What follows belongs to an exercise in optimizing a design on an open flow for small area, a short achievable clock period and few clock cycles per item; a production flow would make more cautious choices.
At most, simulation tests tie the RTL to the original design; equivalence was not proved.
Some runs may be left out. An edit can pass the tests and still lose a function that they never use.
The RTL of runs 6 to 8 and 10 was laid out without a check of its function.

==> run_1/power_grid.png <==
Pins as bars on the die edge.
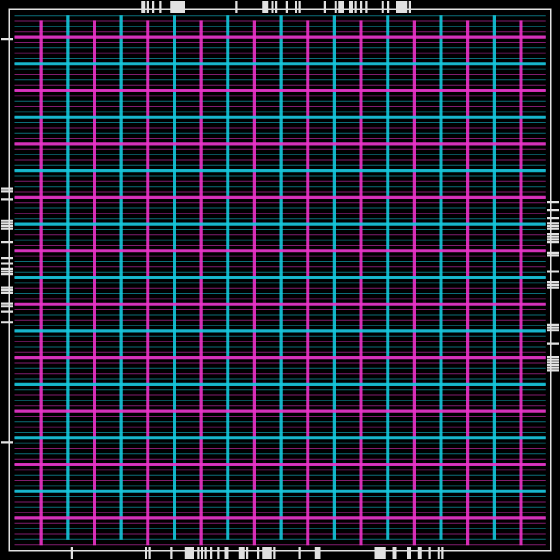
==> run_1/clocks.png <==
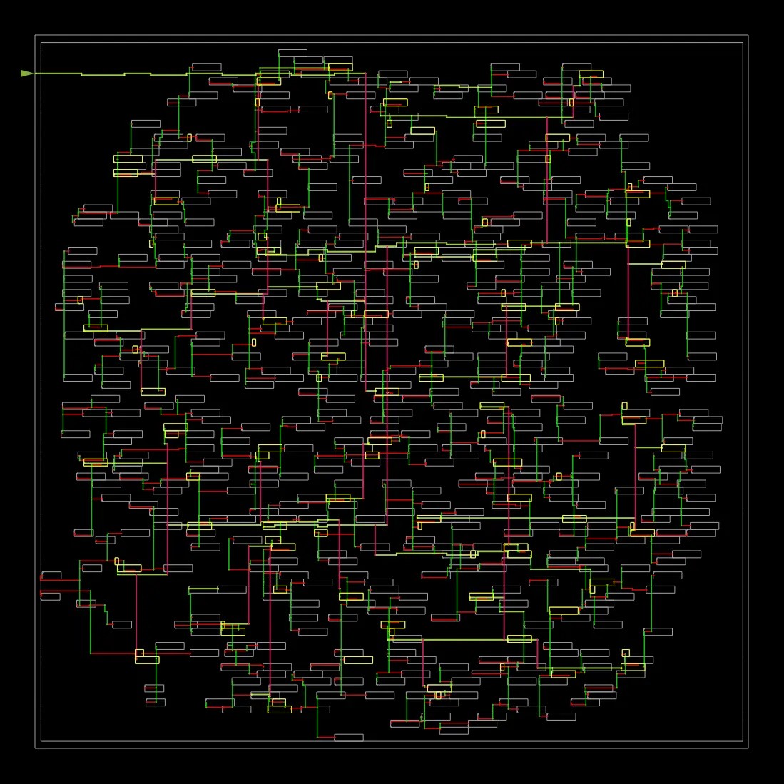
==> run_1/layout.png <==
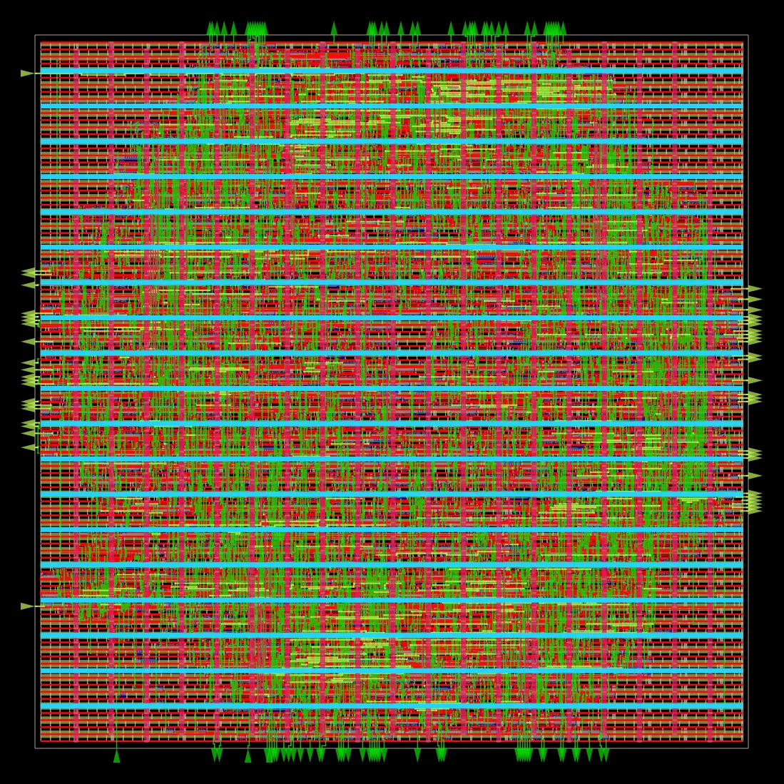
==> run_1/cell_density.png <==
Bar = 100 um. The die is cut into 27 by 27 equal tiles; dark purple is low, yellow is high, 0 to 100% covered.
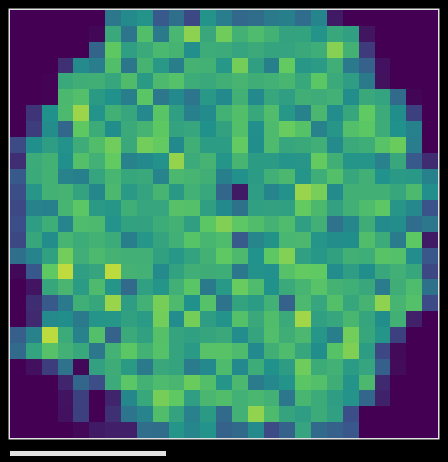
File: run.sh
#!/bin/bash
# synth_recipe.tcl (not shown) runs the flow's synth.tcl, then flattens the netlist and writes it again
# the make line also repeats each setting of config.mk as NAME=value (left out here)
make -C /OpenROAD-flow-scripts/flow DESIGN_CONFIG=/design/flow/config.mk WORK_HOME=/design/flow/orfs CLKGATE_MAP_FILE= SYNTH_SCRIPT=/design/flow/synth_recipe.tcl finish
File: config.mk
export PLATFORM = sky130hd
export DESIGN_NAME = simon2share
export DESIGN_NICKNAME = simon2share
export VERILOG_FILES = /design/flow/design.v
export SDC_FILE = /design/flow/constraint.sdc
export NUM_CORES = 4
export LEC_CHECK = 0
export CAP_MARGIN = 20
export CORE_MARGIN = 2
export CORE_UTILIZATION = 45
export SLEW_MARGIN = 20
File: constraint.sdc
create_clock -name core_clock -period 4.2 [get_ports {clk}]
set_input_delay 0.8400 -clock core_clock [delete_from_list [all_inputs] [get_ports {clk}]]
set_output_delay 0.8400 -clock core_clock [all_outputs]
set_load 0.01 [all_outputs]
File: design.v
`timescale 1ns / 1ps
module simon2share(clk, data_ina, data_inb, data_rdy, cipher_out, Done, Trig);
input clk;
input data_ina, data_inb;
input [1:0] data_rdy;
output [127:0] cipher_out;
output reg Done, Trig;
reg [7:0] counter;
wire [63:0] keya, keyb;
always@(posedge clk)
begin
	if(data_rdy==0) begin
		counter <= 0;
	end
	else if(data_rdy ==3) begin			
		counter <= counter + 1;
	end
end
always @(posedge clk) begin
	if (counter == 1)  
		Trig <= 1;
	else
		Trig <= 0;
	if(data_rdy == 3 && (counter == 135))
		Done <= 1;			
	else
		Done <= 0;
end
p_datapath mydatapath(.clk(clk), .counter(counter), 
							 .data_ina(data_ina), .data_inb(data_inb),
							 .data_rdy(data_rdy), 
							 .key_ina(keya), .key_inb(keyb), 
							 .cipher_out(cipher_out));
p_keysch10 mykeysch_a(.clk(clk), .counter(counter), 
							 .data_in(data_ina), .data_rdy(data_rdy), .key_out(keya));
p_keysch11 mykeysch_b(.clk(clk), .counter(counter), 
							 .data_in(data_inb), .data_rdy(data_rdy), .key_out(keyb));						 
endmodule
module p_datapath
	(clk, counter, data_ina, data_inb, data_rdy,key_ina, key_inb, cipher_out);
input clk, data_ina, data_inb;
input [1:0] data_rdy;
input [7:0] counter;
input [63:0] key_ina, key_inb;	
output [127:0] cipher_out;
wire [63:0] Xout_a, Xout_b, Yout_a, Yout_b;
data_share2 share_a(.clk(clk), .data_rdy(data_rdy), .counter(counter[0]), .data_in(data_ina), 
						 .key_in(key_ina), .X_out(Xout_a), .Y_out(Yout_a), .Y_in(Yout_b));				 
data_share2 share_b(.clk(clk), .data_rdy(data_rdy), .counter(counter[0]), .data_in(data_inb), 
						 .key_in(key_inb), .X_out(Xout_b), .Y_out(Yout_b), .Y_in(Yout_a));
wire [127:0] res1, res2;
reg sel1, sel2;
always @(*) begin
	if (counter == 136) begin
		sel1 <= 1;
		sel2 <= 1;
	end
	else begin		
		sel1 <= 0;
		sel2 <= 0;
	end
end
quick_mux_128 SHARE_A_OUT_MUX_128( .in1({Xout_a, Yout_a}), .in2(128'd0), .out(res1), .sel(sel1) );
quick_mux_128 SHARE_B_OUT_MUX_128( .in1({Xout_b, Yout_b}), .in2(128'd0), .out(res2), .sel(sel2) );
assign cipher_out = res1 ^ res2;
endmodule  
module data_share2(clk, data_rdy, counter, data_in,key_in, X_out, Y_out, Y_in);
input clk, counter, data_in;
input [63:0] key_in;
input [1:0] data_rdy;	
input [63:0] Y_in;
output [63:0] X_out, Y_out;
reg [63:0] X, Y;
wire [63:0] XL1_1, XL2_1, XL8_1;
assign XL1_1 = {X[62:0], X[63]}; 
assign XL2_1 = {X[61:0], X[63:62]}; 
assign XL8_1 = {X[55:0], X[63:56]}; 
wire [63:0] YL1_1, YL8_2;
assign YL1_1 = {Y[62:0], Y[63]}; 
assign YL8_2 = {Y_in[55:0], Y_in[63:56]}; 
wire [63:0] sout1, sout2;
sub1 s1(Y, XL2_1, XL8_1, XL1_1, sout1);
sub1 s2(X, key_in, YL1_1, YL8_2, sout2);
always@(posedge clk)
begin
   if(data_rdy ==1) begin
		{X, Y} <= {data_in, X, Y[63:1]};
	end
	else if(data_rdy ==3) begin			
		if (counter == 1'b0) begin							
			X <= sout1 ;
			Y <= X;
		end
		else begin
			X <= sout2;
		end
	end
end
assign X_out = X;
assign Y_out = Y;
endmodule
module quick_mux_128(in1, in2, out, sel);
input [127:0] in1,in2;
input sel;
output [127:0] out;
assign out = sel?(in1):in2;
endmodule	
module p_keysch10(clk, counter, data_in, data_rdy, key_out);
input clk, data_in;
input [1:0] data_rdy;
input [7:0] counter;
output [63:0] key_out;
reg [63:0] KX, KY;
wire [0:127] Z = {68'b10101111011100000011010010011000101000010001111110010110110011101011, 60'd0};
wire [63:0] c = 64'hfffffffffffffffc;
always@(posedge clk)
begin
	if(data_rdy == 2) begin
		{KX, KY} <= {data_in, KX, KY[63:1]};
	end
	else if(data_rdy == 3) begin
		if(counter[0] == 1'b1) begin
			KX <= c ^ Z[counter[7:1]] ^ KY ^ {KX[2:0],KX[63:3]} ^ {KX[3:0],KX[63:4]};
			KY <= KX;
		end
	end
end
assign key_out = KY ;
endmodule
module p_keysch11(clk, counter, data_in, data_rdy, key_out);
input clk, data_in;
input [1:0] data_rdy;
input [7:0] counter;
output [63:0] key_out;
reg [63:0] KX, KY;
always@(posedge clk)
begin
	if(data_rdy ==2) begin
		{KX, KY} <= {data_in, KX, KY[63:1]};
	end
	else if(data_rdy ==3) begin
		if(counter[0] == 1'b1) begin
			KX <= KY ^ {KX[2:0],KX[63:3]} ^ {KX[3:0],KX[63:4]};
			KY <= KX;
		end
	end
end
assign key_out = KY ;
endmodule
module sub1(i1, i2, i3, i4, o1);
input [63:0] i1, i2, i3, i4;
output [63:0] o1;
wire [63:0] andout;
and4 a1(i3[3:0], i4[3:0], andout[3:0]);
and4 a2(i3[7:4], i4[7:4], andout[7:4]);
and4 a3(i3[11:8], i4[11:8], andout[11:8]);
and4 a4(i3[15:12], i4[15:12], andout[15:12]);
and4 a5(i3[19:16], i4[19:16], andout[19:16]);
and4 a6(i3[23:20], i4[23:20], andout[23:20]);
and4 a7(i3[27:24], i4[27:24], andout[27:24]);
and4 a8(i3[31:28], i4[31:28], andout[31:28]);
and4 a9(i3[35:32], i4[35:32], andout[35:32]);
and4 a10(i3[39:36], i4[39:36], andout[39:36]);
and4 a11(i3[43:40], i4[43:40], andout[43:40]);
and4 a12(i3[47:44], i4[47:44], andout[47:44]);
and4 a13(i3[51:48], i4[51:48], andout[51:48]);
and4 a14(i3[55:52], i4[55:52], andout[55:52]);
and4 a15(i3[59:56], i4[59:56], andout[59:56]);
and4 a16(i3[63:60], i4[63:60], andout[63:60]);
assign o1 = i1 ^ i2 ^ andout;
endmodule
module and4(a1, a2, andout);
input [3:0] a1,a2;
output [3:0] andout;
assign andout = a1 & a2;
endmodule
==> run_summary.xml, run 1 <==
<?xml version="1.0" encoding="UTF-8"?>
<metrics>
  <group name="die">
    <metric name="design.portCount" unit="">135</metric>
    <metric name="fp.dieArea" unit="um2">75600</metric>
    <metric name="taps" unit="">959</metric>
  </group>
  <group name="finish">
    <metric name="final_common_cell" unit="">nand2_1</metric>
    <metric name="layout_common_cells" unit="">nand2_1 (841), xnor2_1 (701), edfxtp_1 (512), nor2_1 (312), o21ai_0 (199)</metric>
    <metric name="drive_gt1_frac" unit="">0.0843</metric>
    <metric name="antennaDiodeCount" unit="">0</metric>
    <metric name="multi_input_area" unit="um2">16200</metric>
    <metric name="seq_area_frac" unit="">0.421</metric>
    <metric name="seq_area" unit="um2">15600</metric>
    <metric name="layout.area.top_class" unit="">multi-input combinational cells</metric>
    <metric name="clock_cell_area_share" unit="">0.0539</metric>
    <metric name="multi_input_area_share" unit="">0.439</metric>
    <metric name="final.signal_inverter_count" unit="">6</metric>
    <metric name="final-nonclk-buf-share" unit="">0.0529</metric>
    <metric name="buffers_excl_clock" unit="">186</metric>
    <metric name="clock_buffer_count" unit="">76</metric>
    <metric name="fillers" unit="">6703</metric>
    <metric name="areaGrowthSynthToFinish" unit="%">12.0</metric>
    <metric name="multiInputCombCellCount" unit="">2639</metric>
    <metric name="finish.net_count" unit="">3429</metric>
  </group>
  <group name="detailed_routing">
    <metric name="post-route-drc-count" unit="">0</metric>
    <metric name="vias" unit="">23500</metric>
    <metric name="dr.pass1.iters" unit="">5</metric>
    <metric name="detail-route-antenna-nets" unit="">0</metric>
    <metric name="vias_per_cell" unit="">5.30</metric>
    <metric name="wl_per_cell" unit="um">20.2</metric>
    <metric name="drt_iter0_drc" unit="">2246</metric>
  </group>
  <group name="hold_path">
    <metric name="worst_hold_path_type" unit="">flop to flop</metric>
    <metric name="worst_hold_startpoint" unit="">counter[6]</metric>
  </group>
  <group name="sta">
    <metric name="worst_slew_pin_slew" unit="ps">970</metric>
    <metric name="hold_violations" unit="">0</metric>
    <metric name="slew_headroom" unit="">0.352</metric>
    <metric name="maxSlewViolCount" unit="">0</metric>
    <metric name="layout_worst_path_cycle_share" unit="">0.907</metric>
    <metric name="rsz0062_at_grt" unit="">false</metric>
    <metric name="fin_tns_setup" unit="ps">0</metric>
    <metric name="timing.final.ws_setup" unit="ps">390</metric>
    <metric name="setup_violations" unit="">0</metric>
    <metric name="fmax" unit="MHz">262</metric>
    <metric name="post_layout_min_period" unit="ps">3810</metric>
    <metric name="hold_ws" unit="ps">586</metric>
  </group>
  <group name="status">
    <metric name="status" unit="">no timing/DRC/antenna violations</metric>
  </group>
  <group name="cts">
    <metric name="post_cts_buffers" unit="">0</metric>
    <metric name="postCtsHoldBufs" unit="">0</metric>
    <metric name="cts_clock_pin_slew_for_the_worst_setup_and_hold_paths" unit="ps">70</metric>
    <metric name="cts_tree" unit="">yes</metric>
    <metric name="cts_buffer_depth" unit="">3</metric>
    <metric name="clkSinkCount" unit="">522</metric>
    <metric name="postCtsResizedCells" unit="">0</metric>
    <metric name="numCtsBuffers" unit="">59</metric>
    <metric name="cts-htree-levels" unit="">2</metric>
    <metric name="cts_root_buf" unit="">clkbuf_16</metric>
    <metric name="clk_latency" unit="ps">630</metric>
  </group>
  <group name="yosys">
    <metric name="netlist-cell-type-count" unit="">41</metric>
    <metric name="synthTopCellsByArea" unit="">edfxtp_1 (47%), xnor2_1 (19%), nand2_1 (9.6%), xor2_1 (5.1%), mux2_2 (4.4%)</metric>
    <metric name="synth_fp_nets" unit="">3463</metric>
    <metric name="mappedNetlistArea" unit="um2">33000</metric>
    <metric name="avg_cell_area_syn" unit="um2">9.58</metric>
    <metric name="yosys.area.top_type_share" unit="">0.466</metric>
    <metric name="seq_area_frac_synth" unit="">0.472</metric>
    <metric name="synth_enable_flop_cells" unit="">512</metric>
    <metric name="dominantRegCellSynth" unit="">edfxtp_1</metric>
    <metric name="synthesis.yosys.warnings" unit="">5</metric>
    <metric name="yosys_reg_bits" unit="">522</metric>
    <metric name="post_synthesis_cell_type_with_the_largest_combined_area" unit="">edfxtp_1</metric>
    <metric name="post_synth_inst_count" unit="">3448</metric>
    <metric name="postSynth.asyncResetShare" unit="">0</metric>
  </group>
  <group name="critical_path">
    <metric name="timing.critical_path.required" unit="ps">3360</metric>
    <metric name="worst-setup-path-type" unit="">flop to primary output</metric>
    <metric name="critical_path_slowest_stage_cell" unit="">clkdlybuf4s50_1</metric>
    <metric name="startpoint_class_of_the_critical_path" unit="">flop</metric>
    <metric name="worstPathCellList" unit="">or3_4 &gt; nor2_2 &gt; nand4_1 &gt; buf_4 &gt; nor2_1 &gt; clkdlybuf4s50_1</metric>
    <metric name="slowest_delay" unit="ps">550</metric>
    <metric name="critical_path_peak_fanout" unit="">61</metric>
    <metric name="worstReg2RegStart" unit="">counter[0]</metric>
    <metric name="crit_start" unit="">counter[4]</metric>
    <metric name="crit_path_end_kind" unit="">primary output</metric>
    <metric name="cp.arrival" unit="ps">2970</metric>
  </group>
  <group name="grt">
    <metric name="grt_overflow" unit="">0</metric>
    <metric name="number_of_global_route_vias_before_repair" unit="">21900</metric>
    <metric name="grt_util_all_layers" unit="">0.237</metric>
    <metric name="grt_max_degree" unit="">93</metric>
    <metric name="antenna_found_initial" unit="">0</metric>
    <metric name="grt_pass1_wl" unit="mm">138</metric>
  </group>
  <group name="placed_design">
    <metric name="finalWeightedCongestion" unit="">0.834</metric>
    <metric name="place.port_buffers" unit="">134</metric>
    <metric name="hpwlAfterDp" unit="mm">62.7</metric>
    <metric name="placement.setup.worst_slack" unit="ps">1020</metric>
  </group>
  <group name="job">
    <metric name="max-cap-violations" unit="">0</metric>
  </group>
</metrics>
Testbench counts for the RTL of run 1, summed over its fixed seeds: cycles 201,728, encryptions 512.
About power_grid.png:
VDD: marked cyan. VSS: marked magenta.
The core has 99 rows. 19 straps on met4. 135 signal pins sit on the boundary. 19 straps on met5.
core outline area: 72800 um2
die width: 275 um

About clocks.png:
FFs & Latches: 522
Worst Clk Skew: 12.6 ps

About layout.png:
routed wire length: 89.5 mm
Design Area, Final: 37000 um2
die height: 275 um
cell row count: 99

About cell_density.png:
5.8% of the tiles are over 75% full. The fullest tile reaches 90%. 13% of the tiles are nearly empty.
Layout Utilization: 0.508
effective utilization at floorplan: 0.453

run 1: flip-flops by register name, summed over array words and instances, names as in the netlist:
signal                flops
mydatapath.share_b.X     64
mykeysch_b.KY            64
mydatapath.share_a.Y     64
mykeysch_a.KX            64
Done                      1
mydatapath.share_b.Y     64
mydatapath.share_a.X     64
counter                   8
mykeysch_a.KY            64
mykeysch_b.KX            64
Trig                      1
run 1: Yosys cell counts (2+ instances only):
| cell type | count |
|---|---|
| nand2_1 | 841 |
| xnor2_1 | 701 |
| edfxtp_1 | 512 |
| nor2_1 | 312 |
| clkbuf_1 | 211 |
| o21ai_0 | 199 |
| xor2_1 | 193 |
| a21oi_1 | 192 |
| mux2_2 | 128 |
| buf_2 | 50 |
| buf_6 | 13 |
| dfxtp_1 | 10 |
| ha_1 | 10 |
| nor2_4 | 10 |
| nand4_1 | 8 |
| nand3_1 | 7 |
| buf_1 | 6 |
| inv_1 | 6 |
| a32o_1 | 5 |
| nand2b_1 | 4 |
| mux2i_1 | 3 |
| nor2b_1 | 3 |
| a211o_1 | 2 |
| a21boi_0 | 2 |
| a31o_2 | 2 |
| a31oi_1 | 2 |
| and4_1 | 2 |
run 1: metrics by stage:
stage                util  std cells  cell area [um2]
floorplan               -       3448            33100
global placement    0.481       4312            35000
detailed placement  0.481       4312            35000
CTS                 0.508       4424            37000
global route        0.508       4424            37000
finish              0.508       4424            37000
run 1: worst max-delay path: cells and delay by family (launching register included):
kind | cells | cell delay [ps]
flops | 1 | 430
buf+inv | 2 | 890
simple gates | 4 | 920
run 1: logic make-up (layout without fill, tap and decap cells):
kind of cell,count (synthesis),after routing,share of synthesized area
AO/OA/AOI/OAI,410,410,0.0641
XOR/XNOR,895,895,0.238
adder cells (fa/ha/maj),10,10,0.00379
buffers and inverters,287,304,0.0378
flip-flops,522,522,0.472
multiplexers,131,131,0.0446
AND/OR/NAND/NOR,1193,1193,0.140
run 1: worst paths after layout:
check	slack [ps]	cells after the start	endpoint
setup / recovery	390	6	cipher_out[30]
hold / removal	590	2	counter[6]
setup reg to reg	1680	4	mydatapath.share_a.X[34]
hold reg to reg	590	2	counter[6]
run 1: routing by layer:
metal / up-vias / wire length, um / global-route usage
li1: 11200 / - / -
met1: 11300 / 39800 / 0.342
met2: 778 / 41900 / 0.380
met3: 134 / 5600 / 0.0279
met4: 0 / 2250 / 0.0620
met5: - / 0 / 0
==> run 2: changes to the inputs <==
==> design.v (replaced) <==
`timescale 1ns / 1ps
module simon2share(clk, data_ina, data_inb, data_rdy, cipher_out, Done, Trig);
input clk;
input data_ina, data_inb;
input [1:0] data_rdy;
output [127:0] cipher_out;
output reg Done, Trig;
reg [7:0] counter;     
reg [6:0] ptcnt;       
wire idle  = (data_rdy == 2'd0);
wire ld_pt = (data_rdy == 2'd1);
wire ld_k  = (data_rdy == 2'd2);
wire run   = (data_rdy == 2'd3);
wire ph    = counter[0];
always @(posedge clk) begin
	if (idle)
		counter <= 8'd0;
	else if (run)
		counter <= counter + 8'd1;
end
always @(posedge clk) begin
	if (ld_k)
		ptcnt <= 7'd0;
	else if (ld_pt)
		ptcnt <= ptcnt + 7'd1;
end
always @(posedge clk) begin
	Trig <= (counter == 8'd1);
	Done <= run && (counter == 8'd135);
end
reg [63:0] Xa, Ya, Xb, Yb;
wire [63:0] Xa1 = {Xa[62:0], Xa[63]};
wire [63:0] Xa2 = {Xa[61:0], Xa[63:62]};
wire [63:0] Xa8 = {Xa[55:0], Xa[63:56]};
wire [63:0] Xb1 = {Xb[62:0], Xb[63]};
wire [63:0] Xb2 = {Xb[61:0], Xb[63:62]};
wire [63:0] Xb8 = {Xb[55:0], Xb[63:56]};
wire [63:0] Ya1 = {Ya[62:0], Ya[63]};
wire [63:0] Ya8 = {Ya[55:0], Ya[63:56]};
wire [63:0] Yb1 = {Yb[62:0], Yb[63]};
wire [63:0] Yb8 = {Yb[55:0], Yb[63:56]};
wire [63:0] KYa, KYb;
wire [63:0] sa1 = Ya ^ Xa2 ^ (Xa1 & Xa8);
wire [63:0] sb1 = Yb ^ Xb2 ^ (Xb1 & Xb8);
wire [63:0] sa2 = Xa ^ KYa ^ (Ya1 & Yb8);
wire [63:0] sb2 = Xb ^ KYb ^ (Yb1 & Ya8);
wire y_load = ld_pt && (ptcnt[6] == 1'b0 || ptcnt[5:0] == 6'd0);
always @(posedge clk) begin
	if (run) begin
		if (ph == 1'b0) begin
			Xa <= sa1;
			Xb <= sb1;
		end
		else begin
			Xa <= sa2;
			Xb <= sb2;
		end
	end
	else if (ld_pt) begin
		Xa <= {data_ina, Xa[63:1]};
		Xb <= {data_inb, Xb[63:1]};
	end
	if ((run && ph == 1'b0) || y_load) begin
		Ya <= Xa;
		Yb <= Xb;
	end
end
reg [63:0] KXa, KXb;
reg [63:0] KYa_r, KYb_r;
assign KYa = KYa_r;
assign KYb = KYb_r;
wire [0:127] Z = {68'b10101111011100000011010010011000101000010001111110010110110011101011, 60'd0};
wire [63:0] c = 64'hfffffffffffffffc;
always @(posedge clk) begin
	if (ld_k) begin
		{KXa, KYa_r} <= {data_ina, KXa, KYa_r[63:1]};
		{KXb, KYb_r} <= {data_inb, KXb, KYb_r[63:1]};
	end
	else if (run && ph == 1'b1) begin
		KXa <= c ^ Z[counter[7:1]] ^ KYa_r ^ {KXa[2:0], KXa[63:3]} ^ {KXa[3:0], KXa[63:4]};
		KYa_r <= KXa;
		KXb <= KYb_r ^ {KXb[2:0], KXb[63:3]} ^ {KXb[3:0], KXb[63:4]};
		KYb_r <= KXb;
	end
end
wire [127:0] res_a = Done ? {Xa, Ya} : 128'd0;
wire [127:0] res_b = Done ? {Xb, Yb} : 128'd0;
assign cipher_out = res_a ^ res_b;
endmodule
==> run_summary.xml, run 2 <==
<?xml version="1.0" encoding="UTF-8"?>
<metrics>
  <group name="yosys">
    <metric name="netlist-cell-type-count" unit="">42</metric>
    <metric name="synth_enable_flop_cells" unit="">512</metric>
    <metric name="seq_area_frac_synth" unit="">0.491</metric>
    <metric name="post_synthesis_cell_type_with_the_largest_combined_area" unit="">edfxtp_1</metric>
    <metric name="synth_top_cells_by_count" unit="">nand2_1 (980), xnor2_1 (575), edfxtp_1 (512)</metric>
    <metric name="synthTopCellsByArea" unit="">edfxtp_1 (48%), xnor2_1 (16%), nand2_1 (12%), xor2_1 (8.8%), o21ai_0 (2.8%)</metric>
    <metric name="mappedNetlistArea" unit="um2">32000</metric>
    <metric name="post_synth_inst_count" unit="">3346</metric>
    <metric name="dominantRegCellSynth" unit="">edfxtp_1</metric>
    <metric name="avg_cell_area_syn" unit="um2">9.56</metric>
    <metric name="synthesis.yosys.warnings" unit="">1</metric>
    <metric name="yosys.area.top_type_share" unit="">0.481</metric>
    <metric name="synth.most_common_cell" unit="">nand2_1</metric>
    <metric name="yosys_reg_bits" unit="">529</metric>
    <metric name="postSynth.asyncResetShare" unit="">0</metric>
    <metric name="synth_fp_nets" unit="">3362</metric>
  </group>
  <group name="finish">
    <metric name="layout_common_cells" unit="">nand2_1 (978), xnor2_1 (575), edfxtp_1 (512), xor2_1 (321), o21ai_0 (178)</metric>
    <metric name="fillers" unit="">6470</metric>
    <metric name="finish.net_count" unit="">3319</metric>
    <metric name="multi_input_area" unit="um2">15200</metric>
    <metric name="final_common_cell" unit="">nand2_1</metric>
    <metric name="seq_area" unit="um2">15700</metric>
    <metric name="antennaDiodeCount" unit="">0</metric>
    <metric name="drive_gt1_frac" unit="">0.0355</metric>
    <metric name="areaGrowthSynthToFinish" unit="%">11.7</metric>
  </group>
  <group name="sta">
    <metric name="layout_worst_path_cycle_share" unit="">0.759</metric>
    <metric name="clock-skew-final" unit="ps">15.3</metric>
    <metric name="rsz0062_at_grt" unit="">false</metric>
    <metric name="setup_violations" unit="">0</metric>
    <metric name="hold_violations" unit="">0</metric>
    <metric name="fmax" unit="MHz">314</metric>
    <metric name="slew_headroom" unit="">0.333</metric>
    <metric name="worst_slew_pin_slew" unit="ps">1000</metric>
    <metric name="fin_tns_setup" unit="ps">0</metric>
    <metric name="post_layout_min_period" unit="ps">3190</metric>
    <metric name="hold_ws" unit="ps">565</metric>
    <metric name="timing.final.ws_setup" unit="ps">1010</metric>
    <metric name="maxSlewViolCount" unit="">0</metric>
  </group>
  <group name="cts">
    <metric name="postCtsResizedCells" unit="">0</metric>
    <metric name="clk_latency" unit="ps">630</metric>
    <metric name="cts_clock_pin_slew_for_the_worst_setup_and_hold_paths" unit="ps">60</metric>
    <metric name="cts_tree" unit="">yes</metric>
    <metric name="postCtsHoldBufs" unit="">0</metric>
    <metric name="numCtsBuffers" unit="">59</metric>
    <metric name="clkSinkCount" unit="">529</metric>
    <metric name="cts_buffer_depth" unit="">3</metric>
    <metric name="cts_root_buf" unit="">clkbuf_16</metric>
    <metric name="cts-htree-levels" unit="">2</metric>
    <metric name="post_cts_buffers" unit="">0</metric>
  </group>
  <group name="critical_path">
    <metric name="flop_to_flop_setup_slack" unit="ps">2050</metric>
    <metric name="worstReg2RegStart" unit="">counter[2]</metric>
    <metric name="slowest_delay" unit="ps">670</metric>
    <metric name="worst-setup-path-type" unit="">flop to primary output</metric>
    <metric name="timing.critical_path.required" unit="ps">3360</metric>
    <metric name="worstPathCellList" unit="">buf_12 &gt; and2_1 &gt; clkdlybuf4s50_1</metric>
    <metric name="cp.arrival" unit="ps">2350</metric>
    <metric name="startpoint_class_of_the_critical_path" unit="">flop</metric>
    <metric name="crit_path_end_kind" unit="">primary output</metric>
    <metric name="worst-r2r-cell-count" unit="">6</metric>
    <metric name="crit-reg2reg-capture" unit="">KXa[0]</metric>
    <metric name="critical_path_peak_fanout" unit="">68</metric>
    <metric name="critical_path_slowest_stage_cell" unit="">dfxtp_4</metric>
  </group>
  <group name="grt">
    <metric name="grt_util_all_layers" unit="">0.234</metric>
    <metric name="grt_overflow" unit="">0</metric>
    <metric name="grt_max_degree" unit="">136</metric>
    <metric name="antenna_found_initial" unit="">0</metric>
    <metric name="grt_pass1_wl" unit="mm">133</metric>
    <metric name="number_of_global_route_vias_before_repair" unit="">21600</metric>
  </group>
  <group name="hold_path">
    <metric name="whs_path_depth" unit="">1</metric>
    <metric name="worst_hold_path_type" unit="">flop to flop</metric>
    <metric name="worst_hold_startpoint" unit="">ptcnt[1]</metric>
    <metric name="min_to" unit="">ptcnt[1]</metric>
  </group>
  <group name="status">
    <metric name="status" unit="">no timing/DRC/antenna violations</metric>
  </group>
  <group name="detailed_routing">
    <metric name="detail-route-antenna-nets" unit="">0</metric>
    <metric name="vias_per_cell" unit="">5.23</metric>
    <metric name="post-route-drc-count" unit="">0</metric>
    <metric name="drt-total-wl" unit="mm">86.6</metric>
    <metric name="dr.pass1.iters" unit="">5</metric>
    <metric name="drt_iter0_drc" unit="">2127</metric>
    <metric name="wl_per_cell" unit="um">20.2</metric>
    <metric name="vias" unit="">22400</metric>
  </group>
  <group name="placed_design">
    <metric name="place.port_buffers" unit="">134</metric>
    <metric name="placement.setup.worst_slack" unit="ps">889</metric>
    <metric name="hpwlAfterDp" unit="mm">60.1</metric>
    <metric name="placed_area" unit="um2">33900</metric>
    <metric name="finalWeightedCongestion" unit="">0.897</metric>
  </group>
  <group name="job">
    <metric name="max-cap-violations" unit="">0</metric>
  </group>
  <group name="die">
    <metric name="design.portCount" unit="">135</metric>
    <metric name="start_util" unit="">0.456</metric>
    <metric name="fp.dieArea" unit="um2">73200</metric>
  </group>
</metrics>
Testbench counts for the RTL of run 2, summed over its fixed seeds: cycles 201,728, encryptions 512.
## run 2: changes by cell type in the layout (fill, tap and decap cells not counted), moves of 124 or more
cell	before	now
xor2_1	193	321
xnor2_1	701	575
mux2_2	128	1
nand2_1	841	978
and2_1	0	128
o21ai_1	0	153
a21oi_1	192	68
nor2_1	312	72
## run 2: logic make-up after synthesis
family	count (synthesis)	synth area share
simple gates	1212	0.155
xor+xnor	896	0.245
flops	529	0.491
compound gates	420	0.0680
buf+inv	273	0.0345
fa+ha+maj	11	0.00430
mux	5	0.00160
## run 2: through the flow
| step | util | cells |
|---|---|---|
| 2_1_floorplan | - | 3346 |
| 3_3_place_gp | 0.483 | 4181 |
| 3_5_place_dp | 0.483 | 4181 |
| 4_1_cts | 0.509 | 4287 |
| 5_1_grt | 0.509 | 4288 |
| 6_report | 0.509 | 4288 |
## run 2: critical path, delay by kind of cell, from the launching register on
kind	cells	cell delay [ps]
buffers and inverters	2	810
flip-flops	1	670
AND/OR/NAND/NOR	1	180
## run 2: final cells by class
cell class / count / area share
Sequential cell: 529 / 0.440
Multi-Input combinational cell: 2544 / 0.426
Timing Repair Buffer: 162 / 0.0487
Clock buffer: 75 / 0.0430
Tap cell: 940 / 0.0329
Clock inverter: 31 / 0.00914
Inverter: 7 / 0.000735
## run 2: per-layer routing
layer	routed length, um	up-vias	track usage
li1	-	10800	-
met3	5040	121	0.0239
met5	0	-	0
met4	2070	0	0.0631
met1	38600	10800	0.336
met2	40900	742	0.379
## run 2: worst max path at each step
stage                           start              to  slack (ps)  depth (start not counted)
after global routing             Done  cipher_out[80]         830                          3
after floorplan           data_rdy[0]           Ya[0]         110                          4
after CTS                        Done  cipher_out[17]         800                          2
after detailed placement  data_rdy[1]         KXb[39]         890                          5
final                            Done  cipher_out[17]        1010                          3
after global placement    data_rdy[1]          KXb[1]         990                          5
==> run_2/power_grid.png <==
Pins as bars on the die edge.
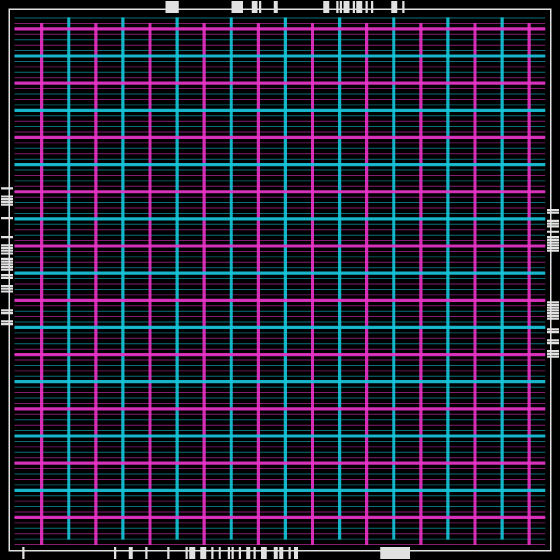
VSS: marked magenta. VDD: marked cyan.
19 straps on met5. 19 straps on met4. The core has 97 rows. 98 met1 rails follow the rows.
die width: 271 um
core outline area: 70100 um2

==> run_2/placement_by_type.png <==
Fill, decap, tap and diode cells in gray.
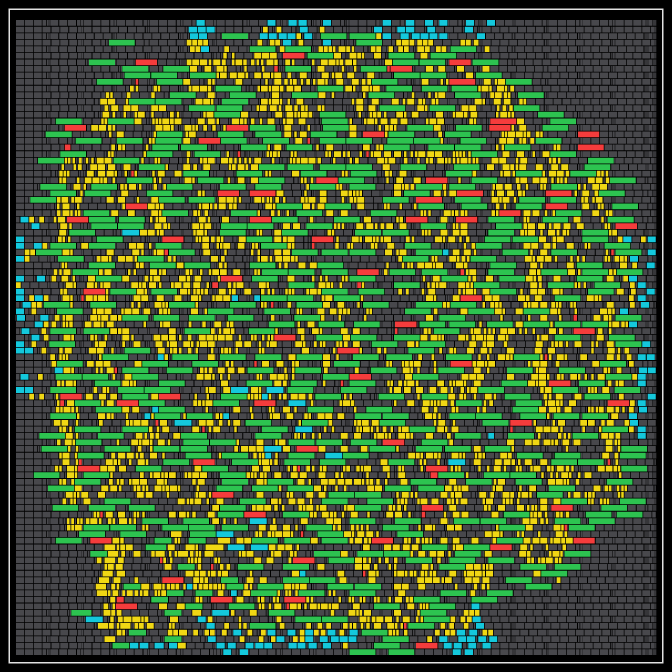
other buffers and delay cells: marked cyan, cells 162, share of their area 5.0%. clock drivers and dummy loads: marked red, cells 106, share of their area 5.4%. flops: marked green, cells 529, share of their area 45%. combinational and other logic: marked yellow, cells 2551, share of their area 44%.
Design Area, Final: 35700 um2
share of cell area taken by flip-flops and latches: 0.440
cell row count: 97
Layout Utilization: 0.509

==> run 3: changes to the inputs <==
--- a/config.mk
+++ b/config.mk
@@ -5,7 +5,9 @@
 export SDC_FILE = /design/flow/constraint.sdc
 export NUM_CORES = 4
 export LEC_CHECK = 0
+export ABC_CLOCK_PERIOD_IN_PS = 2300
 export CAP_MARGIN = 20
 export CORE_MARGIN = 2
 export CORE_UTILIZATION = 45
+export SETUP_SLACK_MARGIN = 1.9
 export SLEW_MARGIN = 20
==> run_summary.xml, run 3 <==
<?xml version="1.0" encoding="UTF-8"?>
<metrics>
  <group name="status">
    <metric name="status" unit="">no timing/DRC/antenna violations</metric>
  </group>
  <group name="grt">
    <metric name="grt_overflow" unit="">0</metric>
    <metric name="antenna_found_initial" unit="">1</metric>
    <metric name="number_of_global_route_vias_before_repair" unit="">23000</metric>
    <metric name="grt_util_all_layers" unit="">0.258</metric>
    <metric name="grt_max_degree" unit="">147</metric>
    <metric name="grt_pass1_wl" unit="mm">145</metric>
  </group>
  <group name="sta">
    <metric name="setup_violations" unit="">0</metric>
    <metric name="fmax" unit="MHz">389</metric>
    <metric name="worst_slew_pin_slew" unit="ps">1030</metric>
    <metric name="slew_headroom" unit="">0.313</metric>
    <metric name="maxSlewViolCount" unit="">0</metric>
    <metric name="fin_tns_setup" unit="ps">0</metric>
    <metric name="hold_ws" unit="ps">540</metric>
    <metric name="hold_violations" unit="">0</metric>
    <metric name="layout_worst_path_cycle_share" unit="">0.612</metric>
  </group>
  <group name="critical_path">
    <metric name="worst-setup-path-type" unit="">flop to primary output</metric>
    <metric name="slowest_delay" unit="ps">370</metric>
    <metric name="timing.critical_path.buf_inv" unit="">5</metric>
    <metric name="critical_path_peak_fanout" unit="">4</metric>
    <metric name="timing.critical_path.required" unit="ps">3360</metric>
    <metric name="worstReg2RegStart" unit="">counter[2]</metric>
    <metric name="worst-r2r-cell-count" unit="">6</metric>
    <metric name="crit-reg2reg-capture" unit="">KXa[0]</metric>
    <metric name="flop_to_flop_setup_slack" unit="ps">2040</metric>
    <metric name="worstPathCellList" unit="">buf_8 &gt; buf_12 &gt; buf_6 &gt; buf_6 &gt; and2_1 &gt; buf_2</metric>
    <metric name="cpLargestDelayFamily" unit="">buffers and inverters</metric>
    <metric name="startpoint_class_of_the_critical_path" unit="">flop</metric>
  </group>
  <group name="yosys">
    <metric name="post_synth_inst_count" unit="">3346</metric>
    <metric name="dominantRegCellSynth" unit="">edfxtp_1</metric>
    <metric name="postSynth.asyncResetShare" unit="">0</metric>
    <metric name="synthTopCellsByArea" unit="">edfxtp_1 (48%), xnor2_1 (16%), nand2_1 (12%), xor2_1 (8.8%), o21ai_0 (2.8%)</metric>
    <metric name="synth_top_cells_by_count" unit="">nand2_1 (980), xnor2_1 (575), edfxtp_1 (512)</metric>
    <metric name="yosys.area.top_type_share" unit="">0.481</metric>
    <metric name="synthesis.yosys.warnings" unit="">1</metric>
    <metric name="avg_cell_area_syn" unit="um2">9.56</metric>
    <metric name="post_synthesis_cell_type_with_the_largest_combined_area" unit="">edfxtp_1</metric>
    <metric name="yosys_reg_bits" unit="">529</metric>
    <metric name="synth_enable_flop_cells" unit="">512</metric>
    <metric name="seq_area_frac_synth" unit="">0.491</metric>
    <metric name="mappedNetlistArea" unit="um2">32000</metric>
    <metric name="netlist-cell-type-count" unit="">42</metric>
    <metric name="synth.most_common_cell" unit="">nand2_1</metric>
    <metric name="synth_fp_nets" unit="">3362</metric>
  </group>
  <group name="detailed_routing">
    <metric name="drt_iter0_drc" unit="">2860</metric>
    <metric name="vias_per_cell" unit="">5.30</metric>
    <metric name="drt-total-wl" unit="mm">99.5</metric>
    <metric name="post-route-drc-count" unit="">0</metric>
    <metric name="vias" unit="">24400</metric>
    <metric name="dr.pass1.iters" unit="">6</metric>
    <metric name="detail-route-antenna-nets" unit="">0</metric>
  </group>
  <group name="die">
    <metric name="floorplan.core_area" unit="um2">70100</metric>
    <metric name="design.portCount" unit="">135</metric>
    <metric name="fp-row-count" unit="">97</metric>
  </group>
  <group name="finish">
    <metric name="drive_gt1_frac" unit="">0.195</metric>
    <metric name="final_common_cell" unit="">nand2_1</metric>
    <metric name="layout_common_cells" unit="">nand2_1 (976), xnor2_1 (575), edfxtp_1 (512), buf_4 (292), xor2_1 (259)</metric>
    <metric name="areaGrowthSynthToFinish" unit="%">22.1</metric>
    <metric name="fillers" unit="">6178</metric>
    <metric name="finish.instance_area" unit="um2">39000</metric>
    <metric name="finish.net_count" unit="">3634</metric>
  </group>
  <group name="hold_path">
    <metric name="worst_hold_path_type" unit="">flop to flop</metric>
    <metric name="min_to" unit="">ptcnt[1]</metric>
    <metric name="whs_path_depth" unit="">1</metric>
    <metric name="worst_hold_startpoint" unit="">ptcnt[1]</metric>
  </group>
  <group name="cts">
    <metric name="cts-htree-levels" unit="">2</metric>
    <metric name="cts_tree" unit="">yes</metric>
  </group>
  <group name="job">
    <metric name="max-cap-violations" unit="">0</metric>
  </group>
  <group name="placed_design">
    <metric name="placed_area" unit="um2">33900</metric>
    <metric name="place.port_buffers" unit="">134</metric>
    <metric name="hpwlAfterDp" unit="mm">59.7</metric>
  </group>
</metrics>
-- run 3: cell counts after synthesis --
Identical to the previous run, type by type.
-- run 3: worst max path at each step --
stage	end	slack [ps]	startpoint
2_1_floorplan	Ya[0]	300	data_rdy[1]
3_3_place_gp	KXa[38]	1070	data_rdy[1]
3_5_place_dp	KXb[37]	990	data_rdy[1]
4_1_cts	cipher_out[103]	1300	Done
5_1_grt	cipher_out[38]	1570	Done
6_report	cipher_out[115]	1630	Done
-- run 3: what timing repair did --
action                                  in CTS  in global routing
resized for setup                          272                412
buffers inserted                           258                 42
gates cloned                                 0                 13
pin swaps                                  110                 60
endpoints found under the hold margin        0                  0
endpoints found under the setup margin     724                280
-- run 3: per-layer routing --
| metal | vias up | track usage | share of wire |
|---|---|---|---|
| met2 | 1077 | 0.407 | 0.45 |
| met1 | 11800 | 0.369 | 0.42 |
| met5 | - | 0 | 0 |
| li1 | 11400 | - | - |
| met4 | 0 | 0.0820 | 0.038 |
| met3 | 174 | 0.0348 | 0.086 |
-- run 3: final cells by class --
type / count / area (um2) / share of cell area
Multi-Input combinational cell: 2545 / 15900 / 0.408
Sequential cell: 529 / 15700 / 0.403
Timing Repair Buffer: 475 / 4330 / 0.111
Clock buffer: 73 / 1570 / 0.0403
Tap cell: 940 / 1180 / 0.0301
Clock inverter: 35 / 294 / 0.00753
Inverter: 7 / 28.8 / 0.000737
Antenna cell: 1 / 2.50 / 0.0000641
-- run 3: metrics by stage --
| stage | utilization | instances | worst slack [ps] |
|---|---|---|---|
| after floorplan | - | 3346 | 305 |
| after CTS | 0.541 | 4549 | 1300 |
| after detailed placement | 0.483 | 4183 | 990 |
| after global routing | 0.557 | 4605 | 1570 |
| after global placement | 0.483 | 4183 | 1070 |
| final | 0.557 | 4605 | 1630 |
-- run 3: cells by family after synthesis --
kind of cell / synth area share
XOR/XNOR: 0.245
adder cells (fa/ha/maj): 0.00430
multiplexers: 0.00160
buffers and inverters: 0.0345
AO/OA/AOI/OAI: 0.0680
flip-flops: 0.491
AND/OR/NAND/NOR: 0.155
==> run_3/clocks.png <==
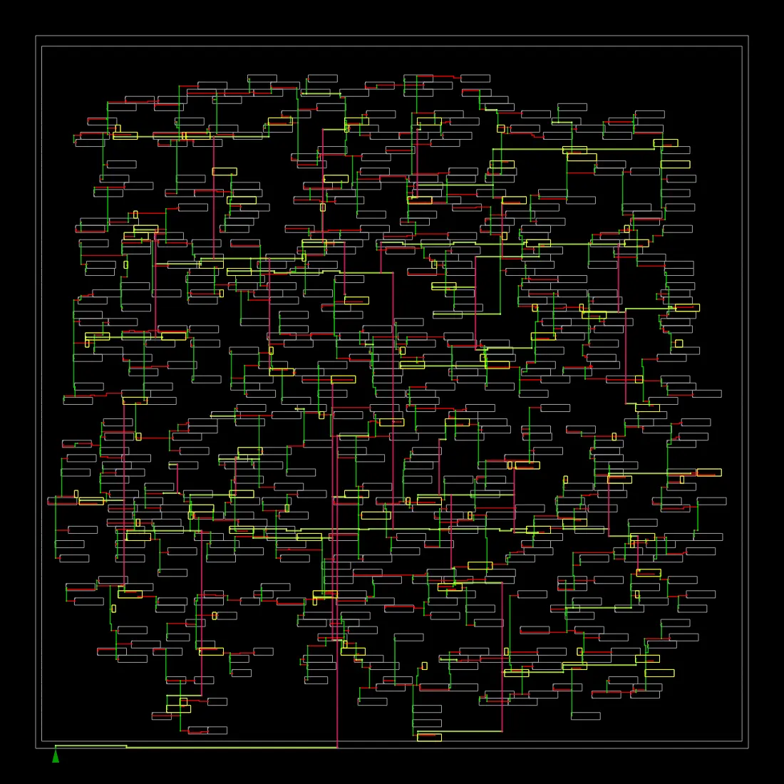
CTS Buf Count: 60
Worst Clk Skew: 25.8 ps
clock latency of the later-clocked register in the worst-skew pair: 640 ps
clock sink total: 529

==> run_3/cell_density.png <==
Bar = 100 um. The die is cut into 27 by 27 equal tiles; dark purple is low, yellow is high, 0 to 100% covered.
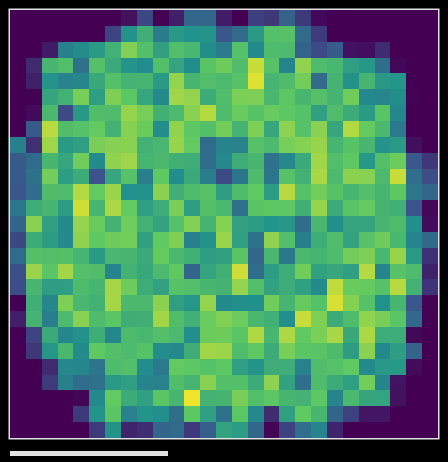
13% of the tiles are nearly empty. The fullest tile reaches 98%. The emptiest ninth of the die: top right. The mean over all tiles is 52%.
effective utilization at floorplan: 0.456
Layout Utilization: 0.557

==> run 4: changes to the inputs <==
--- a/config.mk
+++ b/config.mk
@@ -5,7 +5,7 @@
 export SDC_FILE = /design/flow/constraint.sdc
 export NUM_CORES = 4
 export LEC_CHECK = 0
-export ABC_CLOCK_PERIOD_IN_PS = 2300
+export ABC_AREA = 1
 export CAP_MARGIN = 20
 export CORE_MARGIN = 2
 export CORE_UTILIZATION = 45
==> run_summary.xml, run 4 <==
<?xml version="1.0" encoding="UTF-8"?>
<metrics>
  <group name="critical_path">
    <metric name="startpoint_class_of_the_critical_path" unit="">flop</metric>
    <metric name="critical_path_peak_fanout" unit="">7</metric>
    <metric name="worst-setup-path-type" unit="">flop to primary output</metric>
    <metric name="flop_to_flop_setup_slack" unit="ps">2060</metric>
    <metric name="crit_path_end_kind" unit="">primary output</metric>
    <metric name="worstReg2RegStart" unit="">ptcnt[0]</metric>
    <metric name="crit-reg2reg-capture" unit="">Yb[32]</metric>
    <metric name="timing.critical_path.required" unit="ps">3360</metric>
    <metric name="worst-r2r-cell-count" unit="">7</metric>
    <metric name="cp.arrival" unit="ps">1850</metric>
    <metric name="crit_start" unit="">Done</metric>
  </group>
  <group name="placed_design">
    <metric name="hpwlAfterDp" unit="mm">62.2</metric>
    <metric name="place_inst" unit="">4311</metric>
    <metric name="placement.setup.worst_slack" unit="ps">990</metric>
    <metric name="place.port_buffers" unit="">134</metric>
    <metric name="finalWeightedCongestion" unit="">0.854</metric>
    <metric name="placed_area" unit="um2">33100</metric>
  </group>
  <group name="status">
    <metric name="status" unit="">no timing/DRC/antenna violations</metric>
  </group>
  <group name="finish">
    <metric name="final-instance-count-excl-fill" unit="">4541</metric>
    <metric name="finish.instance_area" unit="um2">36200</metric>
    <metric name="layout_common_cells" unit="">nand2_1 (774), edfxtp_1 (512), a21oi_1 (283), xor2_1 (279), xnor2_1 (254)</metric>
    <metric name="finish.net_count" unit="">3580</metric>
    <metric name="final_common_cell" unit="">nand2_1</metric>
    <metric name="drive_gt1_frac" unit="">0.131</metric>
    <metric name="areaGrowthSynthToFinish" unit="%">15.6</metric>
    <metric name="antennaDiodeCount" unit="">0</metric>
  </group>
  <group name="sta">
    <metric name="setup_violations" unit="">0</metric>
    <metric name="fin_tns_setup" unit="ps">0</metric>
    <metric name="layout_worst_path_cycle_share" unit="">0.640</metric>
    <metric name="rsz0062_at_grt" unit="">true</metric>
    <metric name="slew_headroom" unit="">0.346</metric>
    <metric name="maxSlewViolCount" unit="">0</metric>
    <metric name="timing.final.ws_setup" unit="ps">1510</metric>
    <metric name="post_layout_min_period" unit="ps">2690</metric>
    <metric name="hold_violations" unit="">0</metric>
    <metric name="fmax" unit="MHz">372</metric>
    <metric name="clock-skew-final" unit="ps">24.4</metric>
    <metric name="worst_slew_pin_slew" unit="ps">981</metric>
  </group>
  <group name="hold_path">
    <metric name="worst_hold_startpoint" unit="">ptcnt[6]</metric>
    <metric name="worst_hold_path_type" unit="">flop to flop</metric>
    <metric name="min_to" unit="">ptcnt[6]</metric>
    <metric name="whs_path_depth" unit="">2</metric>
  </group>
  <group name="yosys">
    <metric name="synthTopCellsByArea" unit="">edfxtp_1 (49%), nand2_1 (9.3%), xor2_1 (7.8%), xnor2_1 (7.1%), a21oi_1 (5.2%)</metric>
    <metric name="synthesis.yosys.warnings" unit="">1</metric>
    <metric name="post_synthesis_cell_type_with_the_largest_combined_area" unit="">edfxtp_1</metric>
    <metric name="yosys_reg_bits" unit="">529</metric>
    <metric name="yosys.area.top_type_share" unit="">0.491</metric>
    <metric name="netlist-cell-type-count" unit="">28</metric>
    <metric name="mappedNetlistArea" unit="um2">31300</metric>
    <metric name="seq_area_frac_synth" unit="">0.502</metric>
    <metric name="dominantRegCellSynth" unit="">edfxtp_1</metric>
    <metric name="synth_top_cells_by_count" unit="">nand2_1 (776), edfxtp_1 (512), a21oi_1 (326)</metric>
    <metric name="synth_enable_flop_cells" unit="">512</metric>
    <metric name="avg_cell_area_syn" unit="um2">8.99</metric>
    <metric name="postSynth.asyncResetShare" unit="">0</metric>
    <metric name="synth_fp_nets" unit="">3497</metric>
    <metric name="synth.most_common_cell" unit="">nand2_1</metric>
    <metric name="post_synth_inst_count" unit="">3481</metric>
  </group>
  <group name="detailed_routing">
    <metric name="vias_per_cell" unit="">5.61</metric>
    <metric name="drt-total-wl" unit="mm">97.0</metric>
    <metric name="wl_per_cell" unit="um">21.4</metric>
    <metric name="dr.pass1.iters" unit="">7</metric>
    <metric name="detail-route-antenna-nets" unit="">0</metric>
    <metric name="post-route-drc-count" unit="">0</metric>
    <metric name="drt_iter0_drc" unit="">3105</metric>
    <metric name="vias" unit="">25500</metric>
  </group>
  <group name="cts">
    <metric name="cts_buffer_depth" unit="">3</metric>
    <metric name="clkSinkCount" unit="">529</metric>
    <metric name="cts-htree-levels" unit="">3</metric>
    <metric name="numCtsBuffers" unit="">66</metric>
    <metric name="postCtsHoldBufs" unit="">0</metric>
    <metric name="clk_latency" unit="ps">600</metric>
    <metric name="cts_root_buf" unit="">clkbuf_16</metric>
    <metric name="cts_clock_pin_slew_for_the_worst_setup_and_hold_paths" unit="ps">60</metric>
    <metric name="cts_tree" unit="">yes</metric>
  </group>
  <group name="grt">
    <metric name="grt_overflow" unit="">0</metric>
    <metric name="number_of_global_route_vias_before_repair" unit="">22900</metric>
    <metric name="antenna_found_initial" unit="">0</metric>
    <metric name="grt_pass1_wl" unit="mm">142</metric>
    <metric name="grt_max_degree" unit="">136</metric>
    <metric name="grt_util_all_layers" unit="">0.262</metric>
  </group>
  <group name="die">
    <metric name="design.portCount" unit="">135</metric>
    <metric name="fp-row-count" unit="">96</metric>
    <metric name="fp.dieArea" unit="um2">71700</metric>
  </group>
  <group name="job">
    <metric name="max-cap-violations" unit="">0</metric>
  </group>
</metrics>
-- run 4: cells by family (layout without fill, tap and decap cells) --
family,count (synthesis),after routing,synth area share
buf+inv,473,601,0.0601
flops,529,529,0.502
simple gates,1062,1063,0.131
compound gates,873,873,0.153
xor+xnor,533,533,0.149
fa+ha+maj,11,11,0.00440
-- run 4: worst max-delay path by stage --
stage | slack, ps | to | cells after the start
after floorplan | 1410 | KXa[0] | 7
after global placement | 1010 | KXa[35] | 6
after detailed placement | 990 | KXb[61] | 5
after CTS | 1470 | cipher_out[49] | 5
after global routing | 1470 | cipher_out[100] | 6
final | 1510 | cipher_out[64] | 6
-- run 4: layer usage --
metal | up-vias | track usage | share of wire
li1 | 12100 | - | -
met1 | 12200 | 0.363 | 0.43
met2 | 1091 | 0.424 | 0.47
met3 | 146 | 0.0396 | 0.075
met4 | 0 | 0.0839 | 0.024
met5 | - | 0 | 0
-- run 4: per-stage QoR --
step | util | hold slack, ps
floorplan | - | 424
global placement | 0.482 | 457
detailed placement | 0.482 | 459
CTS | 0.516 | 469
global route | 0.527 | 498
finish | 0.527 | 474
-- run 4: worst max-delay path: stages (launching register included) --
cell and delay [ps]:
dfxtp_4 390, buf_12 190, buf_16 170, buf_12 130, o21ai_4 50, a21oi_2 150, buf_2 160
-- run 4: cell type report --
class / count / area [um2]
clock inverter: 31 / 240
inverter: 216 / 833
timing repair buffer: 271 / 2290
tap: 931 / 1160
sequential: 529 / 15700
clock buffer: 83 / 1740
multi-input combinational: 2480 / 14200
fill: 6408 / 32500
-- run 4: repair_timing --
item                                    4_1_cts  5_1_grt
gates cloned                                  7        4
setup buffers                                31       74
endpoints found under the hold margin         0        0
resized for setup                           549      180
endpoints found under the setup margin      612      160
pin swaps                                     2        0
==> run_4/cell_density.png <==
Bar = 100 um. The die is cut into 27 by 27 equal tiles; dark purple is low, yellow is high, 0 to 100% covered.
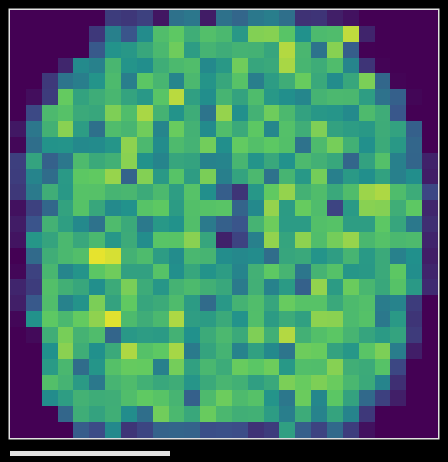
Layout Utilization: 0.527
core outline area: 68700 um2
effective utilization at floorplan: 0.455

==> run_4/power_grid.png <==
Pins as bars on the die edge.
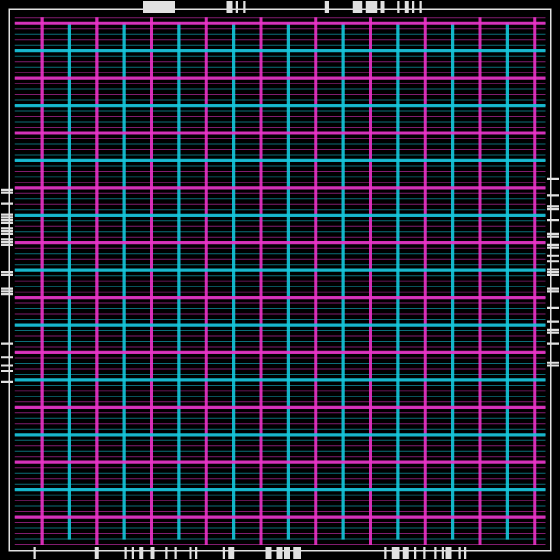
die width: 268 um
die height: 268 um

==> run 5: changes to the inputs <==
--- a/config.mk
+++ b/config.mk
@@ -8,6 +8,6 @@
 export ABC_AREA = 1
 export CAP_MARGIN = 20
 export CORE_MARGIN = 2
-export CORE_UTILIZATION = 45
-export SETUP_SLACK_MARGIN = 1.9
+export CORE_UTILIZATION = 60
+export SETUP_SLACK_MARGIN = 1.7
 export SLEW_MARGIN = 20
==> run_summary.xml, run 5 <==
<?xml version="1.0" encoding="UTF-8"?>
<metrics>
  <group name="status">
    <metric name="status" unit="">no timing/DRC/antenna violations</metric>
  </group>
  <group name="finish">
    <metric name="layout_common_cells" unit="">nand2_1 (774), edfxtp_1 (512), xor2_1 (279), a21oi_1 (276), xnor2_1 (254)</metric>
    <metric name="final_common_cell" unit="">nand2_1</metric>
    <metric name="areaGrowthSynthToFinish" unit="%">15.9</metric>
    <metric name="finish.net_count" unit="">3577</metric>
    <metric name="drive_gt1_frac" unit="">0.141</metric>
    <metric name="fillers" unit="">3970</metric>
  </group>
  <group name="critical_path">
    <metric name="critical_path_peak_fanout" unit="">8</metric>
    <metric name="slowest_delay" unit="ps">390</metric>
    <metric name="timing.critical_path.required" unit="ps">3360</metric>
    <metric name="cp.arrival" unit="ps">1980</metric>
    <metric name="timing.critical_path.buf_inv" unit="">5</metric>
    <metric name="critical_path_slowest_stage_cell" unit="">dfxtp_4</metric>
    <metric name="crit_path_end_kind" unit="">primary output</metric>
    <metric name="cpLargestDelayFamily" unit="">buffers and inverters</metric>
    <metric name="worstPathCellList" unit="">buf_6 &gt; buf_12 &gt; buf_12 &gt; buf_16 &gt; o21ai_1 &gt; a21oi_1 &gt; buf_2</metric>
    <metric name="startpoint_class_of_the_critical_path" unit="">flop</metric>
    <metric name="worst-setup-path-type" unit="">flop to primary output</metric>
    <metric name="worst_path_most_repeated_cell" unit="">buf_12</metric>
  </group>
  <group name="sta">
    <metric name="fin_tns_setup" unit="ps">0</metric>
    <metric name="hold_violations" unit="">0</metric>
    <metric name="setup_violations" unit="">0</metric>
    <metric name="clock-skew-final" unit="ps">26.3</metric>
    <metric name="fmax" unit="MHz">355</metric>
    <metric name="rsz0062_at_grt" unit="">true</metric>
    <metric name="maxSlewViolCount" unit="">0</metric>
    <metric name="slew_headroom" unit="">0.325</metric>
    <metric name="post_layout_min_period" unit="ps">2820</metric>
    <metric name="layout_worst_path_cycle_share" unit="">0.670</metric>
    <metric name="worst_slew_pin_slew" unit="ps">1010</metric>
  </group>
  <group name="yosys">
    <metric name="yosys.area.top_type_share" unit="">0.491</metric>
    <metric name="netlist-cell-type-count" unit="">28</metric>
    <metric name="yosys_reg_bits" unit="">529</metric>
    <metric name="avg_cell_area_syn" unit="um2">8.99</metric>
    <metric name="synth_top_cells_by_count" unit="">nand2_1 (776), edfxtp_1 (512), a21oi_1 (326)</metric>
    <metric name="synth_fp_nets" unit="">3497</metric>
    <metric name="dominantRegCellSynth" unit="">edfxtp_1</metric>
    <metric name="post_synthesis_cell_type_with_the_largest_combined_area" unit="">edfxtp_1</metric>
    <metric name="synth_enable_flop_cells" unit="">512</metric>
    <metric name="synthTopCellsByArea" unit="">edfxtp_1 (49%), nand2_1 (9.3%), xor2_1 (7.8%), xnor2_1 (7.1%), a21oi_1 (5.2%)</metric>
    <metric name="postSynth.asyncResetShare" unit="">0</metric>
    <metric name="seq_area_frac_synth" unit="">0.502</metric>
    <metric name="mappedNetlistArea" unit="um2">31300</metric>
    <metric name="post_synth_inst_count" unit="">3481</metric>
    <metric name="synth.most_common_cell" unit="">nand2_1</metric>
    <metric name="synthesis.yosys.warnings" unit="">1</metric>
  </group>
  <group name="grt">
    <metric name="grt_overflow" unit="">0</metric>
    <metric name="grt_util_all_layers" unit="">0.357</metric>
    <metric name="grt_pass1_wl" unit="mm">146</metric>
    <metric name="antenna_found_initial" unit="">0</metric>
    <metric name="grt_max_degree" unit="">220</metric>
    <metric name="number_of_global_route_vias_before_repair" unit="">24300</metric>
  </group>
  <group name="cts">
    <metric name="clkSinkCount" unit="">529</metric>
    <metric name="postCtsHoldBufs" unit="">0</metric>
    <metric name="cts_clock_pin_slew_for_the_worst_setup_and_hold_paths" unit="ps">60</metric>
    <metric name="numCtsBuffers" unit="">57</metric>
    <metric name="cts_root_buf" unit="">clkbuf_16</metric>
    <metric name="clk_latency" unit="ps">630</metric>
    <metric name="cts_tree" unit="">yes</metric>
    <metric name="cts-htree-levels" unit="">2</metric>
    <metric name="cts_buffer_depth" unit="">3</metric>
  </group>
  <group name="hold_path">
    <metric name="worst_hold_path_type" unit="">flop to flop</metric>
  </group>
  <group name="detailed_routing">
    <metric name="drt_iter0_drc" unit="">3614</metric>
    <metric name="post-route-drc-count" unit="">0</metric>
    <metric name="detail-route-antenna-nets" unit="">0</metric>
    <metric name="vias" unit="">26700</metric>
    <metric name="vias_per_cell" unit="">6.22</metric>
    <metric name="drt-total-wl" unit="mm">101</metric>
    <metric name="dr.pass1.iters" unit="">6</metric>
    <metric name="wl_per_cell" unit="um">23.6</metric>
  </group>
  <group name="die">
    <metric name="design.portCount" unit="">135</metric>
    <metric name="fp-row-count" unit="">83</metric>
    <metric name="fp.dieArea" unit="um2">54000</metric>
  </group>
  <group name="job">
    <metric name="max-cap-violations" unit="">0</metric>
  </group>
  <group name="placed_design">
    <metric name="hpwlAfterDp" unit="mm">61.9</metric>
    <metric name="place.port_buffers" unit="">134</metric>
    <metric name="finalWeightedCongestion" unit="">0.904</metric>
  </group>
</metrics>
run 5: routing by layer:
| metal | vias up | share of wire | wire length [um] | track usage |
|---|---|---|---|---|
| met1 | 12700 | 0.39 | 39900 | 0.494 |
| met3 | 278 | 0.11 | 11000 | 0.0708 |
| li1 | 12000 | - | - | - |
| met5 | - | 0 | 0 | 0 |
| met4 | 0 | 0.043 | 4370 | 0.136 |
| met2 | 1681 | 0.46 | 46200 | 0.557 |
run 5: metrics by stage:
step	instance area, um2	setup WS (ps)	hold slack [ps]	instances
finish	36200	1380	494	4290
global route	36200	1340	517	4288
CTS	35500	1420	488	4256
detailed placement	32800	939	478	4061
global placement	32800	1020	462	4061
floorplan	31400	1410	424	3481
run 5: cell type report:
cell class / count / area (um2) / share of cell area
repair buffers: 274 / 2480 / 0.0684
diodes: 2 / 5.00 / 0.000138
repair inverters: 1 / 11.3 / 0.000311
clock inverters: 35 / 422 / 0.0116
multi-input cells: 2482 / 14400 / 0.396
flip-flops and latches: 529 / 15700 / 0.434
well taps: 680 / 851 / 0.0235
clock buffers: 71 / 1540 / 0.0425
inverters: 216 / 850 / 0.0234
run 5: kinds of logic (layout without fill, tap and decap cells):
kind of cell / after synthesis / in the layout / share of synthesized area
AOI/OAI and AO/OA: 873 / 873 / 0.153
xor gates and xnor gates: 533 / 533 / 0.149
adders and majority gates: 11 / 11 / 0.00440
buffers and inverters: 473 / 597 / 0.0601
DFF: 529 / 529 / 0.502
other: 0 / 2 / 0
and+or+nand+nor: 1062 / 1065 / 0.131
run 5: final timing paths:
path / endpoint / slack (ps) / cells after the start / startpoint
max: cipher_out[73] / 1380 / 7 / Done
min: ptcnt[6] / 490 / 2 / ptcnt[6]
min reg2reg: ptcnt[6] / 490 / 2 / ptcnt[6]
max reg2reg: Yb[30] / 1870 / 7 / ptcnt[0]
run 5: timing repair:
action                     in CTS  in global routing
gates cloned                   11                  8
setup endpoints to repair     195                342
gates resized for setup       579                221
pin swaps                       1                  2
buffers inserted               78                 24
==> run_5/power_grid.png <==
Pins as bars on the die edge.
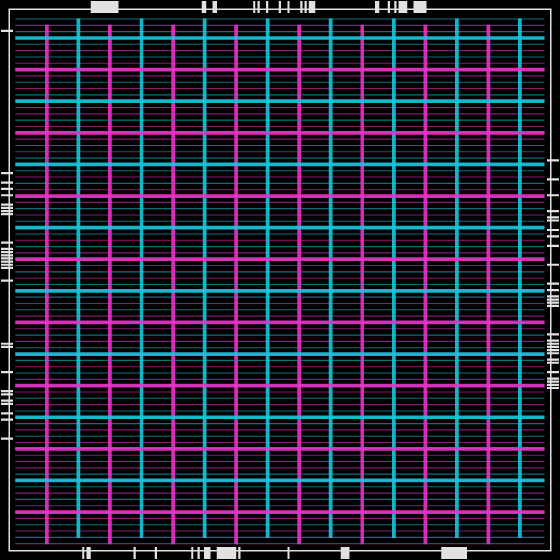
VSS: marked magenta. VDD: marked cyan.
84 met1 rails follow the rows. The core has 83 rows. 16 straps on met5. 135 signal pins sit on the boundary.
die height: 232 um
die width: 232 um

==> run_5/cell_density.png <==
Bar = 50 um. The die is cut into 23 by 23 equal tiles; dark purple is low, yellow is high, 0 to 100% covered.
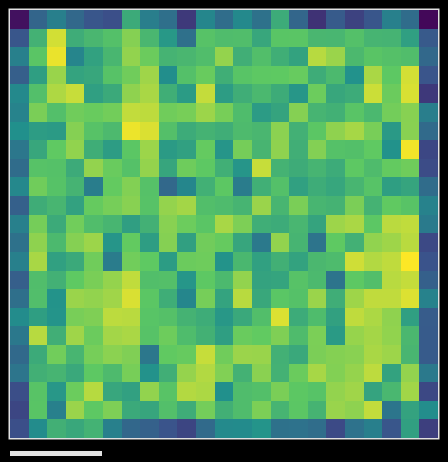
35% of the tiles are over 75% full. The fullest tile reaches 100%. The mean over all tiles is 66%.
Layout Utilization: 0.705
effective utilization at floorplan: 0.609
core outline area: 51400 um2

==> run 6: changes to the inputs <==
--- a/design.v
+++ b/design.v
@@ -24,9 +24,13 @@
 	else if (ld_pt)
 		ptcnt <= ptcnt + 7'd1;
 end
+reg [2:0] oe;
 always @(posedge clk) begin
 	Trig <= (counter == 8'd1);
-	Done <= run && (counter == 8'd135);
+	Done  <= run && (counter == 8'd135);
+	oe[0] <= run && counter[0] && (counter[7:1] == 7'd67);
+	oe[1] <= run && (counter[3:0] == 4'd7) && (counter[7:4] == 4'd8);
+	oe[2] <= run && (counter[1:0] == 2'd3) && (counter[7:2] == 6'd33);
 end
 reg [63:0] Xa, Ya, Xb, Yb;
 wire [63:0] Xa1 = {Xa[62:0], Xa[63]};
@@ -83,7 +87,8 @@
 		KYb_r <= KXb;
 	end
 end
-wire [127:0] res_a = Done ? {Xa, Ya} : 128'd0;
-wire [127:0] res_b = Done ? {Xb, Yb} : 128'd0;
-assign cipher_out = res_a ^ res_b;
+wire [127:0] xy_a = {Xa, Ya};
+wire [127:0] xy_b = {Xb, Yb};
+wire [127:0] gate = {{32{oe[2]}}, {32{oe[1]}}, {32{oe[0]}}, {32{Done}}};
+assign cipher_out = (xy_a & gate) ^ (xy_b & gate);
 endmodule
--- a/config.mk
+++ b/config.mk
@@ -8,6 +8,8 @@
 export ABC_AREA = 1
 export CAP_MARGIN = 20
 export CORE_MARGIN = 2
-export CORE_UTILIZATION = 60
-export SETUP_SLACK_MARGIN = 1.7
+export CORE_UTILIZATION = 45
+export CTS_CLUSTER_DIAMETER = 80
+export CTS_CLUSTER_SIZE = 24
+export SETUP_SLACK_MARGIN = 1.9
 export SLEW_MARGIN = 20
==> run_summary.xml, run 6 <==
<?xml version="1.0" encoding="UTF-8"?>
<metrics>
  <group name="status">
    <metric name="status" unit="">no timing/DRC/antenna violations</metric>
  </group>
  <group name="yosys">
    <metric name="synthesis.yosys.warnings" unit="">1</metric>
    <metric name="synth_fp_nets" unit="">3510</metric>
    <metric name="synth_enable_flop_cells" unit="">512</metric>
    <metric name="synthTopCellsByArea" unit="">edfxtp_1 (49%), nand2_1 (9.5%), xor2_1 (8.0%), xnor2_1 (6.8%), a21oi_1 (5.3%)</metric>
    <metric name="postSynth.asyncResetShare" unit="">0</metric>
    <metric name="avg_cell_area_syn" unit="um2">8.97</metric>
    <metric name="yosys.area.top_type_share" unit="">0.491</metric>
    <metric name="seq_area_frac_synth" unit="">0.503</metric>
    <metric name="post_synthesis_cell_type_with_the_largest_combined_area" unit="">edfxtp_1</metric>
    <metric name="post_synth_inst_count" unit="">3495</metric>
    <metric name="yosys_reg_bits" unit="">532</metric>
    <metric name="synth_top_cells_by_count" unit="">nand2_1 (794), edfxtp_1 (512), a21oi_1 (333)</metric>
  </group>
  <group name="cts">
    <metric name="cts-htree-levels" unit="">1</metric>
    <metric name="cts_tree" unit="">yes</metric>
    <metric name="cts_root_buf" unit="">clkbuf_16</metric>
    <metric name="clkSinkCount" unit="">532</metric>
    <metric name="numCtsBuffers" unit="">31</metric>
    <metric name="postCtsHoldBufs" unit="">0</metric>
    <metric name="clk_latency" unit="ps">640</metric>
    <metric name="cts_clock_pin_slew_for_the_worst_setup_and_hold_paths" unit="ps">90</metric>
  </group>
  <group name="die">
    <metric name="start_util" unit="">0.455</metric>
    <metric name="fp-row-count" unit="">96</metric>
    <metric name="chipHeight" unit="um">268</metric>
  </group>
  <group name="sta">
    <metric name="clock-skew-final" unit="ps">25.7</metric>
    <metric name="rsz0062_at_grt" unit="">true</metric>
    <metric name="maxSlewViolCount" unit="">0</metric>
    <metric name="hold_ws" unit="ps">468</metric>
    <metric name="worst_slew_pin_slew" unit="ps">910</metric>
    <metric name="post_layout_min_period" unit="ps">2700</metric>
    <metric name="hold_violations" unit="">0</metric>
    <metric name="fin_tns_setup" unit="ps">0</metric>
    <metric name="setup_violations" unit="">0</metric>
  </group>
  <group name="detailed_routing">
    <metric name="drt_iter0_drc" unit="">3278</metric>
    <metric name="dr.pass1.iters" unit="">8</metric>
    <metric name="met2_length" unit="mm">48.6</metric>
    <metric name="detail-route-antenna-nets" unit="">0</metric>
    <metric name="vias_per_cell" unit="">5.68</metric>
  </group>
  <group name="grt">
    <metric name="groute.layer.met1.usage" unit="">0.393</metric>
    <metric name="global_route.usage.met3" unit="">0.0329</metric>
    <metric name="global_route.peak_usage_layer" unit="">met2</metric>
    <metric name="grt_pass1_wl" unit="mm">152</metric>
    <metric name="grt_overflow" unit="">0</metric>
    <metric name="number_of_global_route_vias_before_repair" unit="">23900</metric>
    <metric name="grtUsageMet2" unit="">0.448</metric>
    <metric name="antenna_found_initial" unit="">0</metric>
  </group>
  <group name="placed_design">
    <metric name="hpwlAfterDp" unit="mm">62.8</metric>
    <metric name="finalWeightedCongestion" unit="">0.858</metric>
    <metric name="place.port_buffers" unit="">134</metric>
  </group>
  <group name="critical_path">
    <metric name="cpLargestDelayFamily" unit="">buffers and inverters</metric>
    <metric name="timing.critical_path.buf_inv" unit="">4</metric>
    <metric name="timing.critical_path.required" unit="ps">3360</metric>
    <metric name="slowest_delay" unit="ps">480</metric>
    <metric name="crit_path_end_kind" unit="">primary output</metric>
    <metric name="worst-setup-path-type" unit="">flop to primary output</metric>
    <metric name="startpoint_class_of_the_critical_path" unit="">flop</metric>
    <metric name="flop_to_flop_setup_slack" unit="ps">2100</metric>
    <metric name="cp.arrival" unit="ps">1860</metric>
    <metric name="crit-reg2reg-capture" unit="">Yb[19]</metric>
    <metric name="worst-r2r-cell-count" unit="">7</metric>
  </group>
  <group name="hold_path">
    <metric name="whs_path_depth" unit="">2</metric>
  </group>
  <group name="finish">
    <metric name="drive_gt1_frac" unit="">0.191</metric>
    <metric name="final_common_cell" unit="">nand2_1</metric>
    <metric name="layout_common_cells" unit="">nand2_1 (790), edfxtp_1 (512), buf_4 (289), xor2_1 (288), a21oi_1 (265)</metric>
  </group>
  <group name="job">
    <metric name="max-cap-violations" unit="">0</metric>
  </group>
</metrics>
[run 6: what timing repair did]
action | 4_1_cts | 5_1_grt
pin swaps | 1 | 0
endpoints found under the setup margin | 572 | 179
gates cloned | 11 | 3
setup buffers | 287 | 36
resized for setup | 573 | 295
[run 6: cell type report]
type	count	area [um2]
diodes	1	2.50
well taps	931	1160
repair buffers	492	4260
multi-input cells	2498	14600
fillers	6210	31100
inverters	213	831
clock buffers	36	795
flip-flops and latches	532	15800
clock inverters	19	294
[run 6: cell families (layout without fill, tap and decap cells)]
| kind of cell | count (synthesis) | count (layout) | share of synthesized area |
|---|---|---|---|
| AND/OR/NAND/NOR | 1074 | 1076 | 0.132 |
| AO/OA/AOI/OAI | 879 | 879 | 0.153 |
| XOR/XNOR | 533 | 533 | 0.149 |
| flip-flops | 532 | 532 | 0.503 |
| buffers and inverters | 467 | 760 | 0.0585 |
| adder cells (fa/ha/maj) | 10 | 10 | 0.00399 |
| other | 0 | 1 | 0 |
[run 6: worst max-delay path by stage]
| stage | cells after the start | to | startpoint | slack (ps) |
|---|---|---|---|---|
| 2_1_floorplan | 6 | KXa[0] | data_rdy[1] | 1450 |
| 3_3_place_gp | 6 | KYb_r[29] | data_rdy[1] | 930 |
| 3_5_place_dp | 8 | KXb[54] | data_rdy[1] | 920 |
| 4_1_cts | 4 | cipher_out[55] | oe[0] | 1500 |
| 5_1_grt | 6 | cipher_out[69] | oe[1] | 1470 |
| 6_report | 6 | cipher_out[69] | oe[1] | 1500 |
[run 6: stage by stage]
| step | setup WS [ps] | utilization | std cells |
|---|---|---|---|
| 3_5_place_dp | 918 | 0.482 | 4329 |
| 3_3_place_gp | 926 | 0.482 | 4329 |
| 4_1_cts | 1500 | 0.535 | 4682 |
| 2_1_floorplan | 1450 | - | 3495 |
| 5_1_grt | 1470 | 0.549 | 4721 |
| 6_report | 1500 | 0.549 | 4722 |
[run 6: worst min-delay path: stages (launching register included)]
cell and delay [ps]:
dfxtp_1 320, nand2_1 60, a21oi_1 50
==> run_6/wires.png <==
Bar = 100 um.
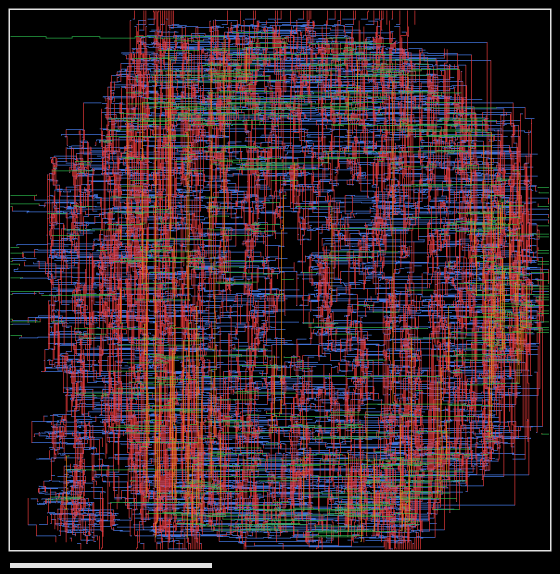
metal 4: marked orange, wire length 4030 um. metal 3: marked green, wire length 8980 um. metal 1: marked blue, wire length 43.7 mm. metal 2: marked red, wire length 48.6 mm.
routed length per instance: 22.3 um
count of vias placed by the detailed router: 26800
routed wire length: 105 mm
global routing usage summed across all routing layers: 0.280

==> run_6/cell_density.png <==
Bar = 100 um. The die is cut into 27 by 27 equal tiles; dark purple is low, yellow is high, 0 to 100% covered.
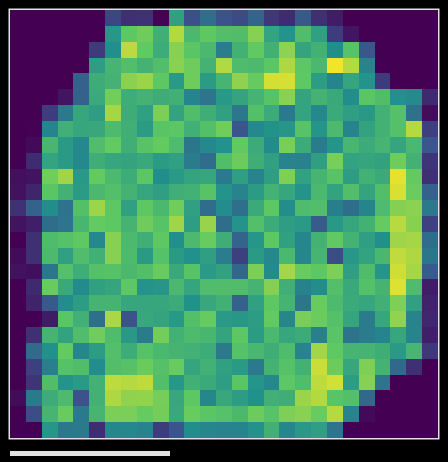
12% of the tiles are nearly empty. The fullest tile reaches 98%. 16% of the tiles are over 75% full. The mean over all tiles is 51%.
Layout Utilization: 0.549
core outline area: 68800 um2

==> run 7: changes to the inputs <==
--- a/config.mk
+++ b/config.mk
@@ -9,7 +9,5 @@
 export CAP_MARGIN = 20
 export CORE_MARGIN = 2
 export CORE_UTILIZATION = 45
-export CTS_CLUSTER_DIAMETER = 80
-export CTS_CLUSTER_SIZE = 24
 export SETUP_SLACK_MARGIN = 1.9
 export SLEW_MARGIN = 20
==> run_summary.xml, run 7 <==
<?xml version="1.0" encoding="UTF-8"?>
<metrics>
  <group name="status">
    <metric name="status" unit="">no timing/DRC/antenna violations</metric>
  </group>
  <group name="critical_path">
    <metric name="worstPathCellList" unit="">clkbuf_16 &gt; buf_4 &gt; o21ai_2 &gt; a21oi_2 &gt; buf_2</metric>
    <metric name="critical_path_peak_fanout" unit="">8</metric>
    <metric name="worst-setup-path-type" unit="">flop to primary output</metric>
    <metric name="startpoint_class_of_the_critical_path" unit="">flop</metric>
    <metric name="cpLargestDelayFamily" unit="">buffers and inverters</metric>
    <metric name="cp.arrival" unit="ps">1830</metric>
    <metric name="slowest_delay" unit="ps">480</metric>
    <metric name="timing.critical_path.required" unit="ps">3360</metric>
    <metric name="timing.critical_path.buf_inv" unit="">3</metric>
    <metric name="critical_path_slowest_stage_cell" unit="">dfxtp_4</metric>
    <metric name="crit_path_end_kind" unit="">primary output</metric>
  </group>
  <group name="detailed_routing">
    <metric name="drt_iter0_drc" unit="">3436</metric>
    <metric name="vias_per_cell" unit="">5.68</metric>
    <metric name="wl_per_cell" unit="um">22.4</metric>
    <metric name="post-route-drc-count" unit="">0</metric>
    <metric name="vias" unit="">26900</metric>
    <metric name="dr.pass1.iters" unit="">9</metric>
    <metric name="detail-route-antenna-nets" unit="">0</metric>
  </group>
  <group name="sta">
    <metric name="clock-skew-final" unit="ps">24.2</metric>
    <metric name="rsz0062_at_grt" unit="">true</metric>
    <metric name="fmax" unit="MHz">374</metric>
    <metric name="maxSlewViolCount" unit="">0</metric>
    <metric name="layout_worst_path_cycle_share" unit="">0.636</metric>
    <metric name="post_layout_min_period" unit="ps">2670</metric>
    <metric name="setup_violations" unit="">0</metric>
    <metric name="timing.final.ws_setup" unit="ps">1530</metric>
    <metric name="slew_headroom" unit="">0.393</metric>
    <metric name="fin_tns_setup" unit="ps">0</metric>
    <metric name="worst_slew_pin_slew" unit="ps">910</metric>
    <metric name="hold_violations" unit="">0</metric>
  </group>
  <group name="cts">
    <metric name="numCtsBuffers" unit="">59</metric>
    <metric name="cts_tree" unit="">yes</metric>
    <metric name="cts_root_buf" unit="">clkbuf_16</metric>
    <metric name="clkSinkCount" unit="">532</metric>
    <metric name="cts_clock_pin_slew_for_the_worst_setup_and_hold_paths" unit="ps">60</metric>
    <metric name="clk_latency" unit="ps">630</metric>
    <metric name="cts-htree-levels" unit="">2</metric>
    <metric name="cts_buffer_depth" unit="">3</metric>
  </group>
  <group name="grt">
    <metric name="grt_max_degree" unit="">136</metric>
    <metric name="antenna_found_initial" unit="">0</metric>
    <metric name="grt_overflow" unit="">0</metric>
    <metric name="grt_pass1_wl" unit="mm">152</metric>
    <metric name="number_of_global_route_vias_before_repair" unit="">23900</metric>
  </group>
  <group name="placed_design">
    <metric name="placed_area" unit="um2">33200</metric>
    <metric name="placement.setup.worst_slack" unit="ps">918</metric>
    <metric name="hpwlAfterDp" unit="mm">62.8</metric>
    <metric name="place.port_buffers" unit="">134</metric>
    <metric name="finalWeightedCongestion" unit="">0.858</metric>
  </group>
  <group name="yosys">
    <metric name="synth_fp_nets" unit="">3510</metric>
    <metric name="synth_enable_flop_cells" unit="">512</metric>
    <metric name="dominantRegCellSynth" unit="">edfxtp_1</metric>
    <metric name="postSynth.asyncResetShare" unit="">0</metric>
    <metric name="avg_cell_area_syn" unit="um2">8.97</metric>
    <metric name="seq_area_frac_synth" unit="">0.503</metric>
    <metric name="synthesis.yosys.warnings" unit="">1</metric>
    <metric name="yosys_reg_bits" unit="">532</metric>
    <metric name="yosys.area.top_type_share" unit="">0.491</metric>
    <metric name="synth.most_common_cell" unit="">nand2_1</metric>
    <metric name="post_synth_inst_count" unit="">3495</metric>
    <metric name="post_synthesis_cell_type_with_the_largest_combined_area" unit="">edfxtp_1</metric>
    <metric name="synthTopCellsByArea" unit="">edfxtp_1 (49%), nand2_1 (9.5%), xor2_1 (8.0%), xnor2_1 (6.8%), a21oi_1 (5.3%)</metric>
    <metric name="mappedNetlistArea" unit="um2">31300</metric>
    <metric name="synth_top_cells_by_count" unit="">nand2_1 (794), edfxtp_1 (512), a21oi_1 (333)</metric>
    <metric name="netlist-cell-type-count" unit="">30</metric>
  </group>
  <group name="finish">
    <metric name="finalCoreUtilization" unit="">0.555</metric>
    <metric name="layout_common_cells" unit="">nand2_1 (791), edfxtp_1 (512), xor2_1 (288), a21oi_1 (258), buf_4 (256)</metric>
    <metric name="finish.instance_area" unit="um2">38200</metric>
    <metric name="areaGrowthSynthToFinish" unit="%">21.8</metric>
    <metric name="drive_gt1_frac" unit="">0.191</metric>
    <metric name="antennaDiodeCount" unit="">0</metric>
    <metric name="final_common_cell" unit="">nand2_1</metric>
    <metric name="finish.net_count" unit="">3772</metric>
  </group>
  <group name="die">
    <metric name="dieWidth" unit="um">268</metric>
    <metric name="floorplan.core_area" unit="um2">68800</metric>
    <metric name="fp-row-count" unit="">96</metric>
    <metric name="start_util" unit="">0.455</metric>
  </group>
  <group name="hold_path">
    <metric name="worst_hold_path_type" unit="">flop to flop</metric>
  </group>
  <group name="job">
    <metric name="max-cap-violations" unit="">0</metric>
  </group>
</metrics>
[run 7: what timing repair did]
item | in CTS | in global routing
pin swaps | 2 | 0
setup endpoints to repair | 593 | 133
resized for setup | 471 | 411
gates cloned | 11 | 6
buffers inserted | 234 | 47
hold buffers | 0 | 0
[run 7: kinds of logic after synthesis]
| group | after synthesis | synth area share |
|---|---|---|
| buffers and inverters | 467 | 0.0585 |
| AO/OA/AOI/OAI | 879 | 0.153 |
| adder cells (fa/ha/maj) | 10 | 0.00399 |
| XOR/XNOR | 533 | 0.149 |
| AND/OR/NAND/NOR | 1074 | 0.132 |
| flip-flops | 532 | 0.503 |
[run 7: worst min-delay path, stage by stage, from the launching register on]
cell and delay, ps:
dfxtp_1 300, inv_1 60, a21oi_1 50
[run 7: worst paths after layout]
| path | from | end | slack, ps | cells past startpoint |
|---|---|---|---|---|
| worst max-delay path | oe[0] | cipher_out[61] | 1530 | 5 |
| worst max register to register | ptcnt[1] | Ya[36] | 2090 | 7 |
| worst min-delay path | ptcnt[6] | ptcnt[6] | 460 | 2 |
| worst min register to register | ptcnt[6] | ptcnt[6] | 460 | 2 |
[run 7: cell type report]
class | instances | area [um2]
inverter | 213 | 831
fill | 6200 | 30700
sequential | 532 | 15800
multi-input combinational | 2498 | 14600
tap | 931 | 1160
timing repair buffer | 453 | 3860
clock inverter | 39 | 374
clock buffer | 69 | 1510
[run 7: per-stage QoR]
stage,cells,hold WS (ps)
2_1_floorplan,3495,424
3_3_place_gp,4329,455
3_5_place_dp,4329,456
4_1_cts,4682,465
5_1_grt,4735,482
6_report,4735,462
[run 7: metal layers]
| layer | up-vias | GRT usage | share of wire |
|---|---|---|---|
| li1 | 12500 | - | - |
| met1 | 12800 | 0.389 | 0.41 |
| met2 | 1356 | 0.444 | 0.46 |
| met4 | 0 | 0.112 | 0.048 |
| met5 | - | 0 | 0 |
| met3 | 246 | 0.0422 | 0.087 |
==> run_7/layout.png <==
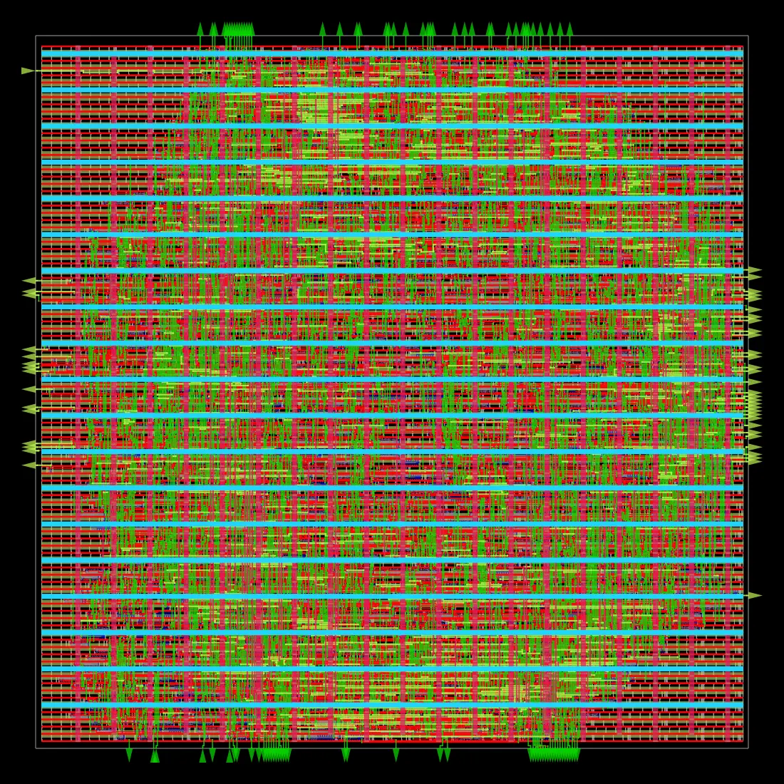
floorplan die area: 71800 um2
die height: 268 um
Top-Level Pins: 135

==> run_7/wires.png <==
Bar = 100 um.
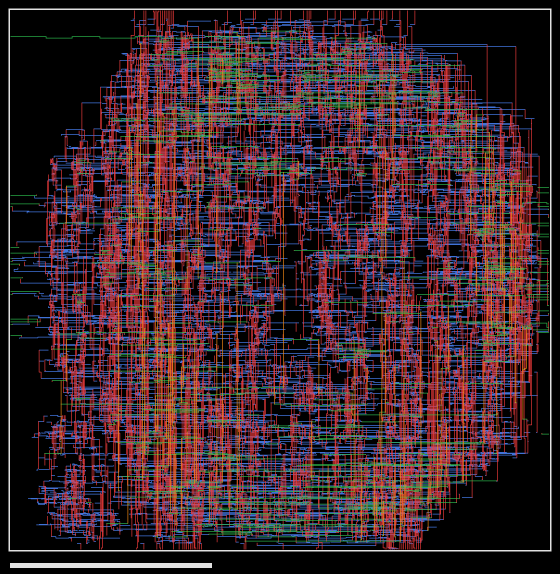
metal 3: marked green, wire length 9210 um. metal 4: marked orange, wire length 5080 um. metal 1: marked blue, wire length 43.5 mm. metal 2: marked red, wire length 48.4 mm.
routed wire length: 106 mm
global routing usage summed across all routing layers: 0.281

==> run 8: changes to the inputs <==
==> flow/run.sh (new file) <==
#!/bin/bash
# Standard ORFS layout (standard.sh, standard synthesis unchanged) with three changes:
#  - port buffers are plain buf_2 cells instead of the delay cells buffer_ports picks by default;
#  - timing repair may change a cell's footprint (so it can resize those port buffers);
#  - before the placement-stage repair_design, a max fanout of 16 is set so that high-fanout
#    nets get a balanced buffer tree.
set -uo pipefail
here=$(pwd)
bash standard.sh \
  MATCH_CELL_FOOTPRINT=0 \
  "BUFFER_PORTS_ARGS=-buffer_cell sky130_fd_sc_hd__buf_2" \
  PRE_RESIZE_TCL=$here/flow/pre_resize.tcl \
  finish > standard.log 2>&1
status=$?
cp -r orfs/logs orfs_logs 2>/dev/null
exit $status
==> flow/pre_resize.tcl (new file) <==
# Guide repair_design: split high-fanout nets into buffer trees.
set_max_fanout 16 [current_design]
==> standard.sh (new file) <==
#!/bin/bash
# synth_recipe.tcl (not shown) runs the flow's synth.tcl, then flattens the netlist and writes it again
# the make line also repeats each setting of config.mk as NAME=value (left out here)
make -C /OpenROAD-flow-scripts/flow DESIGN_CONFIG=/design/flow/config.mk WORK_HOME=/design/flow/orfs CLKGATE_MAP_FILE= SYNTH_SCRIPT=/design/flow/synth_recipe.tcl "${@:-finish}"
removed: run.sh
==> run_summary.xml, run 8 <==
<?xml version="1.0" encoding="UTF-8"?>
<metrics>
  <group name="grt">
    <metric name="grt_pass1_wl" unit="mm">152</metric>
    <metric name="number_of_global_route_vias_before_repair" unit="">23700</metric>
    <metric name="antenna_found_initial" unit="">4</metric>
    <metric name="grt_max_degree" unit="">17</metric>
    <metric name="grt_overflow" unit="">0</metric>
    <metric name="grt_util_all_layers" unit="">0.282</metric>
  </group>
  <group name="finish">
    <metric name="drive_gt1_frac" unit="">0.170</metric>
    <metric name="final_common_cell" unit="">nand2_1</metric>
    <metric name="finish.instance_area" unit="um2">37700</metric>
    <metric name="fillers" unit="">6095</metric>
    <metric name="layout_common_cells" unit="">nand2_1 (790), edfxtp_1 (512), xor2_1 (288), a21oi_1 (268), xnor2_1 (245)</metric>
    <metric name="seq_area" unit="um2">15800</metric>
    <metric name="finish.net_count" unit="">3718</metric>
    <metric name="areaGrowthSynthToFinish" unit="%">20.3</metric>
    <metric name="multi_input_area" unit="um2">14500</metric>
  </group>
  <group name="yosys">
    <metric name="avg_cell_area_syn" unit="um2">8.97</metric>
    <metric name="mappedNetlistArea" unit="um2">31300</metric>
    <metric name="synthTopCellsByArea" unit="">edfxtp_1 (49%), nand2_1 (9.5%), xor2_1 (8.0%), xnor2_1 (6.8%), a21oi_1 (5.3%)</metric>
    <metric name="yosys.area.top_type_share" unit="">0.491</metric>
    <metric name="postSynth.asyncResetShare" unit="">0</metric>
    <metric name="synth.most_common_cell" unit="">nand2_1</metric>
    <metric name="synth_fp_nets" unit="">3510</metric>
    <metric name="netlist-cell-type-count" unit="">30</metric>
    <metric name="post_synth_inst_count" unit="">3495</metric>
    <metric name="synthesis.yosys.warnings" unit="">1</metric>
    <metric name="dominantRegCellSynth" unit="">edfxtp_1</metric>
    <metric name="synth_top_cells_by_count" unit="">nand2_1 (794), edfxtp_1 (512), a21oi_1 (333)</metric>
    <metric name="synth_enable_flop_cells" unit="">512</metric>
    <metric name="yosys_reg_bits" unit="">532</metric>
    <metric name="seq_area_frac_synth" unit="">0.503</metric>
    <metric name="post_synthesis_cell_type_with_the_largest_combined_area" unit="">edfxtp_1</metric>
  </group>
  <group name="cts">
    <metric name="cts-htree-levels" unit="">2</metric>
    <metric name="numCtsBuffers" unit="">59</metric>
    <metric name="clk_latency" unit="ps">630</metric>
    <metric name="cts_buffer_depth" unit="">3</metric>
    <metric name="postCtsHoldBufs" unit="">0</metric>
    <metric name="cts_root_buf" unit="">clkbuf_16</metric>
    <metric name="clkSinkCount" unit="">532</metric>
    <metric name="cts_tree" unit="">yes</metric>
    <metric name="cts_clock_pin_slew_for_the_worst_setup_and_hold_paths" unit="ps">60</metric>
  </group>
  <group name="critical_path">
    <metric name="worst-setup-path-type" unit="">flop to primary output</metric>
    <metric name="startpoint_class_of_the_critical_path" unit="">flop</metric>
    <metric name="worstPathCellList" unit="">buf_6 &gt; buf_12 &gt; buf_12 &gt; buf_6 &gt; o21ai_2 &gt; a21oi_1 &gt; buf_2</metric>
    <metric name="timing.critical_path.required" unit="ps">3360</metric>
    <metric name="critical_path_peak_fanout" unit="">8</metric>
    <metric name="worstReg2RegStart" unit="">counter[0]</metric>
    <metric name="slowest_delay" unit="ps">320</metric>
    <metric name="crit_start" unit="">oe[0]</metric>
    <metric name="crit_path_end_kind" unit="">primary output</metric>
    <metric name="cp.arrival" unit="ps">1840</metric>
    <metric name="flop_to_flop_setup_slack" unit="ps">1970</metric>
    <metric name="worst-r2r-cell-count" unit="">7</metric>
    <metric name="critical_path_slowest_stage_cell" unit="">dfxtp_2</metric>
  </group>
  <group name="sta">
    <metric name="fmax" unit="MHz">373</metric>
    <metric name="rsz0062_at_grt" unit="">true</metric>
    <metric name="post_layout_min_period" unit="ps">2680</metric>
    <metric name="slew_headroom" unit="">0.356</metric>
    <metric name="fin_tns_setup" unit="ps">0</metric>
    <metric name="timing.final.ws_setup" unit="ps">1520</metric>
    <metric name="worst_slew_pin_slew" unit="ps">964</metric>
    <metric name="setup_violations" unit="">0</metric>
    <metric name="maxSlewViolCount" unit="">0</metric>
    <metric name="layout_worst_path_cycle_share" unit="">0.638</metric>
    <metric name="hold_violations" unit="">0</metric>
    <metric name="clock-skew-final" unit="ps">15.0</metric>
  </group>
  <group name="die">
    <metric name="design.portCount" unit="">135</metric>
    <metric name="floorplan.core_area" unit="um2">68800</metric>
    <metric name="chipHeight" unit="um">268</metric>
    <metric name="fp.dieArea" unit="um2">71800</metric>
    <metric name="dieWidth" unit="um">268</metric>
  </group>
  <group name="placed_design">
    <metric name="place_inst" unit="">4449</metric>
    <metric name="finalWeightedCongestion" unit="">0.863</metric>
    <metric name="placed_area" unit="um2">33700</metric>
    <metric name="place.port_buffers" unit="">134</metric>
    <metric name="placement.setup.worst_slack" unit="ps">-5120</metric>
    <metric name="hpwlAfterDp" unit="mm">73.2</metric>
  </group>
  <group name="hold_path">
    <metric name="worst_hold_startpoint" unit="">ptcnt[6]</metric>
    <metric name="whs_path_depth" unit="">2</metric>
    <metric name="worst_hold_path_type" unit="">flop to flop</metric>
  </group>
  <group name="detailed_routing">
    <metric name="vias" unit="">26500</metric>
    <metric name="detail-route-antenna-nets" unit="">0</metric>
    <metric name="vias_per_cell" unit="">5.67</metric>
    <metric name="post-route-drc-count" unit="">0</metric>
    <metric name="dr.pass1.iters" unit="">6</metric>
    <metric name="wl_per_cell" unit="um">22.4</metric>
    <metric name="drt_iter0_drc" unit="">3345</metric>
  </group>
  <group name="status">
    <metric name="status" unit="">no timing/DRC/antenna violations</metric>
  </group>
  <group name="job">
    <metric name="max-cap-violations" unit="">0</metric>
  </group>
</metrics>
[run 8: timing repair]
item,in CTS,in global routing
setup buffers,13,101
setup endpoints to repair,1025,577
pin swaps,0,2
resized for setup,486,358
gates cloned,3,7
[run 8: logic make-up after synthesis]
| family | Yosys count | share of synthesized area |
|---|---|---|
| buffers and inverters | 467 | 0.0585 |
| AO/OA/AOI/OAI | 879 | 0.153 |
| AND/OR/NAND/NOR | 1074 | 0.132 |
| XOR/XNOR | 533 | 0.149 |
| adder cells (fa/ha/maj) | 10 | 0.00399 |
| flip-flops | 532 | 0.503 |
[run 8: final cells by class]
class                      instances  share of cell area
timing repair buffer             401              0.0925
inverter                         213              0.0218
tap                              931              0.0309
sequential                       532               0.419
clock inverter                    46              0.0106
clock buffer                      64              0.0408
multi-input combinational       2496               0.385
antenna                            2            0.000133
[run 8: stage by stage]
step	util	hold slack [ps]
detailed placement	0.489	458
global route	0.548	490
CTS	0.521	465
finish	0.548	462
floorplan	-	424
global placement	0.472	453
[run 8: final timing paths]
path,to
hold reg to reg,ptcnt[6]
hold / removal,ptcnt[6]
setup reg to reg,Xa[50]
setup / recovery,cipher_out[34]
[run 8: critical path: cells and delay by family, from the launching register on]
| family | cells | cell delay (ps) |
|---|---|---|
| buffers and inverters | 5 | 700 |
| AOI/OAI and AO/OA | 2 | 180 |
| DFF | 1 | 320 |
[run 8: metal layers]
| metal | wire length [um] | vias up | GRT usage | part of all wire |
|---|---|---|---|---|
| met5 | 0 | - | 0 | 0 |
| li1 | - | 12400 | - | - |
| met4 | 3560 | 0 | 0.0953 | 0.034 |
| met3 | 9100 | 202 | 0.0378 | 0.087 |
| met1 | 43300 | 12700 | 0.395 | 0.41 |
| met2 | 49000 | 1312 | 0.452 | 0.47 |
==> run_8/layout.png <==
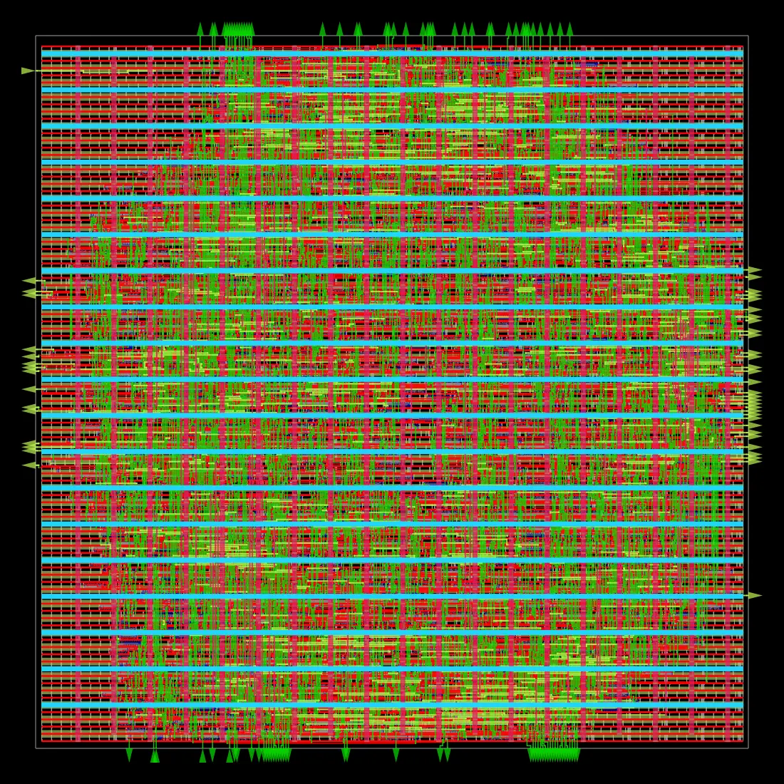
cell row count: 96
Finished Layout Cells: 4685
routed wire length: 105 mm

==> run_8/cell_density.png <==
Bar = 100 um. The die is cut into 27 by 27 equal tiles; dark purple is low, yellow is high, 0 to 100% covered.
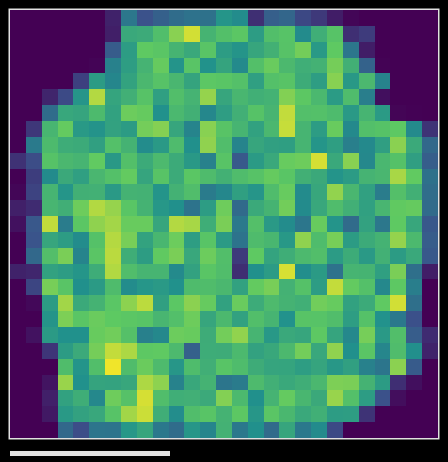
effective utilization at floorplan: 0.455
Layout Utilization: 0.548

==> run 9: changes to the inputs <==
--- a/design.v
+++ b/design.v
@@ -24,13 +24,9 @@
 	else if (ld_pt)
 		ptcnt <= ptcnt + 7'd1;
 end
-reg [2:0] oe;
 always @(posedge clk) begin
 	Trig <= (counter == 8'd1);
-	Done  <= run && (counter == 8'd135);
-	oe[0] <= run && counter[0] && (counter[7:1] == 7'd67);
-	oe[1] <= run && (counter[3:0] == 4'd7) && (counter[7:4] == 4'd8);
-	oe[2] <= run && (counter[1:0] == 2'd3) && (counter[7:2] == 6'd33);
+	Done <= run && (counter == 8'd135);
 end
 reg [63:0] Xa, Ya, Xb, Yb;
 wire [63:0] Xa1 = {Xa[62:0], Xa[63]};
@@ -87,8 +83,7 @@
 		KYb_r <= KXb;
 	end
 end
-wire [127:0] xy_a = {Xa, Ya};
-wire [127:0] xy_b = {Xb, Yb};
-wire [127:0] gate = {{32{oe[2]}}, {32{oe[1]}}, {32{oe[0]}}, {32{Done}}};
-assign cipher_out = (xy_a & gate) ^ (xy_b & gate);
+wire [127:0] res_a = Done ? {Xa, Ya} : 128'd0;
+wire [127:0] res_b = Done ? {Xb, Yb} : 128'd0;
+assign cipher_out = res_a ^ res_b;
 endmodule
==> run_summary.xml, run 9 <==
<?xml version="1.0" encoding="UTF-8"?>
<metrics>
  <group name="status">
    <metric name="status" unit="">no timing/DRC/antenna violations</metric>
  </group>
  <group name="sta">
    <metric name="fin_tns_setup" unit="ps">0</metric>
    <metric name="hold_violations" unit="">0</metric>
    <metric name="layout_worst_path_cycle_share" unit="">0.678</metric>
    <metric name="clock-skew-final" unit="ps">17.8</metric>
    <metric name="slew_headroom" unit="">0.418</metric>
    <metric name="setup_violations" unit="">0</metric>
    <metric name="post_layout_min_period" unit="ps">2850</metric>
    <metric name="fmax" unit="MHz">351</metric>
    <metric name="worst_slew_pin_slew" unit="ps">870</metric>
    <metric name="maxSlewViolCount" unit="">0</metric>
    <metric name="rsz0062_at_grt" unit="">true</metric>
  </group>
  <group name="yosys">
    <metric name="dominantRegCellSynth" unit="">edfxtp_1</metric>
    <metric name="yosys.area.top_type_share" unit="">0.491</metric>
    <metric name="synth_top_family_by_area" unit="">compound AO/OA/AOI/OAI gates</metric>
    <metric name="yosys_reg_bits" unit="">529</metric>
    <metric name="synth.area.mux_share" unit="">0</metric>
    <metric name="synth_fp_nets" unit="">3497</metric>
    <metric name="adder_and_majority_cell_fraction_of_the_synthesized_area" unit="">0.00440</metric>
    <metric name="avg_cell_area_syn" unit="um2">8.99</metric>
    <metric name="post_synthesis_cell_type_with_the_largest_combined_area" unit="">edfxtp_1</metric>
    <metric name="synth.most_common_cell" unit="">nand2_1</metric>
    <metric name="synthTopCellsByArea" unit="">edfxtp_1 (49%), nand2_1 (9.3%), xor2_1 (7.8%), xnor2_1 (7.1%), a21oi_1 (5.2%)</metric>
    <metric name="yosys.area_share.simple" unit="">0.131</metric>
    <metric name="complex_gate_fraction_of_the_synthesized_area" unit="">0.153</metric>
    <metric name="netlist-cell-type-count" unit="">28</metric>
    <metric name="synthesis.yosys.warnings" unit="">1</metric>
    <metric name="seq_area_frac_synth" unit="">0.502</metric>
    <metric name="area_share_of_xor_xnor_cells_in_the_synthesized_design" unit="">0.149</metric>
    <metric name="mappedNetlistArea" unit="um2">31300</metric>
    <metric name="synth_top_cells_by_count" unit="">nand2_1 (776), edfxtp_1 (512), a21oi_1 (326)</metric>
    <metric name="postSynth.asyncResetShare" unit="">0</metric>
    <metric name="post_synth_inst_count" unit="">3481</metric>
    <metric name="synth_enable_flop_cells" unit="">512</metric>
  </group>
  <group name="die">
    <metric name="fp.dieArea" unit="um2">71700</metric>
    <metric name="start_util" unit="">0.455</metric>
    <metric name="floorplan.core_area" unit="um2">68700</metric>
    <metric name="fp-row-count" unit="">96</metric>
    <metric name="design.portCount" unit="">135</metric>
  </group>
  <group name="critical_path">
    <metric name="worst-setup-path-type" unit="">flop to primary output</metric>
    <metric name="critical_path_peak_fanout" unit="">16</metric>
    <metric name="slowest_delay" unit="ps">390</metric>
    <metric name="crit_path_end_kind" unit="">primary output</metric>
    <metric name="worstPathCellList" unit="">buf_12 &gt; buf_12 &gt; buf_12 &gt; buf_8 &gt; o21ai_0 &gt; a21oi_1 &gt; buf_2</metric>
    <metric name="cp.arrival" unit="ps">2010</metric>
    <metric name="critical_path_slowest_stage_cell" unit="">dfxtp_4</metric>
    <metric name="startpoint_class_of_the_critical_path" unit="">flop</metric>
    <metric name="worst_path_most_repeated_cell" unit="">buf_12</metric>
    <metric name="timing.critical_path.required" unit="ps">3360</metric>
  </group>
  <group name="finish">
    <metric name="layout_common_cells" unit="">nand2_1 (773), edfxtp_1 (512), xor2_1 (279), a21oi_1 (261), xnor2_1 (254)</metric>
    <metric name="final_common_cell" unit="">nand2_1</metric>
    <metric name="finish.net_count" unit="">3626</metric>
    <metric name="antennaDiodeCount" unit="">0</metric>
    <metric name="drive_gt1_frac" unit="">0.156</metric>
    <metric name="areaGrowthSynthToFinish" unit="%">18.7</metric>
  </group>
  <group name="cts">
    <metric name="post_cts_buffers" unit="">17</metric>
    <metric name="postCtsHoldBufs" unit="">0</metric>
    <metric name="cts-htree-levels" unit="">2</metric>
    <metric name="cts_clock_pin_slew_for_the_worst_setup_and_hold_paths" unit="ps">60</metric>
    <metric name="clkSinkCount" unit="">529</metric>
    <metric name="clk_latency" unit="ps">640</metric>
    <metric name="numCtsBuffers" unit="">60</metric>
    <metric name="cts_buffer_depth" unit="">3</metric>
    <metric name="postCtsResizedCells" unit="">460</metric>
    <metric name="cts_tree" unit="">yes</metric>
    <metric name="cts_root_buf" unit="">clkbuf_16</metric>
  </group>
  <group name="job">
    <metric name="max-cap-violations" unit="">0</metric>
  </group>
  <group name="detailed_routing">
    <metric name="vias_per_cell" unit="">5.67</metric>
    <metric name="detail-route-antenna-nets" unit="">0</metric>
    <metric name="drt_iter0_drc" unit="">3333</metric>
    <metric name="post-route-drc-count" unit="">0</metric>
    <metric name="dr.pass1.iters" unit="">6</metric>
  </group>
  <group name="hold_path">
    <metric name="worst_hold_path_type" unit="">input port to flop</metric>
  </group>
  <group name="placed_design">
    <metric name="finalWeightedCongestion" unit="">0.857</metric>
    <metric name="hpwlAfterDp" unit="mm">72.8</metric>
    <metric name="place.port_buffers" unit="">134</metric>
  </group>
  <group name="grt">
    <metric name="grt_overflow" unit="">0</metric>
    <metric name="antenna_found_initial" unit="">0</metric>
    <metric name="grt_pass1_wl" unit="mm">150</metric>
    <metric name="grt_max_degree" unit="">17</metric>
    <metric name="number_of_global_route_vias_before_repair" unit="">23600</metric>
  </group>
</metrics>
Testbench counts for the RTL of run 9, summed over its fixed seeds: cycles 201,728, encryptions 512.
==> run 9: changes by cell type in the layout (fill, tap and decap cells not counted), moves of 10 or more <==
cell | previous run | this run
nand2_1 | 790 | 773
buf_4 | 115 | 42
nand3_1 | 40 | 57
o21ai_1 | 40 | 16
buf_6 | 28 | 18
o21ai_2 | 58 | 72
==> run 9: routing by layer <==
layer | track usage | wire length [um] | vias up
met5 | 0 | 0 | -
met4 | 0.0865 | 3200 | 0
met3 | 0.0391 | 8300 | 171
met2 | 0.447 | 47700 | 1213
met1 | 0.391 | 43100 | 12500
li1 | - | - | 12200
==> run 9: area by class of cell <==
| type | instances | area, um2 |
|---|---|---|
| clock inverter | 36 | 458 |
| fill | 6240 | 31600 |
| clock buffer | 72 | 1590 |
| inverter | 216 | 833 |
| tap | 931 | 1160 |
| timing repair buffer | 324 | 2770 |
| sequential | 529 | 15700 |
| multi-input combinational | 2479 | 14600 |
==> run 9: cells by family after synthesis <==
group | count (synthesis)
simple gates | 1062
compound gates | 873
xor+xnor | 533
flops | 529
buf+inv | 473
fa+ha+maj | 11
==> run 9: worst max-delay path, delay by kind of cell, from the launching register on <==
family / cells / cell delay, ps
DFF: 1 / 390
AOI/OAI and AO/OA: 2 / 310
buffers and inverters: 5 / 670
==> run 9: through the flow <==
step	area [um2]	std cells	hold slack (ps)	utilization	worst slack [ps]
3_5_place_dp	33700	4438	478	0.490	-4980
2_1_floorplan	31400	3481	424	-	1410
3_3_place_gp	32400	4314	474	0.472	1150
6_report	37100	4587	467	0.541	1350
5_1_grt	37100	4587	452	0.541	1310
4_1_cts	36100	4566	442	0.526	1300
==> run 9: path summary, 6_finish.rpt <==
check	from	slack, ps	cells past startpoint	to
worst min register to register	ptcnt[2]	490	1	ptcnt[2]
worst max-delay path	Done	1350	7	cipher_out[72]
worst min-delay path	data_rdy[0]	470	1	Xb[1]
worst max register to register	counter[0]	1950	7	Ya[45]
==> run_9/wires.png <==
Bar = 100 um.
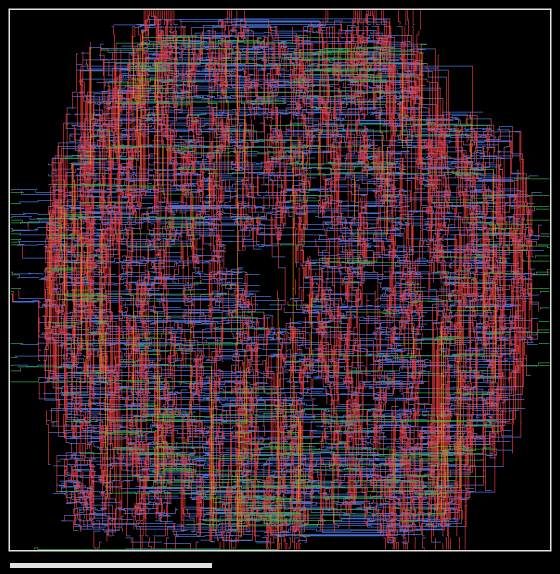
routed length per instance: 22.3 um
count of vias placed by the detailed router: 26000
global routing usage summed across all routing layers: 0.279
routed wire length: 102 mm

==> run_9/layout.png <==
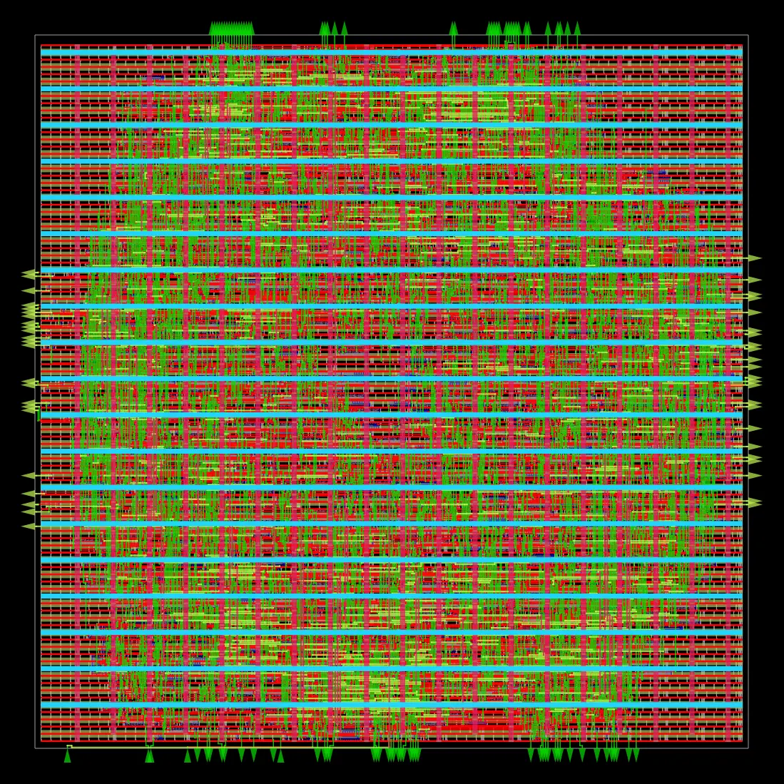
die height: 268 um
Design Area, Final: 37100 um2
die width: 268 um

==> run 10: changes to the inputs <==
--- a/design.v
+++ b/design.v
@@ -27,6 +27,17 @@
 always @(posedge clk) begin
 	Trig <= (counter == 8'd1);
 	Done <= run && (counter == 8'd135);
+end
+reg [7:0] oe;
+always @(posedge clk) begin
+	oe[0] <= run && (counter == 8'd135);
+	oe[1] <= run && (counter[0:0] == 1'd1) && (counter[7:1] == 7'd67);
+	oe[2] <= run && (counter[1:0] == 2'd3) && (counter[7:2] == 6'd33);
+	oe[3] <= run && (counter[2:0] == 3'd7) && (counter[7:3] == 5'd16);
+	oe[4] <= run && (counter[3:0] == 4'd7) && (counter[7:4] == 4'd8);
+	oe[5] <= run && (counter[4:0] == 5'd7) && (counter[7:5] == 3'd4);
+	oe[6] <= run && (counter[5:0] == 6'd7) && (counter[7:6] == 2'd2);
+	oe[7] <= run && (counter[6:0] == 7'd7) && (counter[7:7] == 1'd1);
 end
 reg [63:0] Xa, Ya, Xb, Yb;
 wire [63:0] Xa1 = {Xa[62:0], Xa[63]};
@@ -83,7 +94,9 @@
 		KYb_r <= KXb;
 	end
 end
-wire [127:0] res_a = Done ? {Xa, Ya} : 128'd0;
-wire [127:0] res_b = Done ? {Xb, Yb} : 128'd0;
-assign cipher_out = res_a ^ res_b;
+wire [127:0] xy_a = {Xa, Ya};
+wire [127:0] xy_b = {Xb, Yb};
+wire [127:0] gate = {{16{oe[7]}}, {16{oe[6]}}, {16{oe[5]}}, {16{oe[4]}},
+                     {16{oe[3]}}, {16{oe[2]}}, {16{oe[1]}}, {16{oe[0]}}};
+assign cipher_out = (xy_a & gate) ^ (xy_b & gate);
 endmodule
==> run.sh (new file) <==
#!/bin/bash
# synth_recipe.tcl (not shown) runs the flow's synth.tcl, then flattens the netlist and writes it again
# the make line also repeats each setting of config.mk as NAME=value (left out here)
make -C /OpenROAD-flow-scripts/flow DESIGN_CONFIG=/design/flow/config.mk WORK_HOME=/design/flow/orfs CLKGATE_MAP_FILE= SYNTH_SCRIPT=/design/flow/synth_recipe.tcl finish
removed: flow/run.sh
removed: flow/pre_resize.tcl
removed: standard.sh
==> run_summary.xml, run 10 <==
<?xml version="1.0" encoding="UTF-8"?>
<metrics>
  <group name="status">
    <metric name="status" unit="">no timing/DRC/antenna violations</metric>
  </group>
  <group name="die">
    <metric name="start_util" unit="">0.456</metric>
    <metric name="fp-row-count" unit="">96</metric>
    <metric name="floorplan.core_area" unit="um2">68700</metric>
    <metric name="design.portCount" unit="">135</metric>
  </group>
  <group name="yosys">
    <metric name="seq_area_frac_synth" unit="">0.506</metric>
    <metric name="netlist-cell-type-count" unit="">31</metric>
    <metric name="synth_fp_nets" unit="">3513</metric>
    <metric name="postSynth.asyncResetShare" unit="">0</metric>
    <metric name="mappedNetlistArea" unit="um2">31300</metric>
    <metric name="yosys.area.top_type_share" unit="">0.491</metric>
    <metric name="post_synthesis_cell_type_with_the_largest_combined_area" unit="">edfxtp_1</metric>
    <metric name="avg_cell_area_syn" unit="um2">8.95</metric>
    <metric name="post_synth_inst_count" unit="">3496</metric>
    <metric name="synth.most_common_cell" unit="">nand2_1</metric>
    <metric name="synth_enable_flop_cells" unit="">512</metric>
    <metric name="synth_top_cells_by_count" unit="">nand2_1 (798), edfxtp_1 (512), a21oi_1 (376)</metric>
  </group>
  <group name="critical_path">
    <metric name="worst-setup-path-type" unit="">flop to primary output</metric>
    <metric name="crit_path_end_kind" unit="">primary output</metric>
    <metric name="timing.critical_path.required" unit="ps">3360</metric>
    <metric name="cp.arrival" unit="ps">1720</metric>
    <metric name="critical_path_slowest_stage_cell" unit="">dfxtp_4</metric>
    <metric name="slowest_delay" unit="ps">450</metric>
    <metric name="startpoint_class_of_the_critical_path" unit="">flop</metric>
    <metric name="cpLargestDelayFamily" unit="">flip-flops</metric>
    <metric name="timing.critical_path.buf_inv" unit="">2</metric>
    <metric name="worst-r2r-cell-count" unit="">3</metric>
    <metric name="worstPathCellList" unit="">clkbuf_16 &gt; o21ai_0 &gt; a21oi_1 &gt; buf_2</metric>
    <metric name="critical_path_peak_fanout" unit="">6</metric>
  </group>
  <group name="cts">
    <metric name="cts_tree" unit="">yes</metric>
    <metric name="cts_clock_pin_slew_for_the_worst_setup_and_hold_paths" unit="ps">60</metric>
    <metric name="numCtsBuffers" unit="">58</metric>
    <metric name="cts-htree-levels" unit="">2</metric>
    <metric name="cts_root_buf" unit="">clkbuf_16</metric>
  </group>
  <group name="sta">
    <metric name="worst_slew_pin_slew" unit="ps">954</metric>
    <metric name="hold_violations" unit="">0</metric>
    <metric name="fin_tns_setup" unit="ps">0</metric>
    <metric name="layout_worst_path_cycle_share" unit="">0.608</metric>
    <metric name="rsz0062_at_grt" unit="">true</metric>
    <metric name="setup_violations" unit="">0</metric>
    <metric name="slew_headroom" unit="">0.364</metric>
    <metric name="post_layout_min_period" unit="ps">2560</metric>
    <metric name="fmax" unit="MHz">391</metric>
  </group>
  <group name="finish">
    <metric name="drive_gt1_frac" unit="">0.232</metric>
    <metric name="areaGrowthSynthToFinish" unit="%">26.0</metric>
    <metric name="layout_common_cells" unit="">nand2_1 (797), edfxtp_1 (512), buf_4 (492), a21oi_1 (315), xor2_1 (314)</metric>
    <metric name="antennaDiodeCount" unit="">0</metric>
    <metric name="finish.net_count" unit="">4008</metric>
    <metric name="final_common_cell" unit="">nand2_1</metric>
  </group>
  <group name="detailed_routing">
    <metric name="detail-route-antenna-nets" unit="">0</metric>
    <metric name="dr.pass1.iters" unit="">6</metric>
    <metric name="drt_iter0_drc" unit="">3147</metric>
  </group>
  <group name="grt">
    <metric name="grt_max_degree" unit="">141</metric>
    <metric name="grt_overflow" unit="">0</metric>
    <metric name="grt_pass1_wl" unit="mm">159</metric>
    <metric name="number_of_global_route_vias_before_repair" unit="">25500</metric>
    <metric name="antenna_found_initial" unit="">2</metric>
  </group>
  <group name="hold_path">
    <metric name="worst_hold_path_type" unit="">flop to flop</metric>
    <metric name="min_to" unit="">ptcnt[2]</metric>
    <metric name="whs_path_depth" unit="">2</metric>
  </group>
  <group name="placed_design">
    <metric name="place.port_buffers" unit="">134</metric>
    <metric name="place_inst" unit="">4334</metric>
    <metric name="finalWeightedCongestion" unit="">0.860</metric>
    <metric name="placed_area" unit="um2">33200</metric>
    <metric name="hpwlAfterDp" unit="mm">65.1</metric>
  </group>
  <group name="job">
    <metric name="max-cap-violations" unit="">0</metric>
  </group>
</metrics>
[run 10: changes by cell type after synthesis, sizes merged, moves of 39 or more]
cell   before  now
a21oi     326  376
inv       216  170
o22ai      63  116
nor2      216  269
xnor2     254  201
nand3      57   18
[run 10: repair_timing]
action                     4_1_cts  5_1_grt
resized for setup              679      188
buffers inserted               480       45
setup endpoints to repair      297      386
hold buffers                     0        0
pin swaps                       47       24
cloned                           2        1
[run 10: area by class of cell]
type | instances | area [um2]
clock inverter | 35 | 369
tap | 931 | 1160
clock buffer | 75 | 1590
multi-input combinational | 2538 | 14500
timing repair inverter | 1 | 8.76
inverter | 171 | 672
fill | 6046 | 29300
sequential | 536 | 15900
timing repair buffer | 685 | 5290
[run 10: kinds of logic (layout without fill, tap and decap cells)]
| group | count (synthesis) | in the layout | share of synthesized area |
|---|---|---|---|
| buf+inv | 422 | 967 | 0.0532 |
| simple gates | 1103 | 1103 | 0.135 |
| compound gates | 908 | 908 | 0.156 |
| flops | 536 | 536 | 0.506 |
| xor+xnor | 515 | 515 | 0.144 |
| fa+ha+maj | 12 | 12 | 0.00480 |
[run 10: worst register-to-register path: stages (launching register included)]
cell and delay, ps:
dfxtp_4 620, inv_1 200, a21oi_4 380, buf_12 450
[run 10: through the flow]
step	hold slack [ps]	util
6_report	474	0.574
5_1_grt	481	0.574
4_1_cts	475	0.560
3_5_place_dp	468	0.483
3_3_place_gp	457	0.483
2_1_floorplan	424	-
[run 10: per-layer routing]
| metal | up-vias | global-route usage | wire [um] |
|---|---|---|---|
| met5 | - | 0 | 0 |
| li1 | 13000 | - | - |
| met4 | 0 | 0.0987 | 4040 |
| met3 | 267 | 0.0470 | 9510 |
| met1 | 13400 | 0.412 | 45300 |
| met2 | 1337 | 0.458 | 48700 |
[run 10: how the worst max path moves through the flow]
stage	from	to	slack, ps	cells past startpoint
after floorplan	data_rdy[0]	KXa[0]	-1280	1
after global placement	data_rdy[1]	KXb[16]	970	8
after detailed placement	data_rdy[1]	KXb[10]	890	8
after CTS	oe[0]	cipher_out[14]	1680	4
after global routing	oe[6]	cipher_out[103]	1630	4
final	oe[6]	cipher_out[103]	1640	4
==> run_10/wires.png <==
Bar = 100 um.
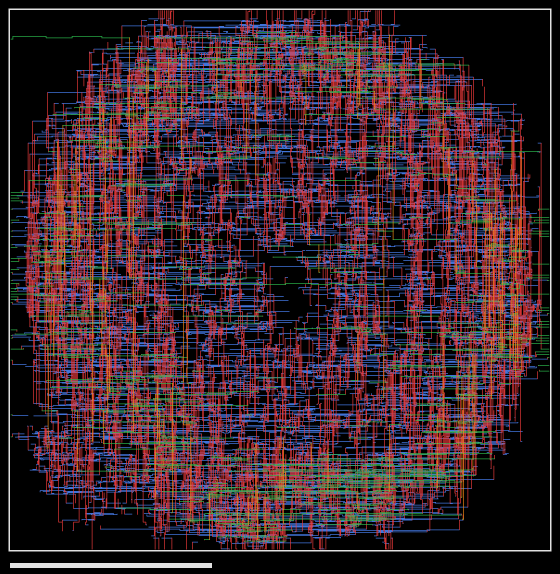
metal 3: marked green, wire length 9510 um. metal 4: marked orange, wire length 4040 um. metal 2: marked red, wire length 48.7 mm. metal 1: marked blue, wire length 45.3 mm.
global routing usage summed across all routing layers: 0.292
routed length per instance: 21.6 um
count of vias placed by the detailed router: 28000
routed wire length: 108 mm

==> run_10/layout.png <==
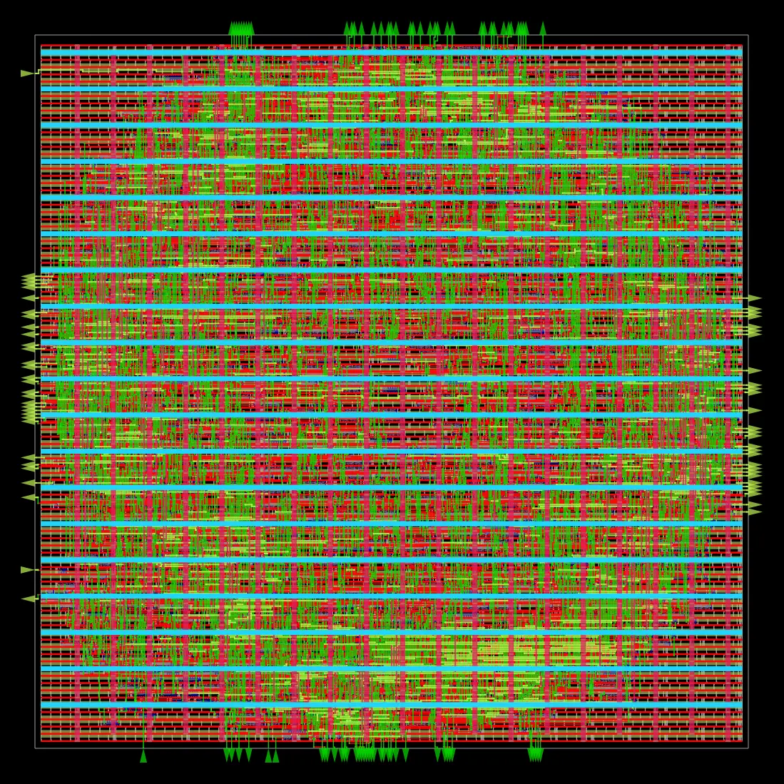
Layout Utilization: 0.574
floorplan die area: 71700 um2
die width: 268 um
die height: 268 um
Design Area, Final: 39400 um2


## Gallery

Final layout.
picture 1
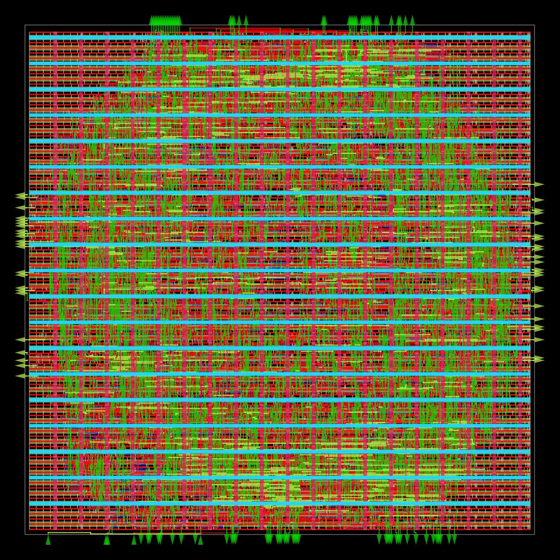
picture 2
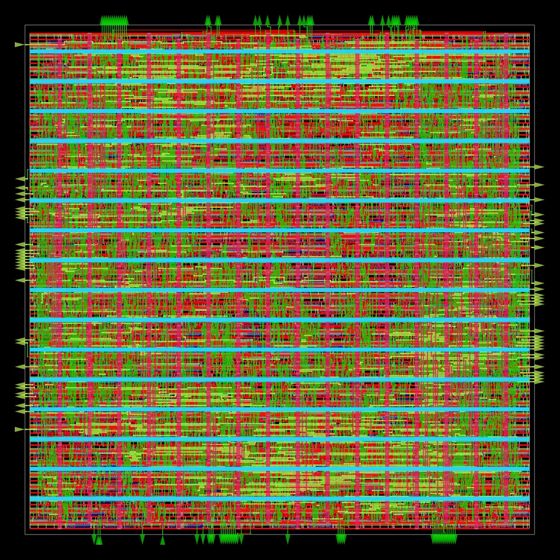
picture 3
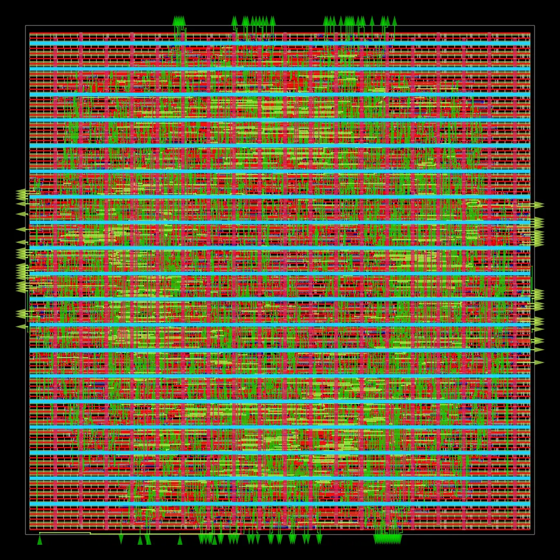
Picture 3 comes from run 3.
Picture 1 comes from run 4.
Picture 2 comes from run 5.
- smallest die: picture 2


==> screenshots <==
Placement by cell class.
Fill, decap, tap and diode cells in gray.
panel A
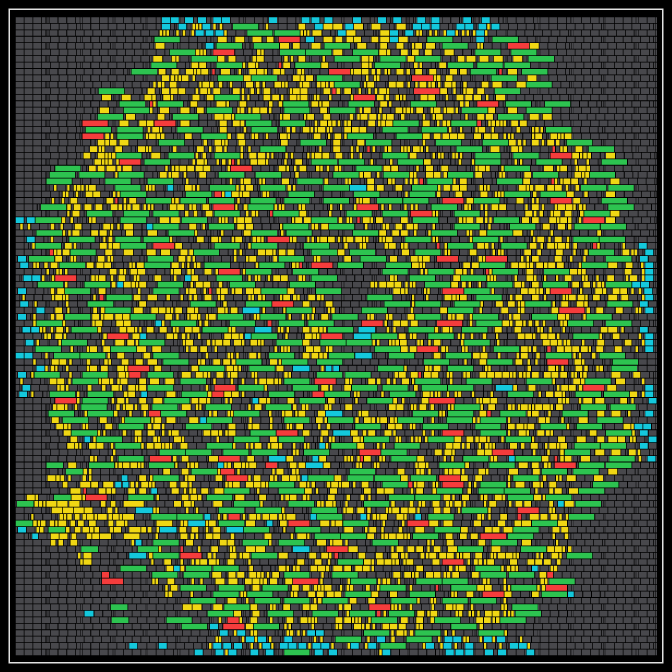
panel B
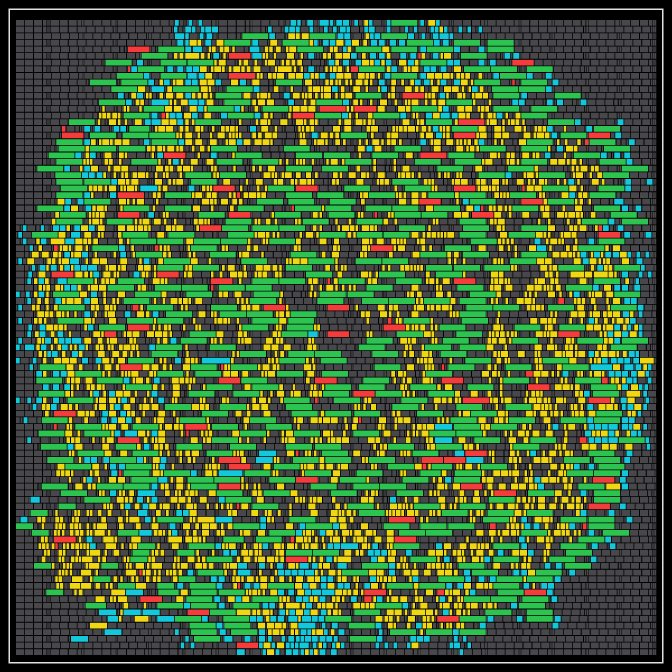
panel C
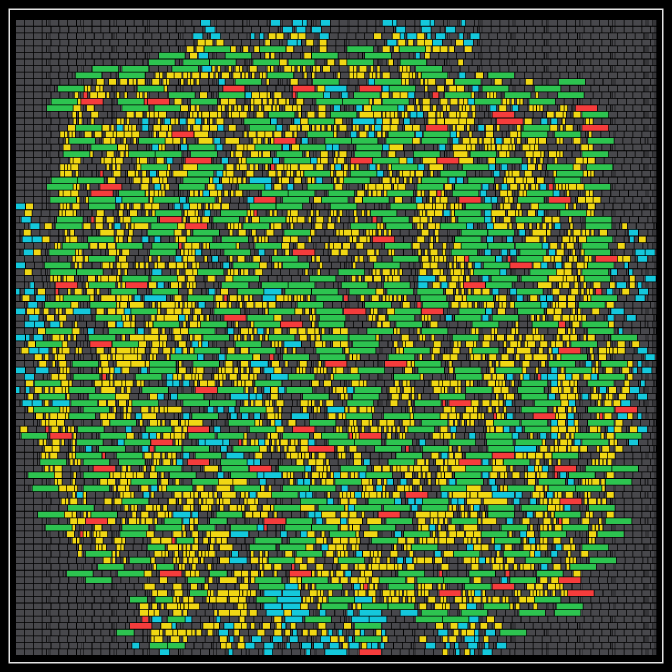
panel D
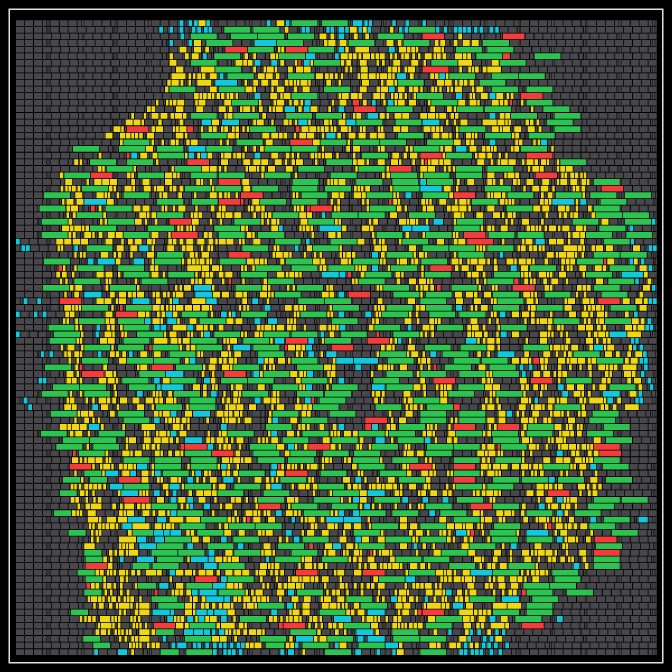
| from | picture |
|---|---|
| run 8 | panel D |
| run 1 | panel A |
| run 3 | panel C |
| run 10 | panel B |

Key to panel B:
flops: marked green, cells 536, share of their area 42%. clock drivers and dummy loads: marked red, cells 110, share of their area 5.1%. combinational and other logic: marked yellow, cells 2710, share of their area 40%. other buffers and delay cells: marked cyan, cells 685, share of their area 14%.

static timing again, ports no longer ideal:
The results above use ideal ports. As a check the final layouts listed here were re-extracted and re-timed, cells and wires unchanged.
Step 1 sets driving cells, clkbuf_16 on the clock port and buf_2 on the other inputs (assumed; they add their load-dependent delay and slew).
Step 2 also shifts input and output timing later by t, the mid clock arrival at the registers, as if the neighbouring blocks saw the same clock.
Slacks: ideal ports / drivers / drivers and shift; pairs: ideal ports / drivers.
run | shift t [ns] | setup WS [ns] | hold WS [ns] | worst setup path at the end | worst register clock-pin slew, ns
run 1 | 0.688 | 0.390 / 0.325 / 0.998 | 0.586 / 0.586 / 0.586 | input to register | 0.07 / 0.07
run 2 | 0.677 | 1.011 / 0.955 / 0.872 | 0.565 / 0.565 / 0.565 | input to register | 0.06 / 0.06
run 3 | 0.687 | 1.628 / 1.568 / 1.435 | 0.540 / 0.540 / 0.540 | input to register | 0.07 / 0.07
run 4 | 0.651 | 1.511 / 1.451 / 1.347 | 0.474 / 0.474 / 0.474 | input to register | 0.06 / 0.06
run 5 | 0.684 | 1.384 / 1.320 / 1.446 | 0.494 / 0.494 / 0.494 | input to register | 0.07 / 0.07
run 6 | 0.689 | 1.505 / 1.440 / 1.390 | 0.468 / 0.468 / 0.468 | input to register | 0.10 / 0.10
run 7 | 0.681 | 1.529 / 1.466 / 1.416 | 0.462 / 0.462 / 0.462 | input to register | 0.07 / 0.07
run 8 | 0.685 | 1.522 / 1.456 / 1.274 | 0.462 / 0.462 / 0.462 | input to register | 0.07 / 0.07
run 9 | 0.689 | 1.352 / 1.293 / 1.251 | 0.467 / 0.444 / 0.491 | input to register | 0.06 / 0.06
run 10 | 0.689 | 1.645 / 1.580 / 1.633 | 0.474 / 0.474 / 0.474 | input to register | 0.07 / 0.07
After both steps every run listed still meets setup and hold. The setup slack of run 8, which loses most, moves by -0.066 ns with the drivers and by -0.248 ns with both steps.
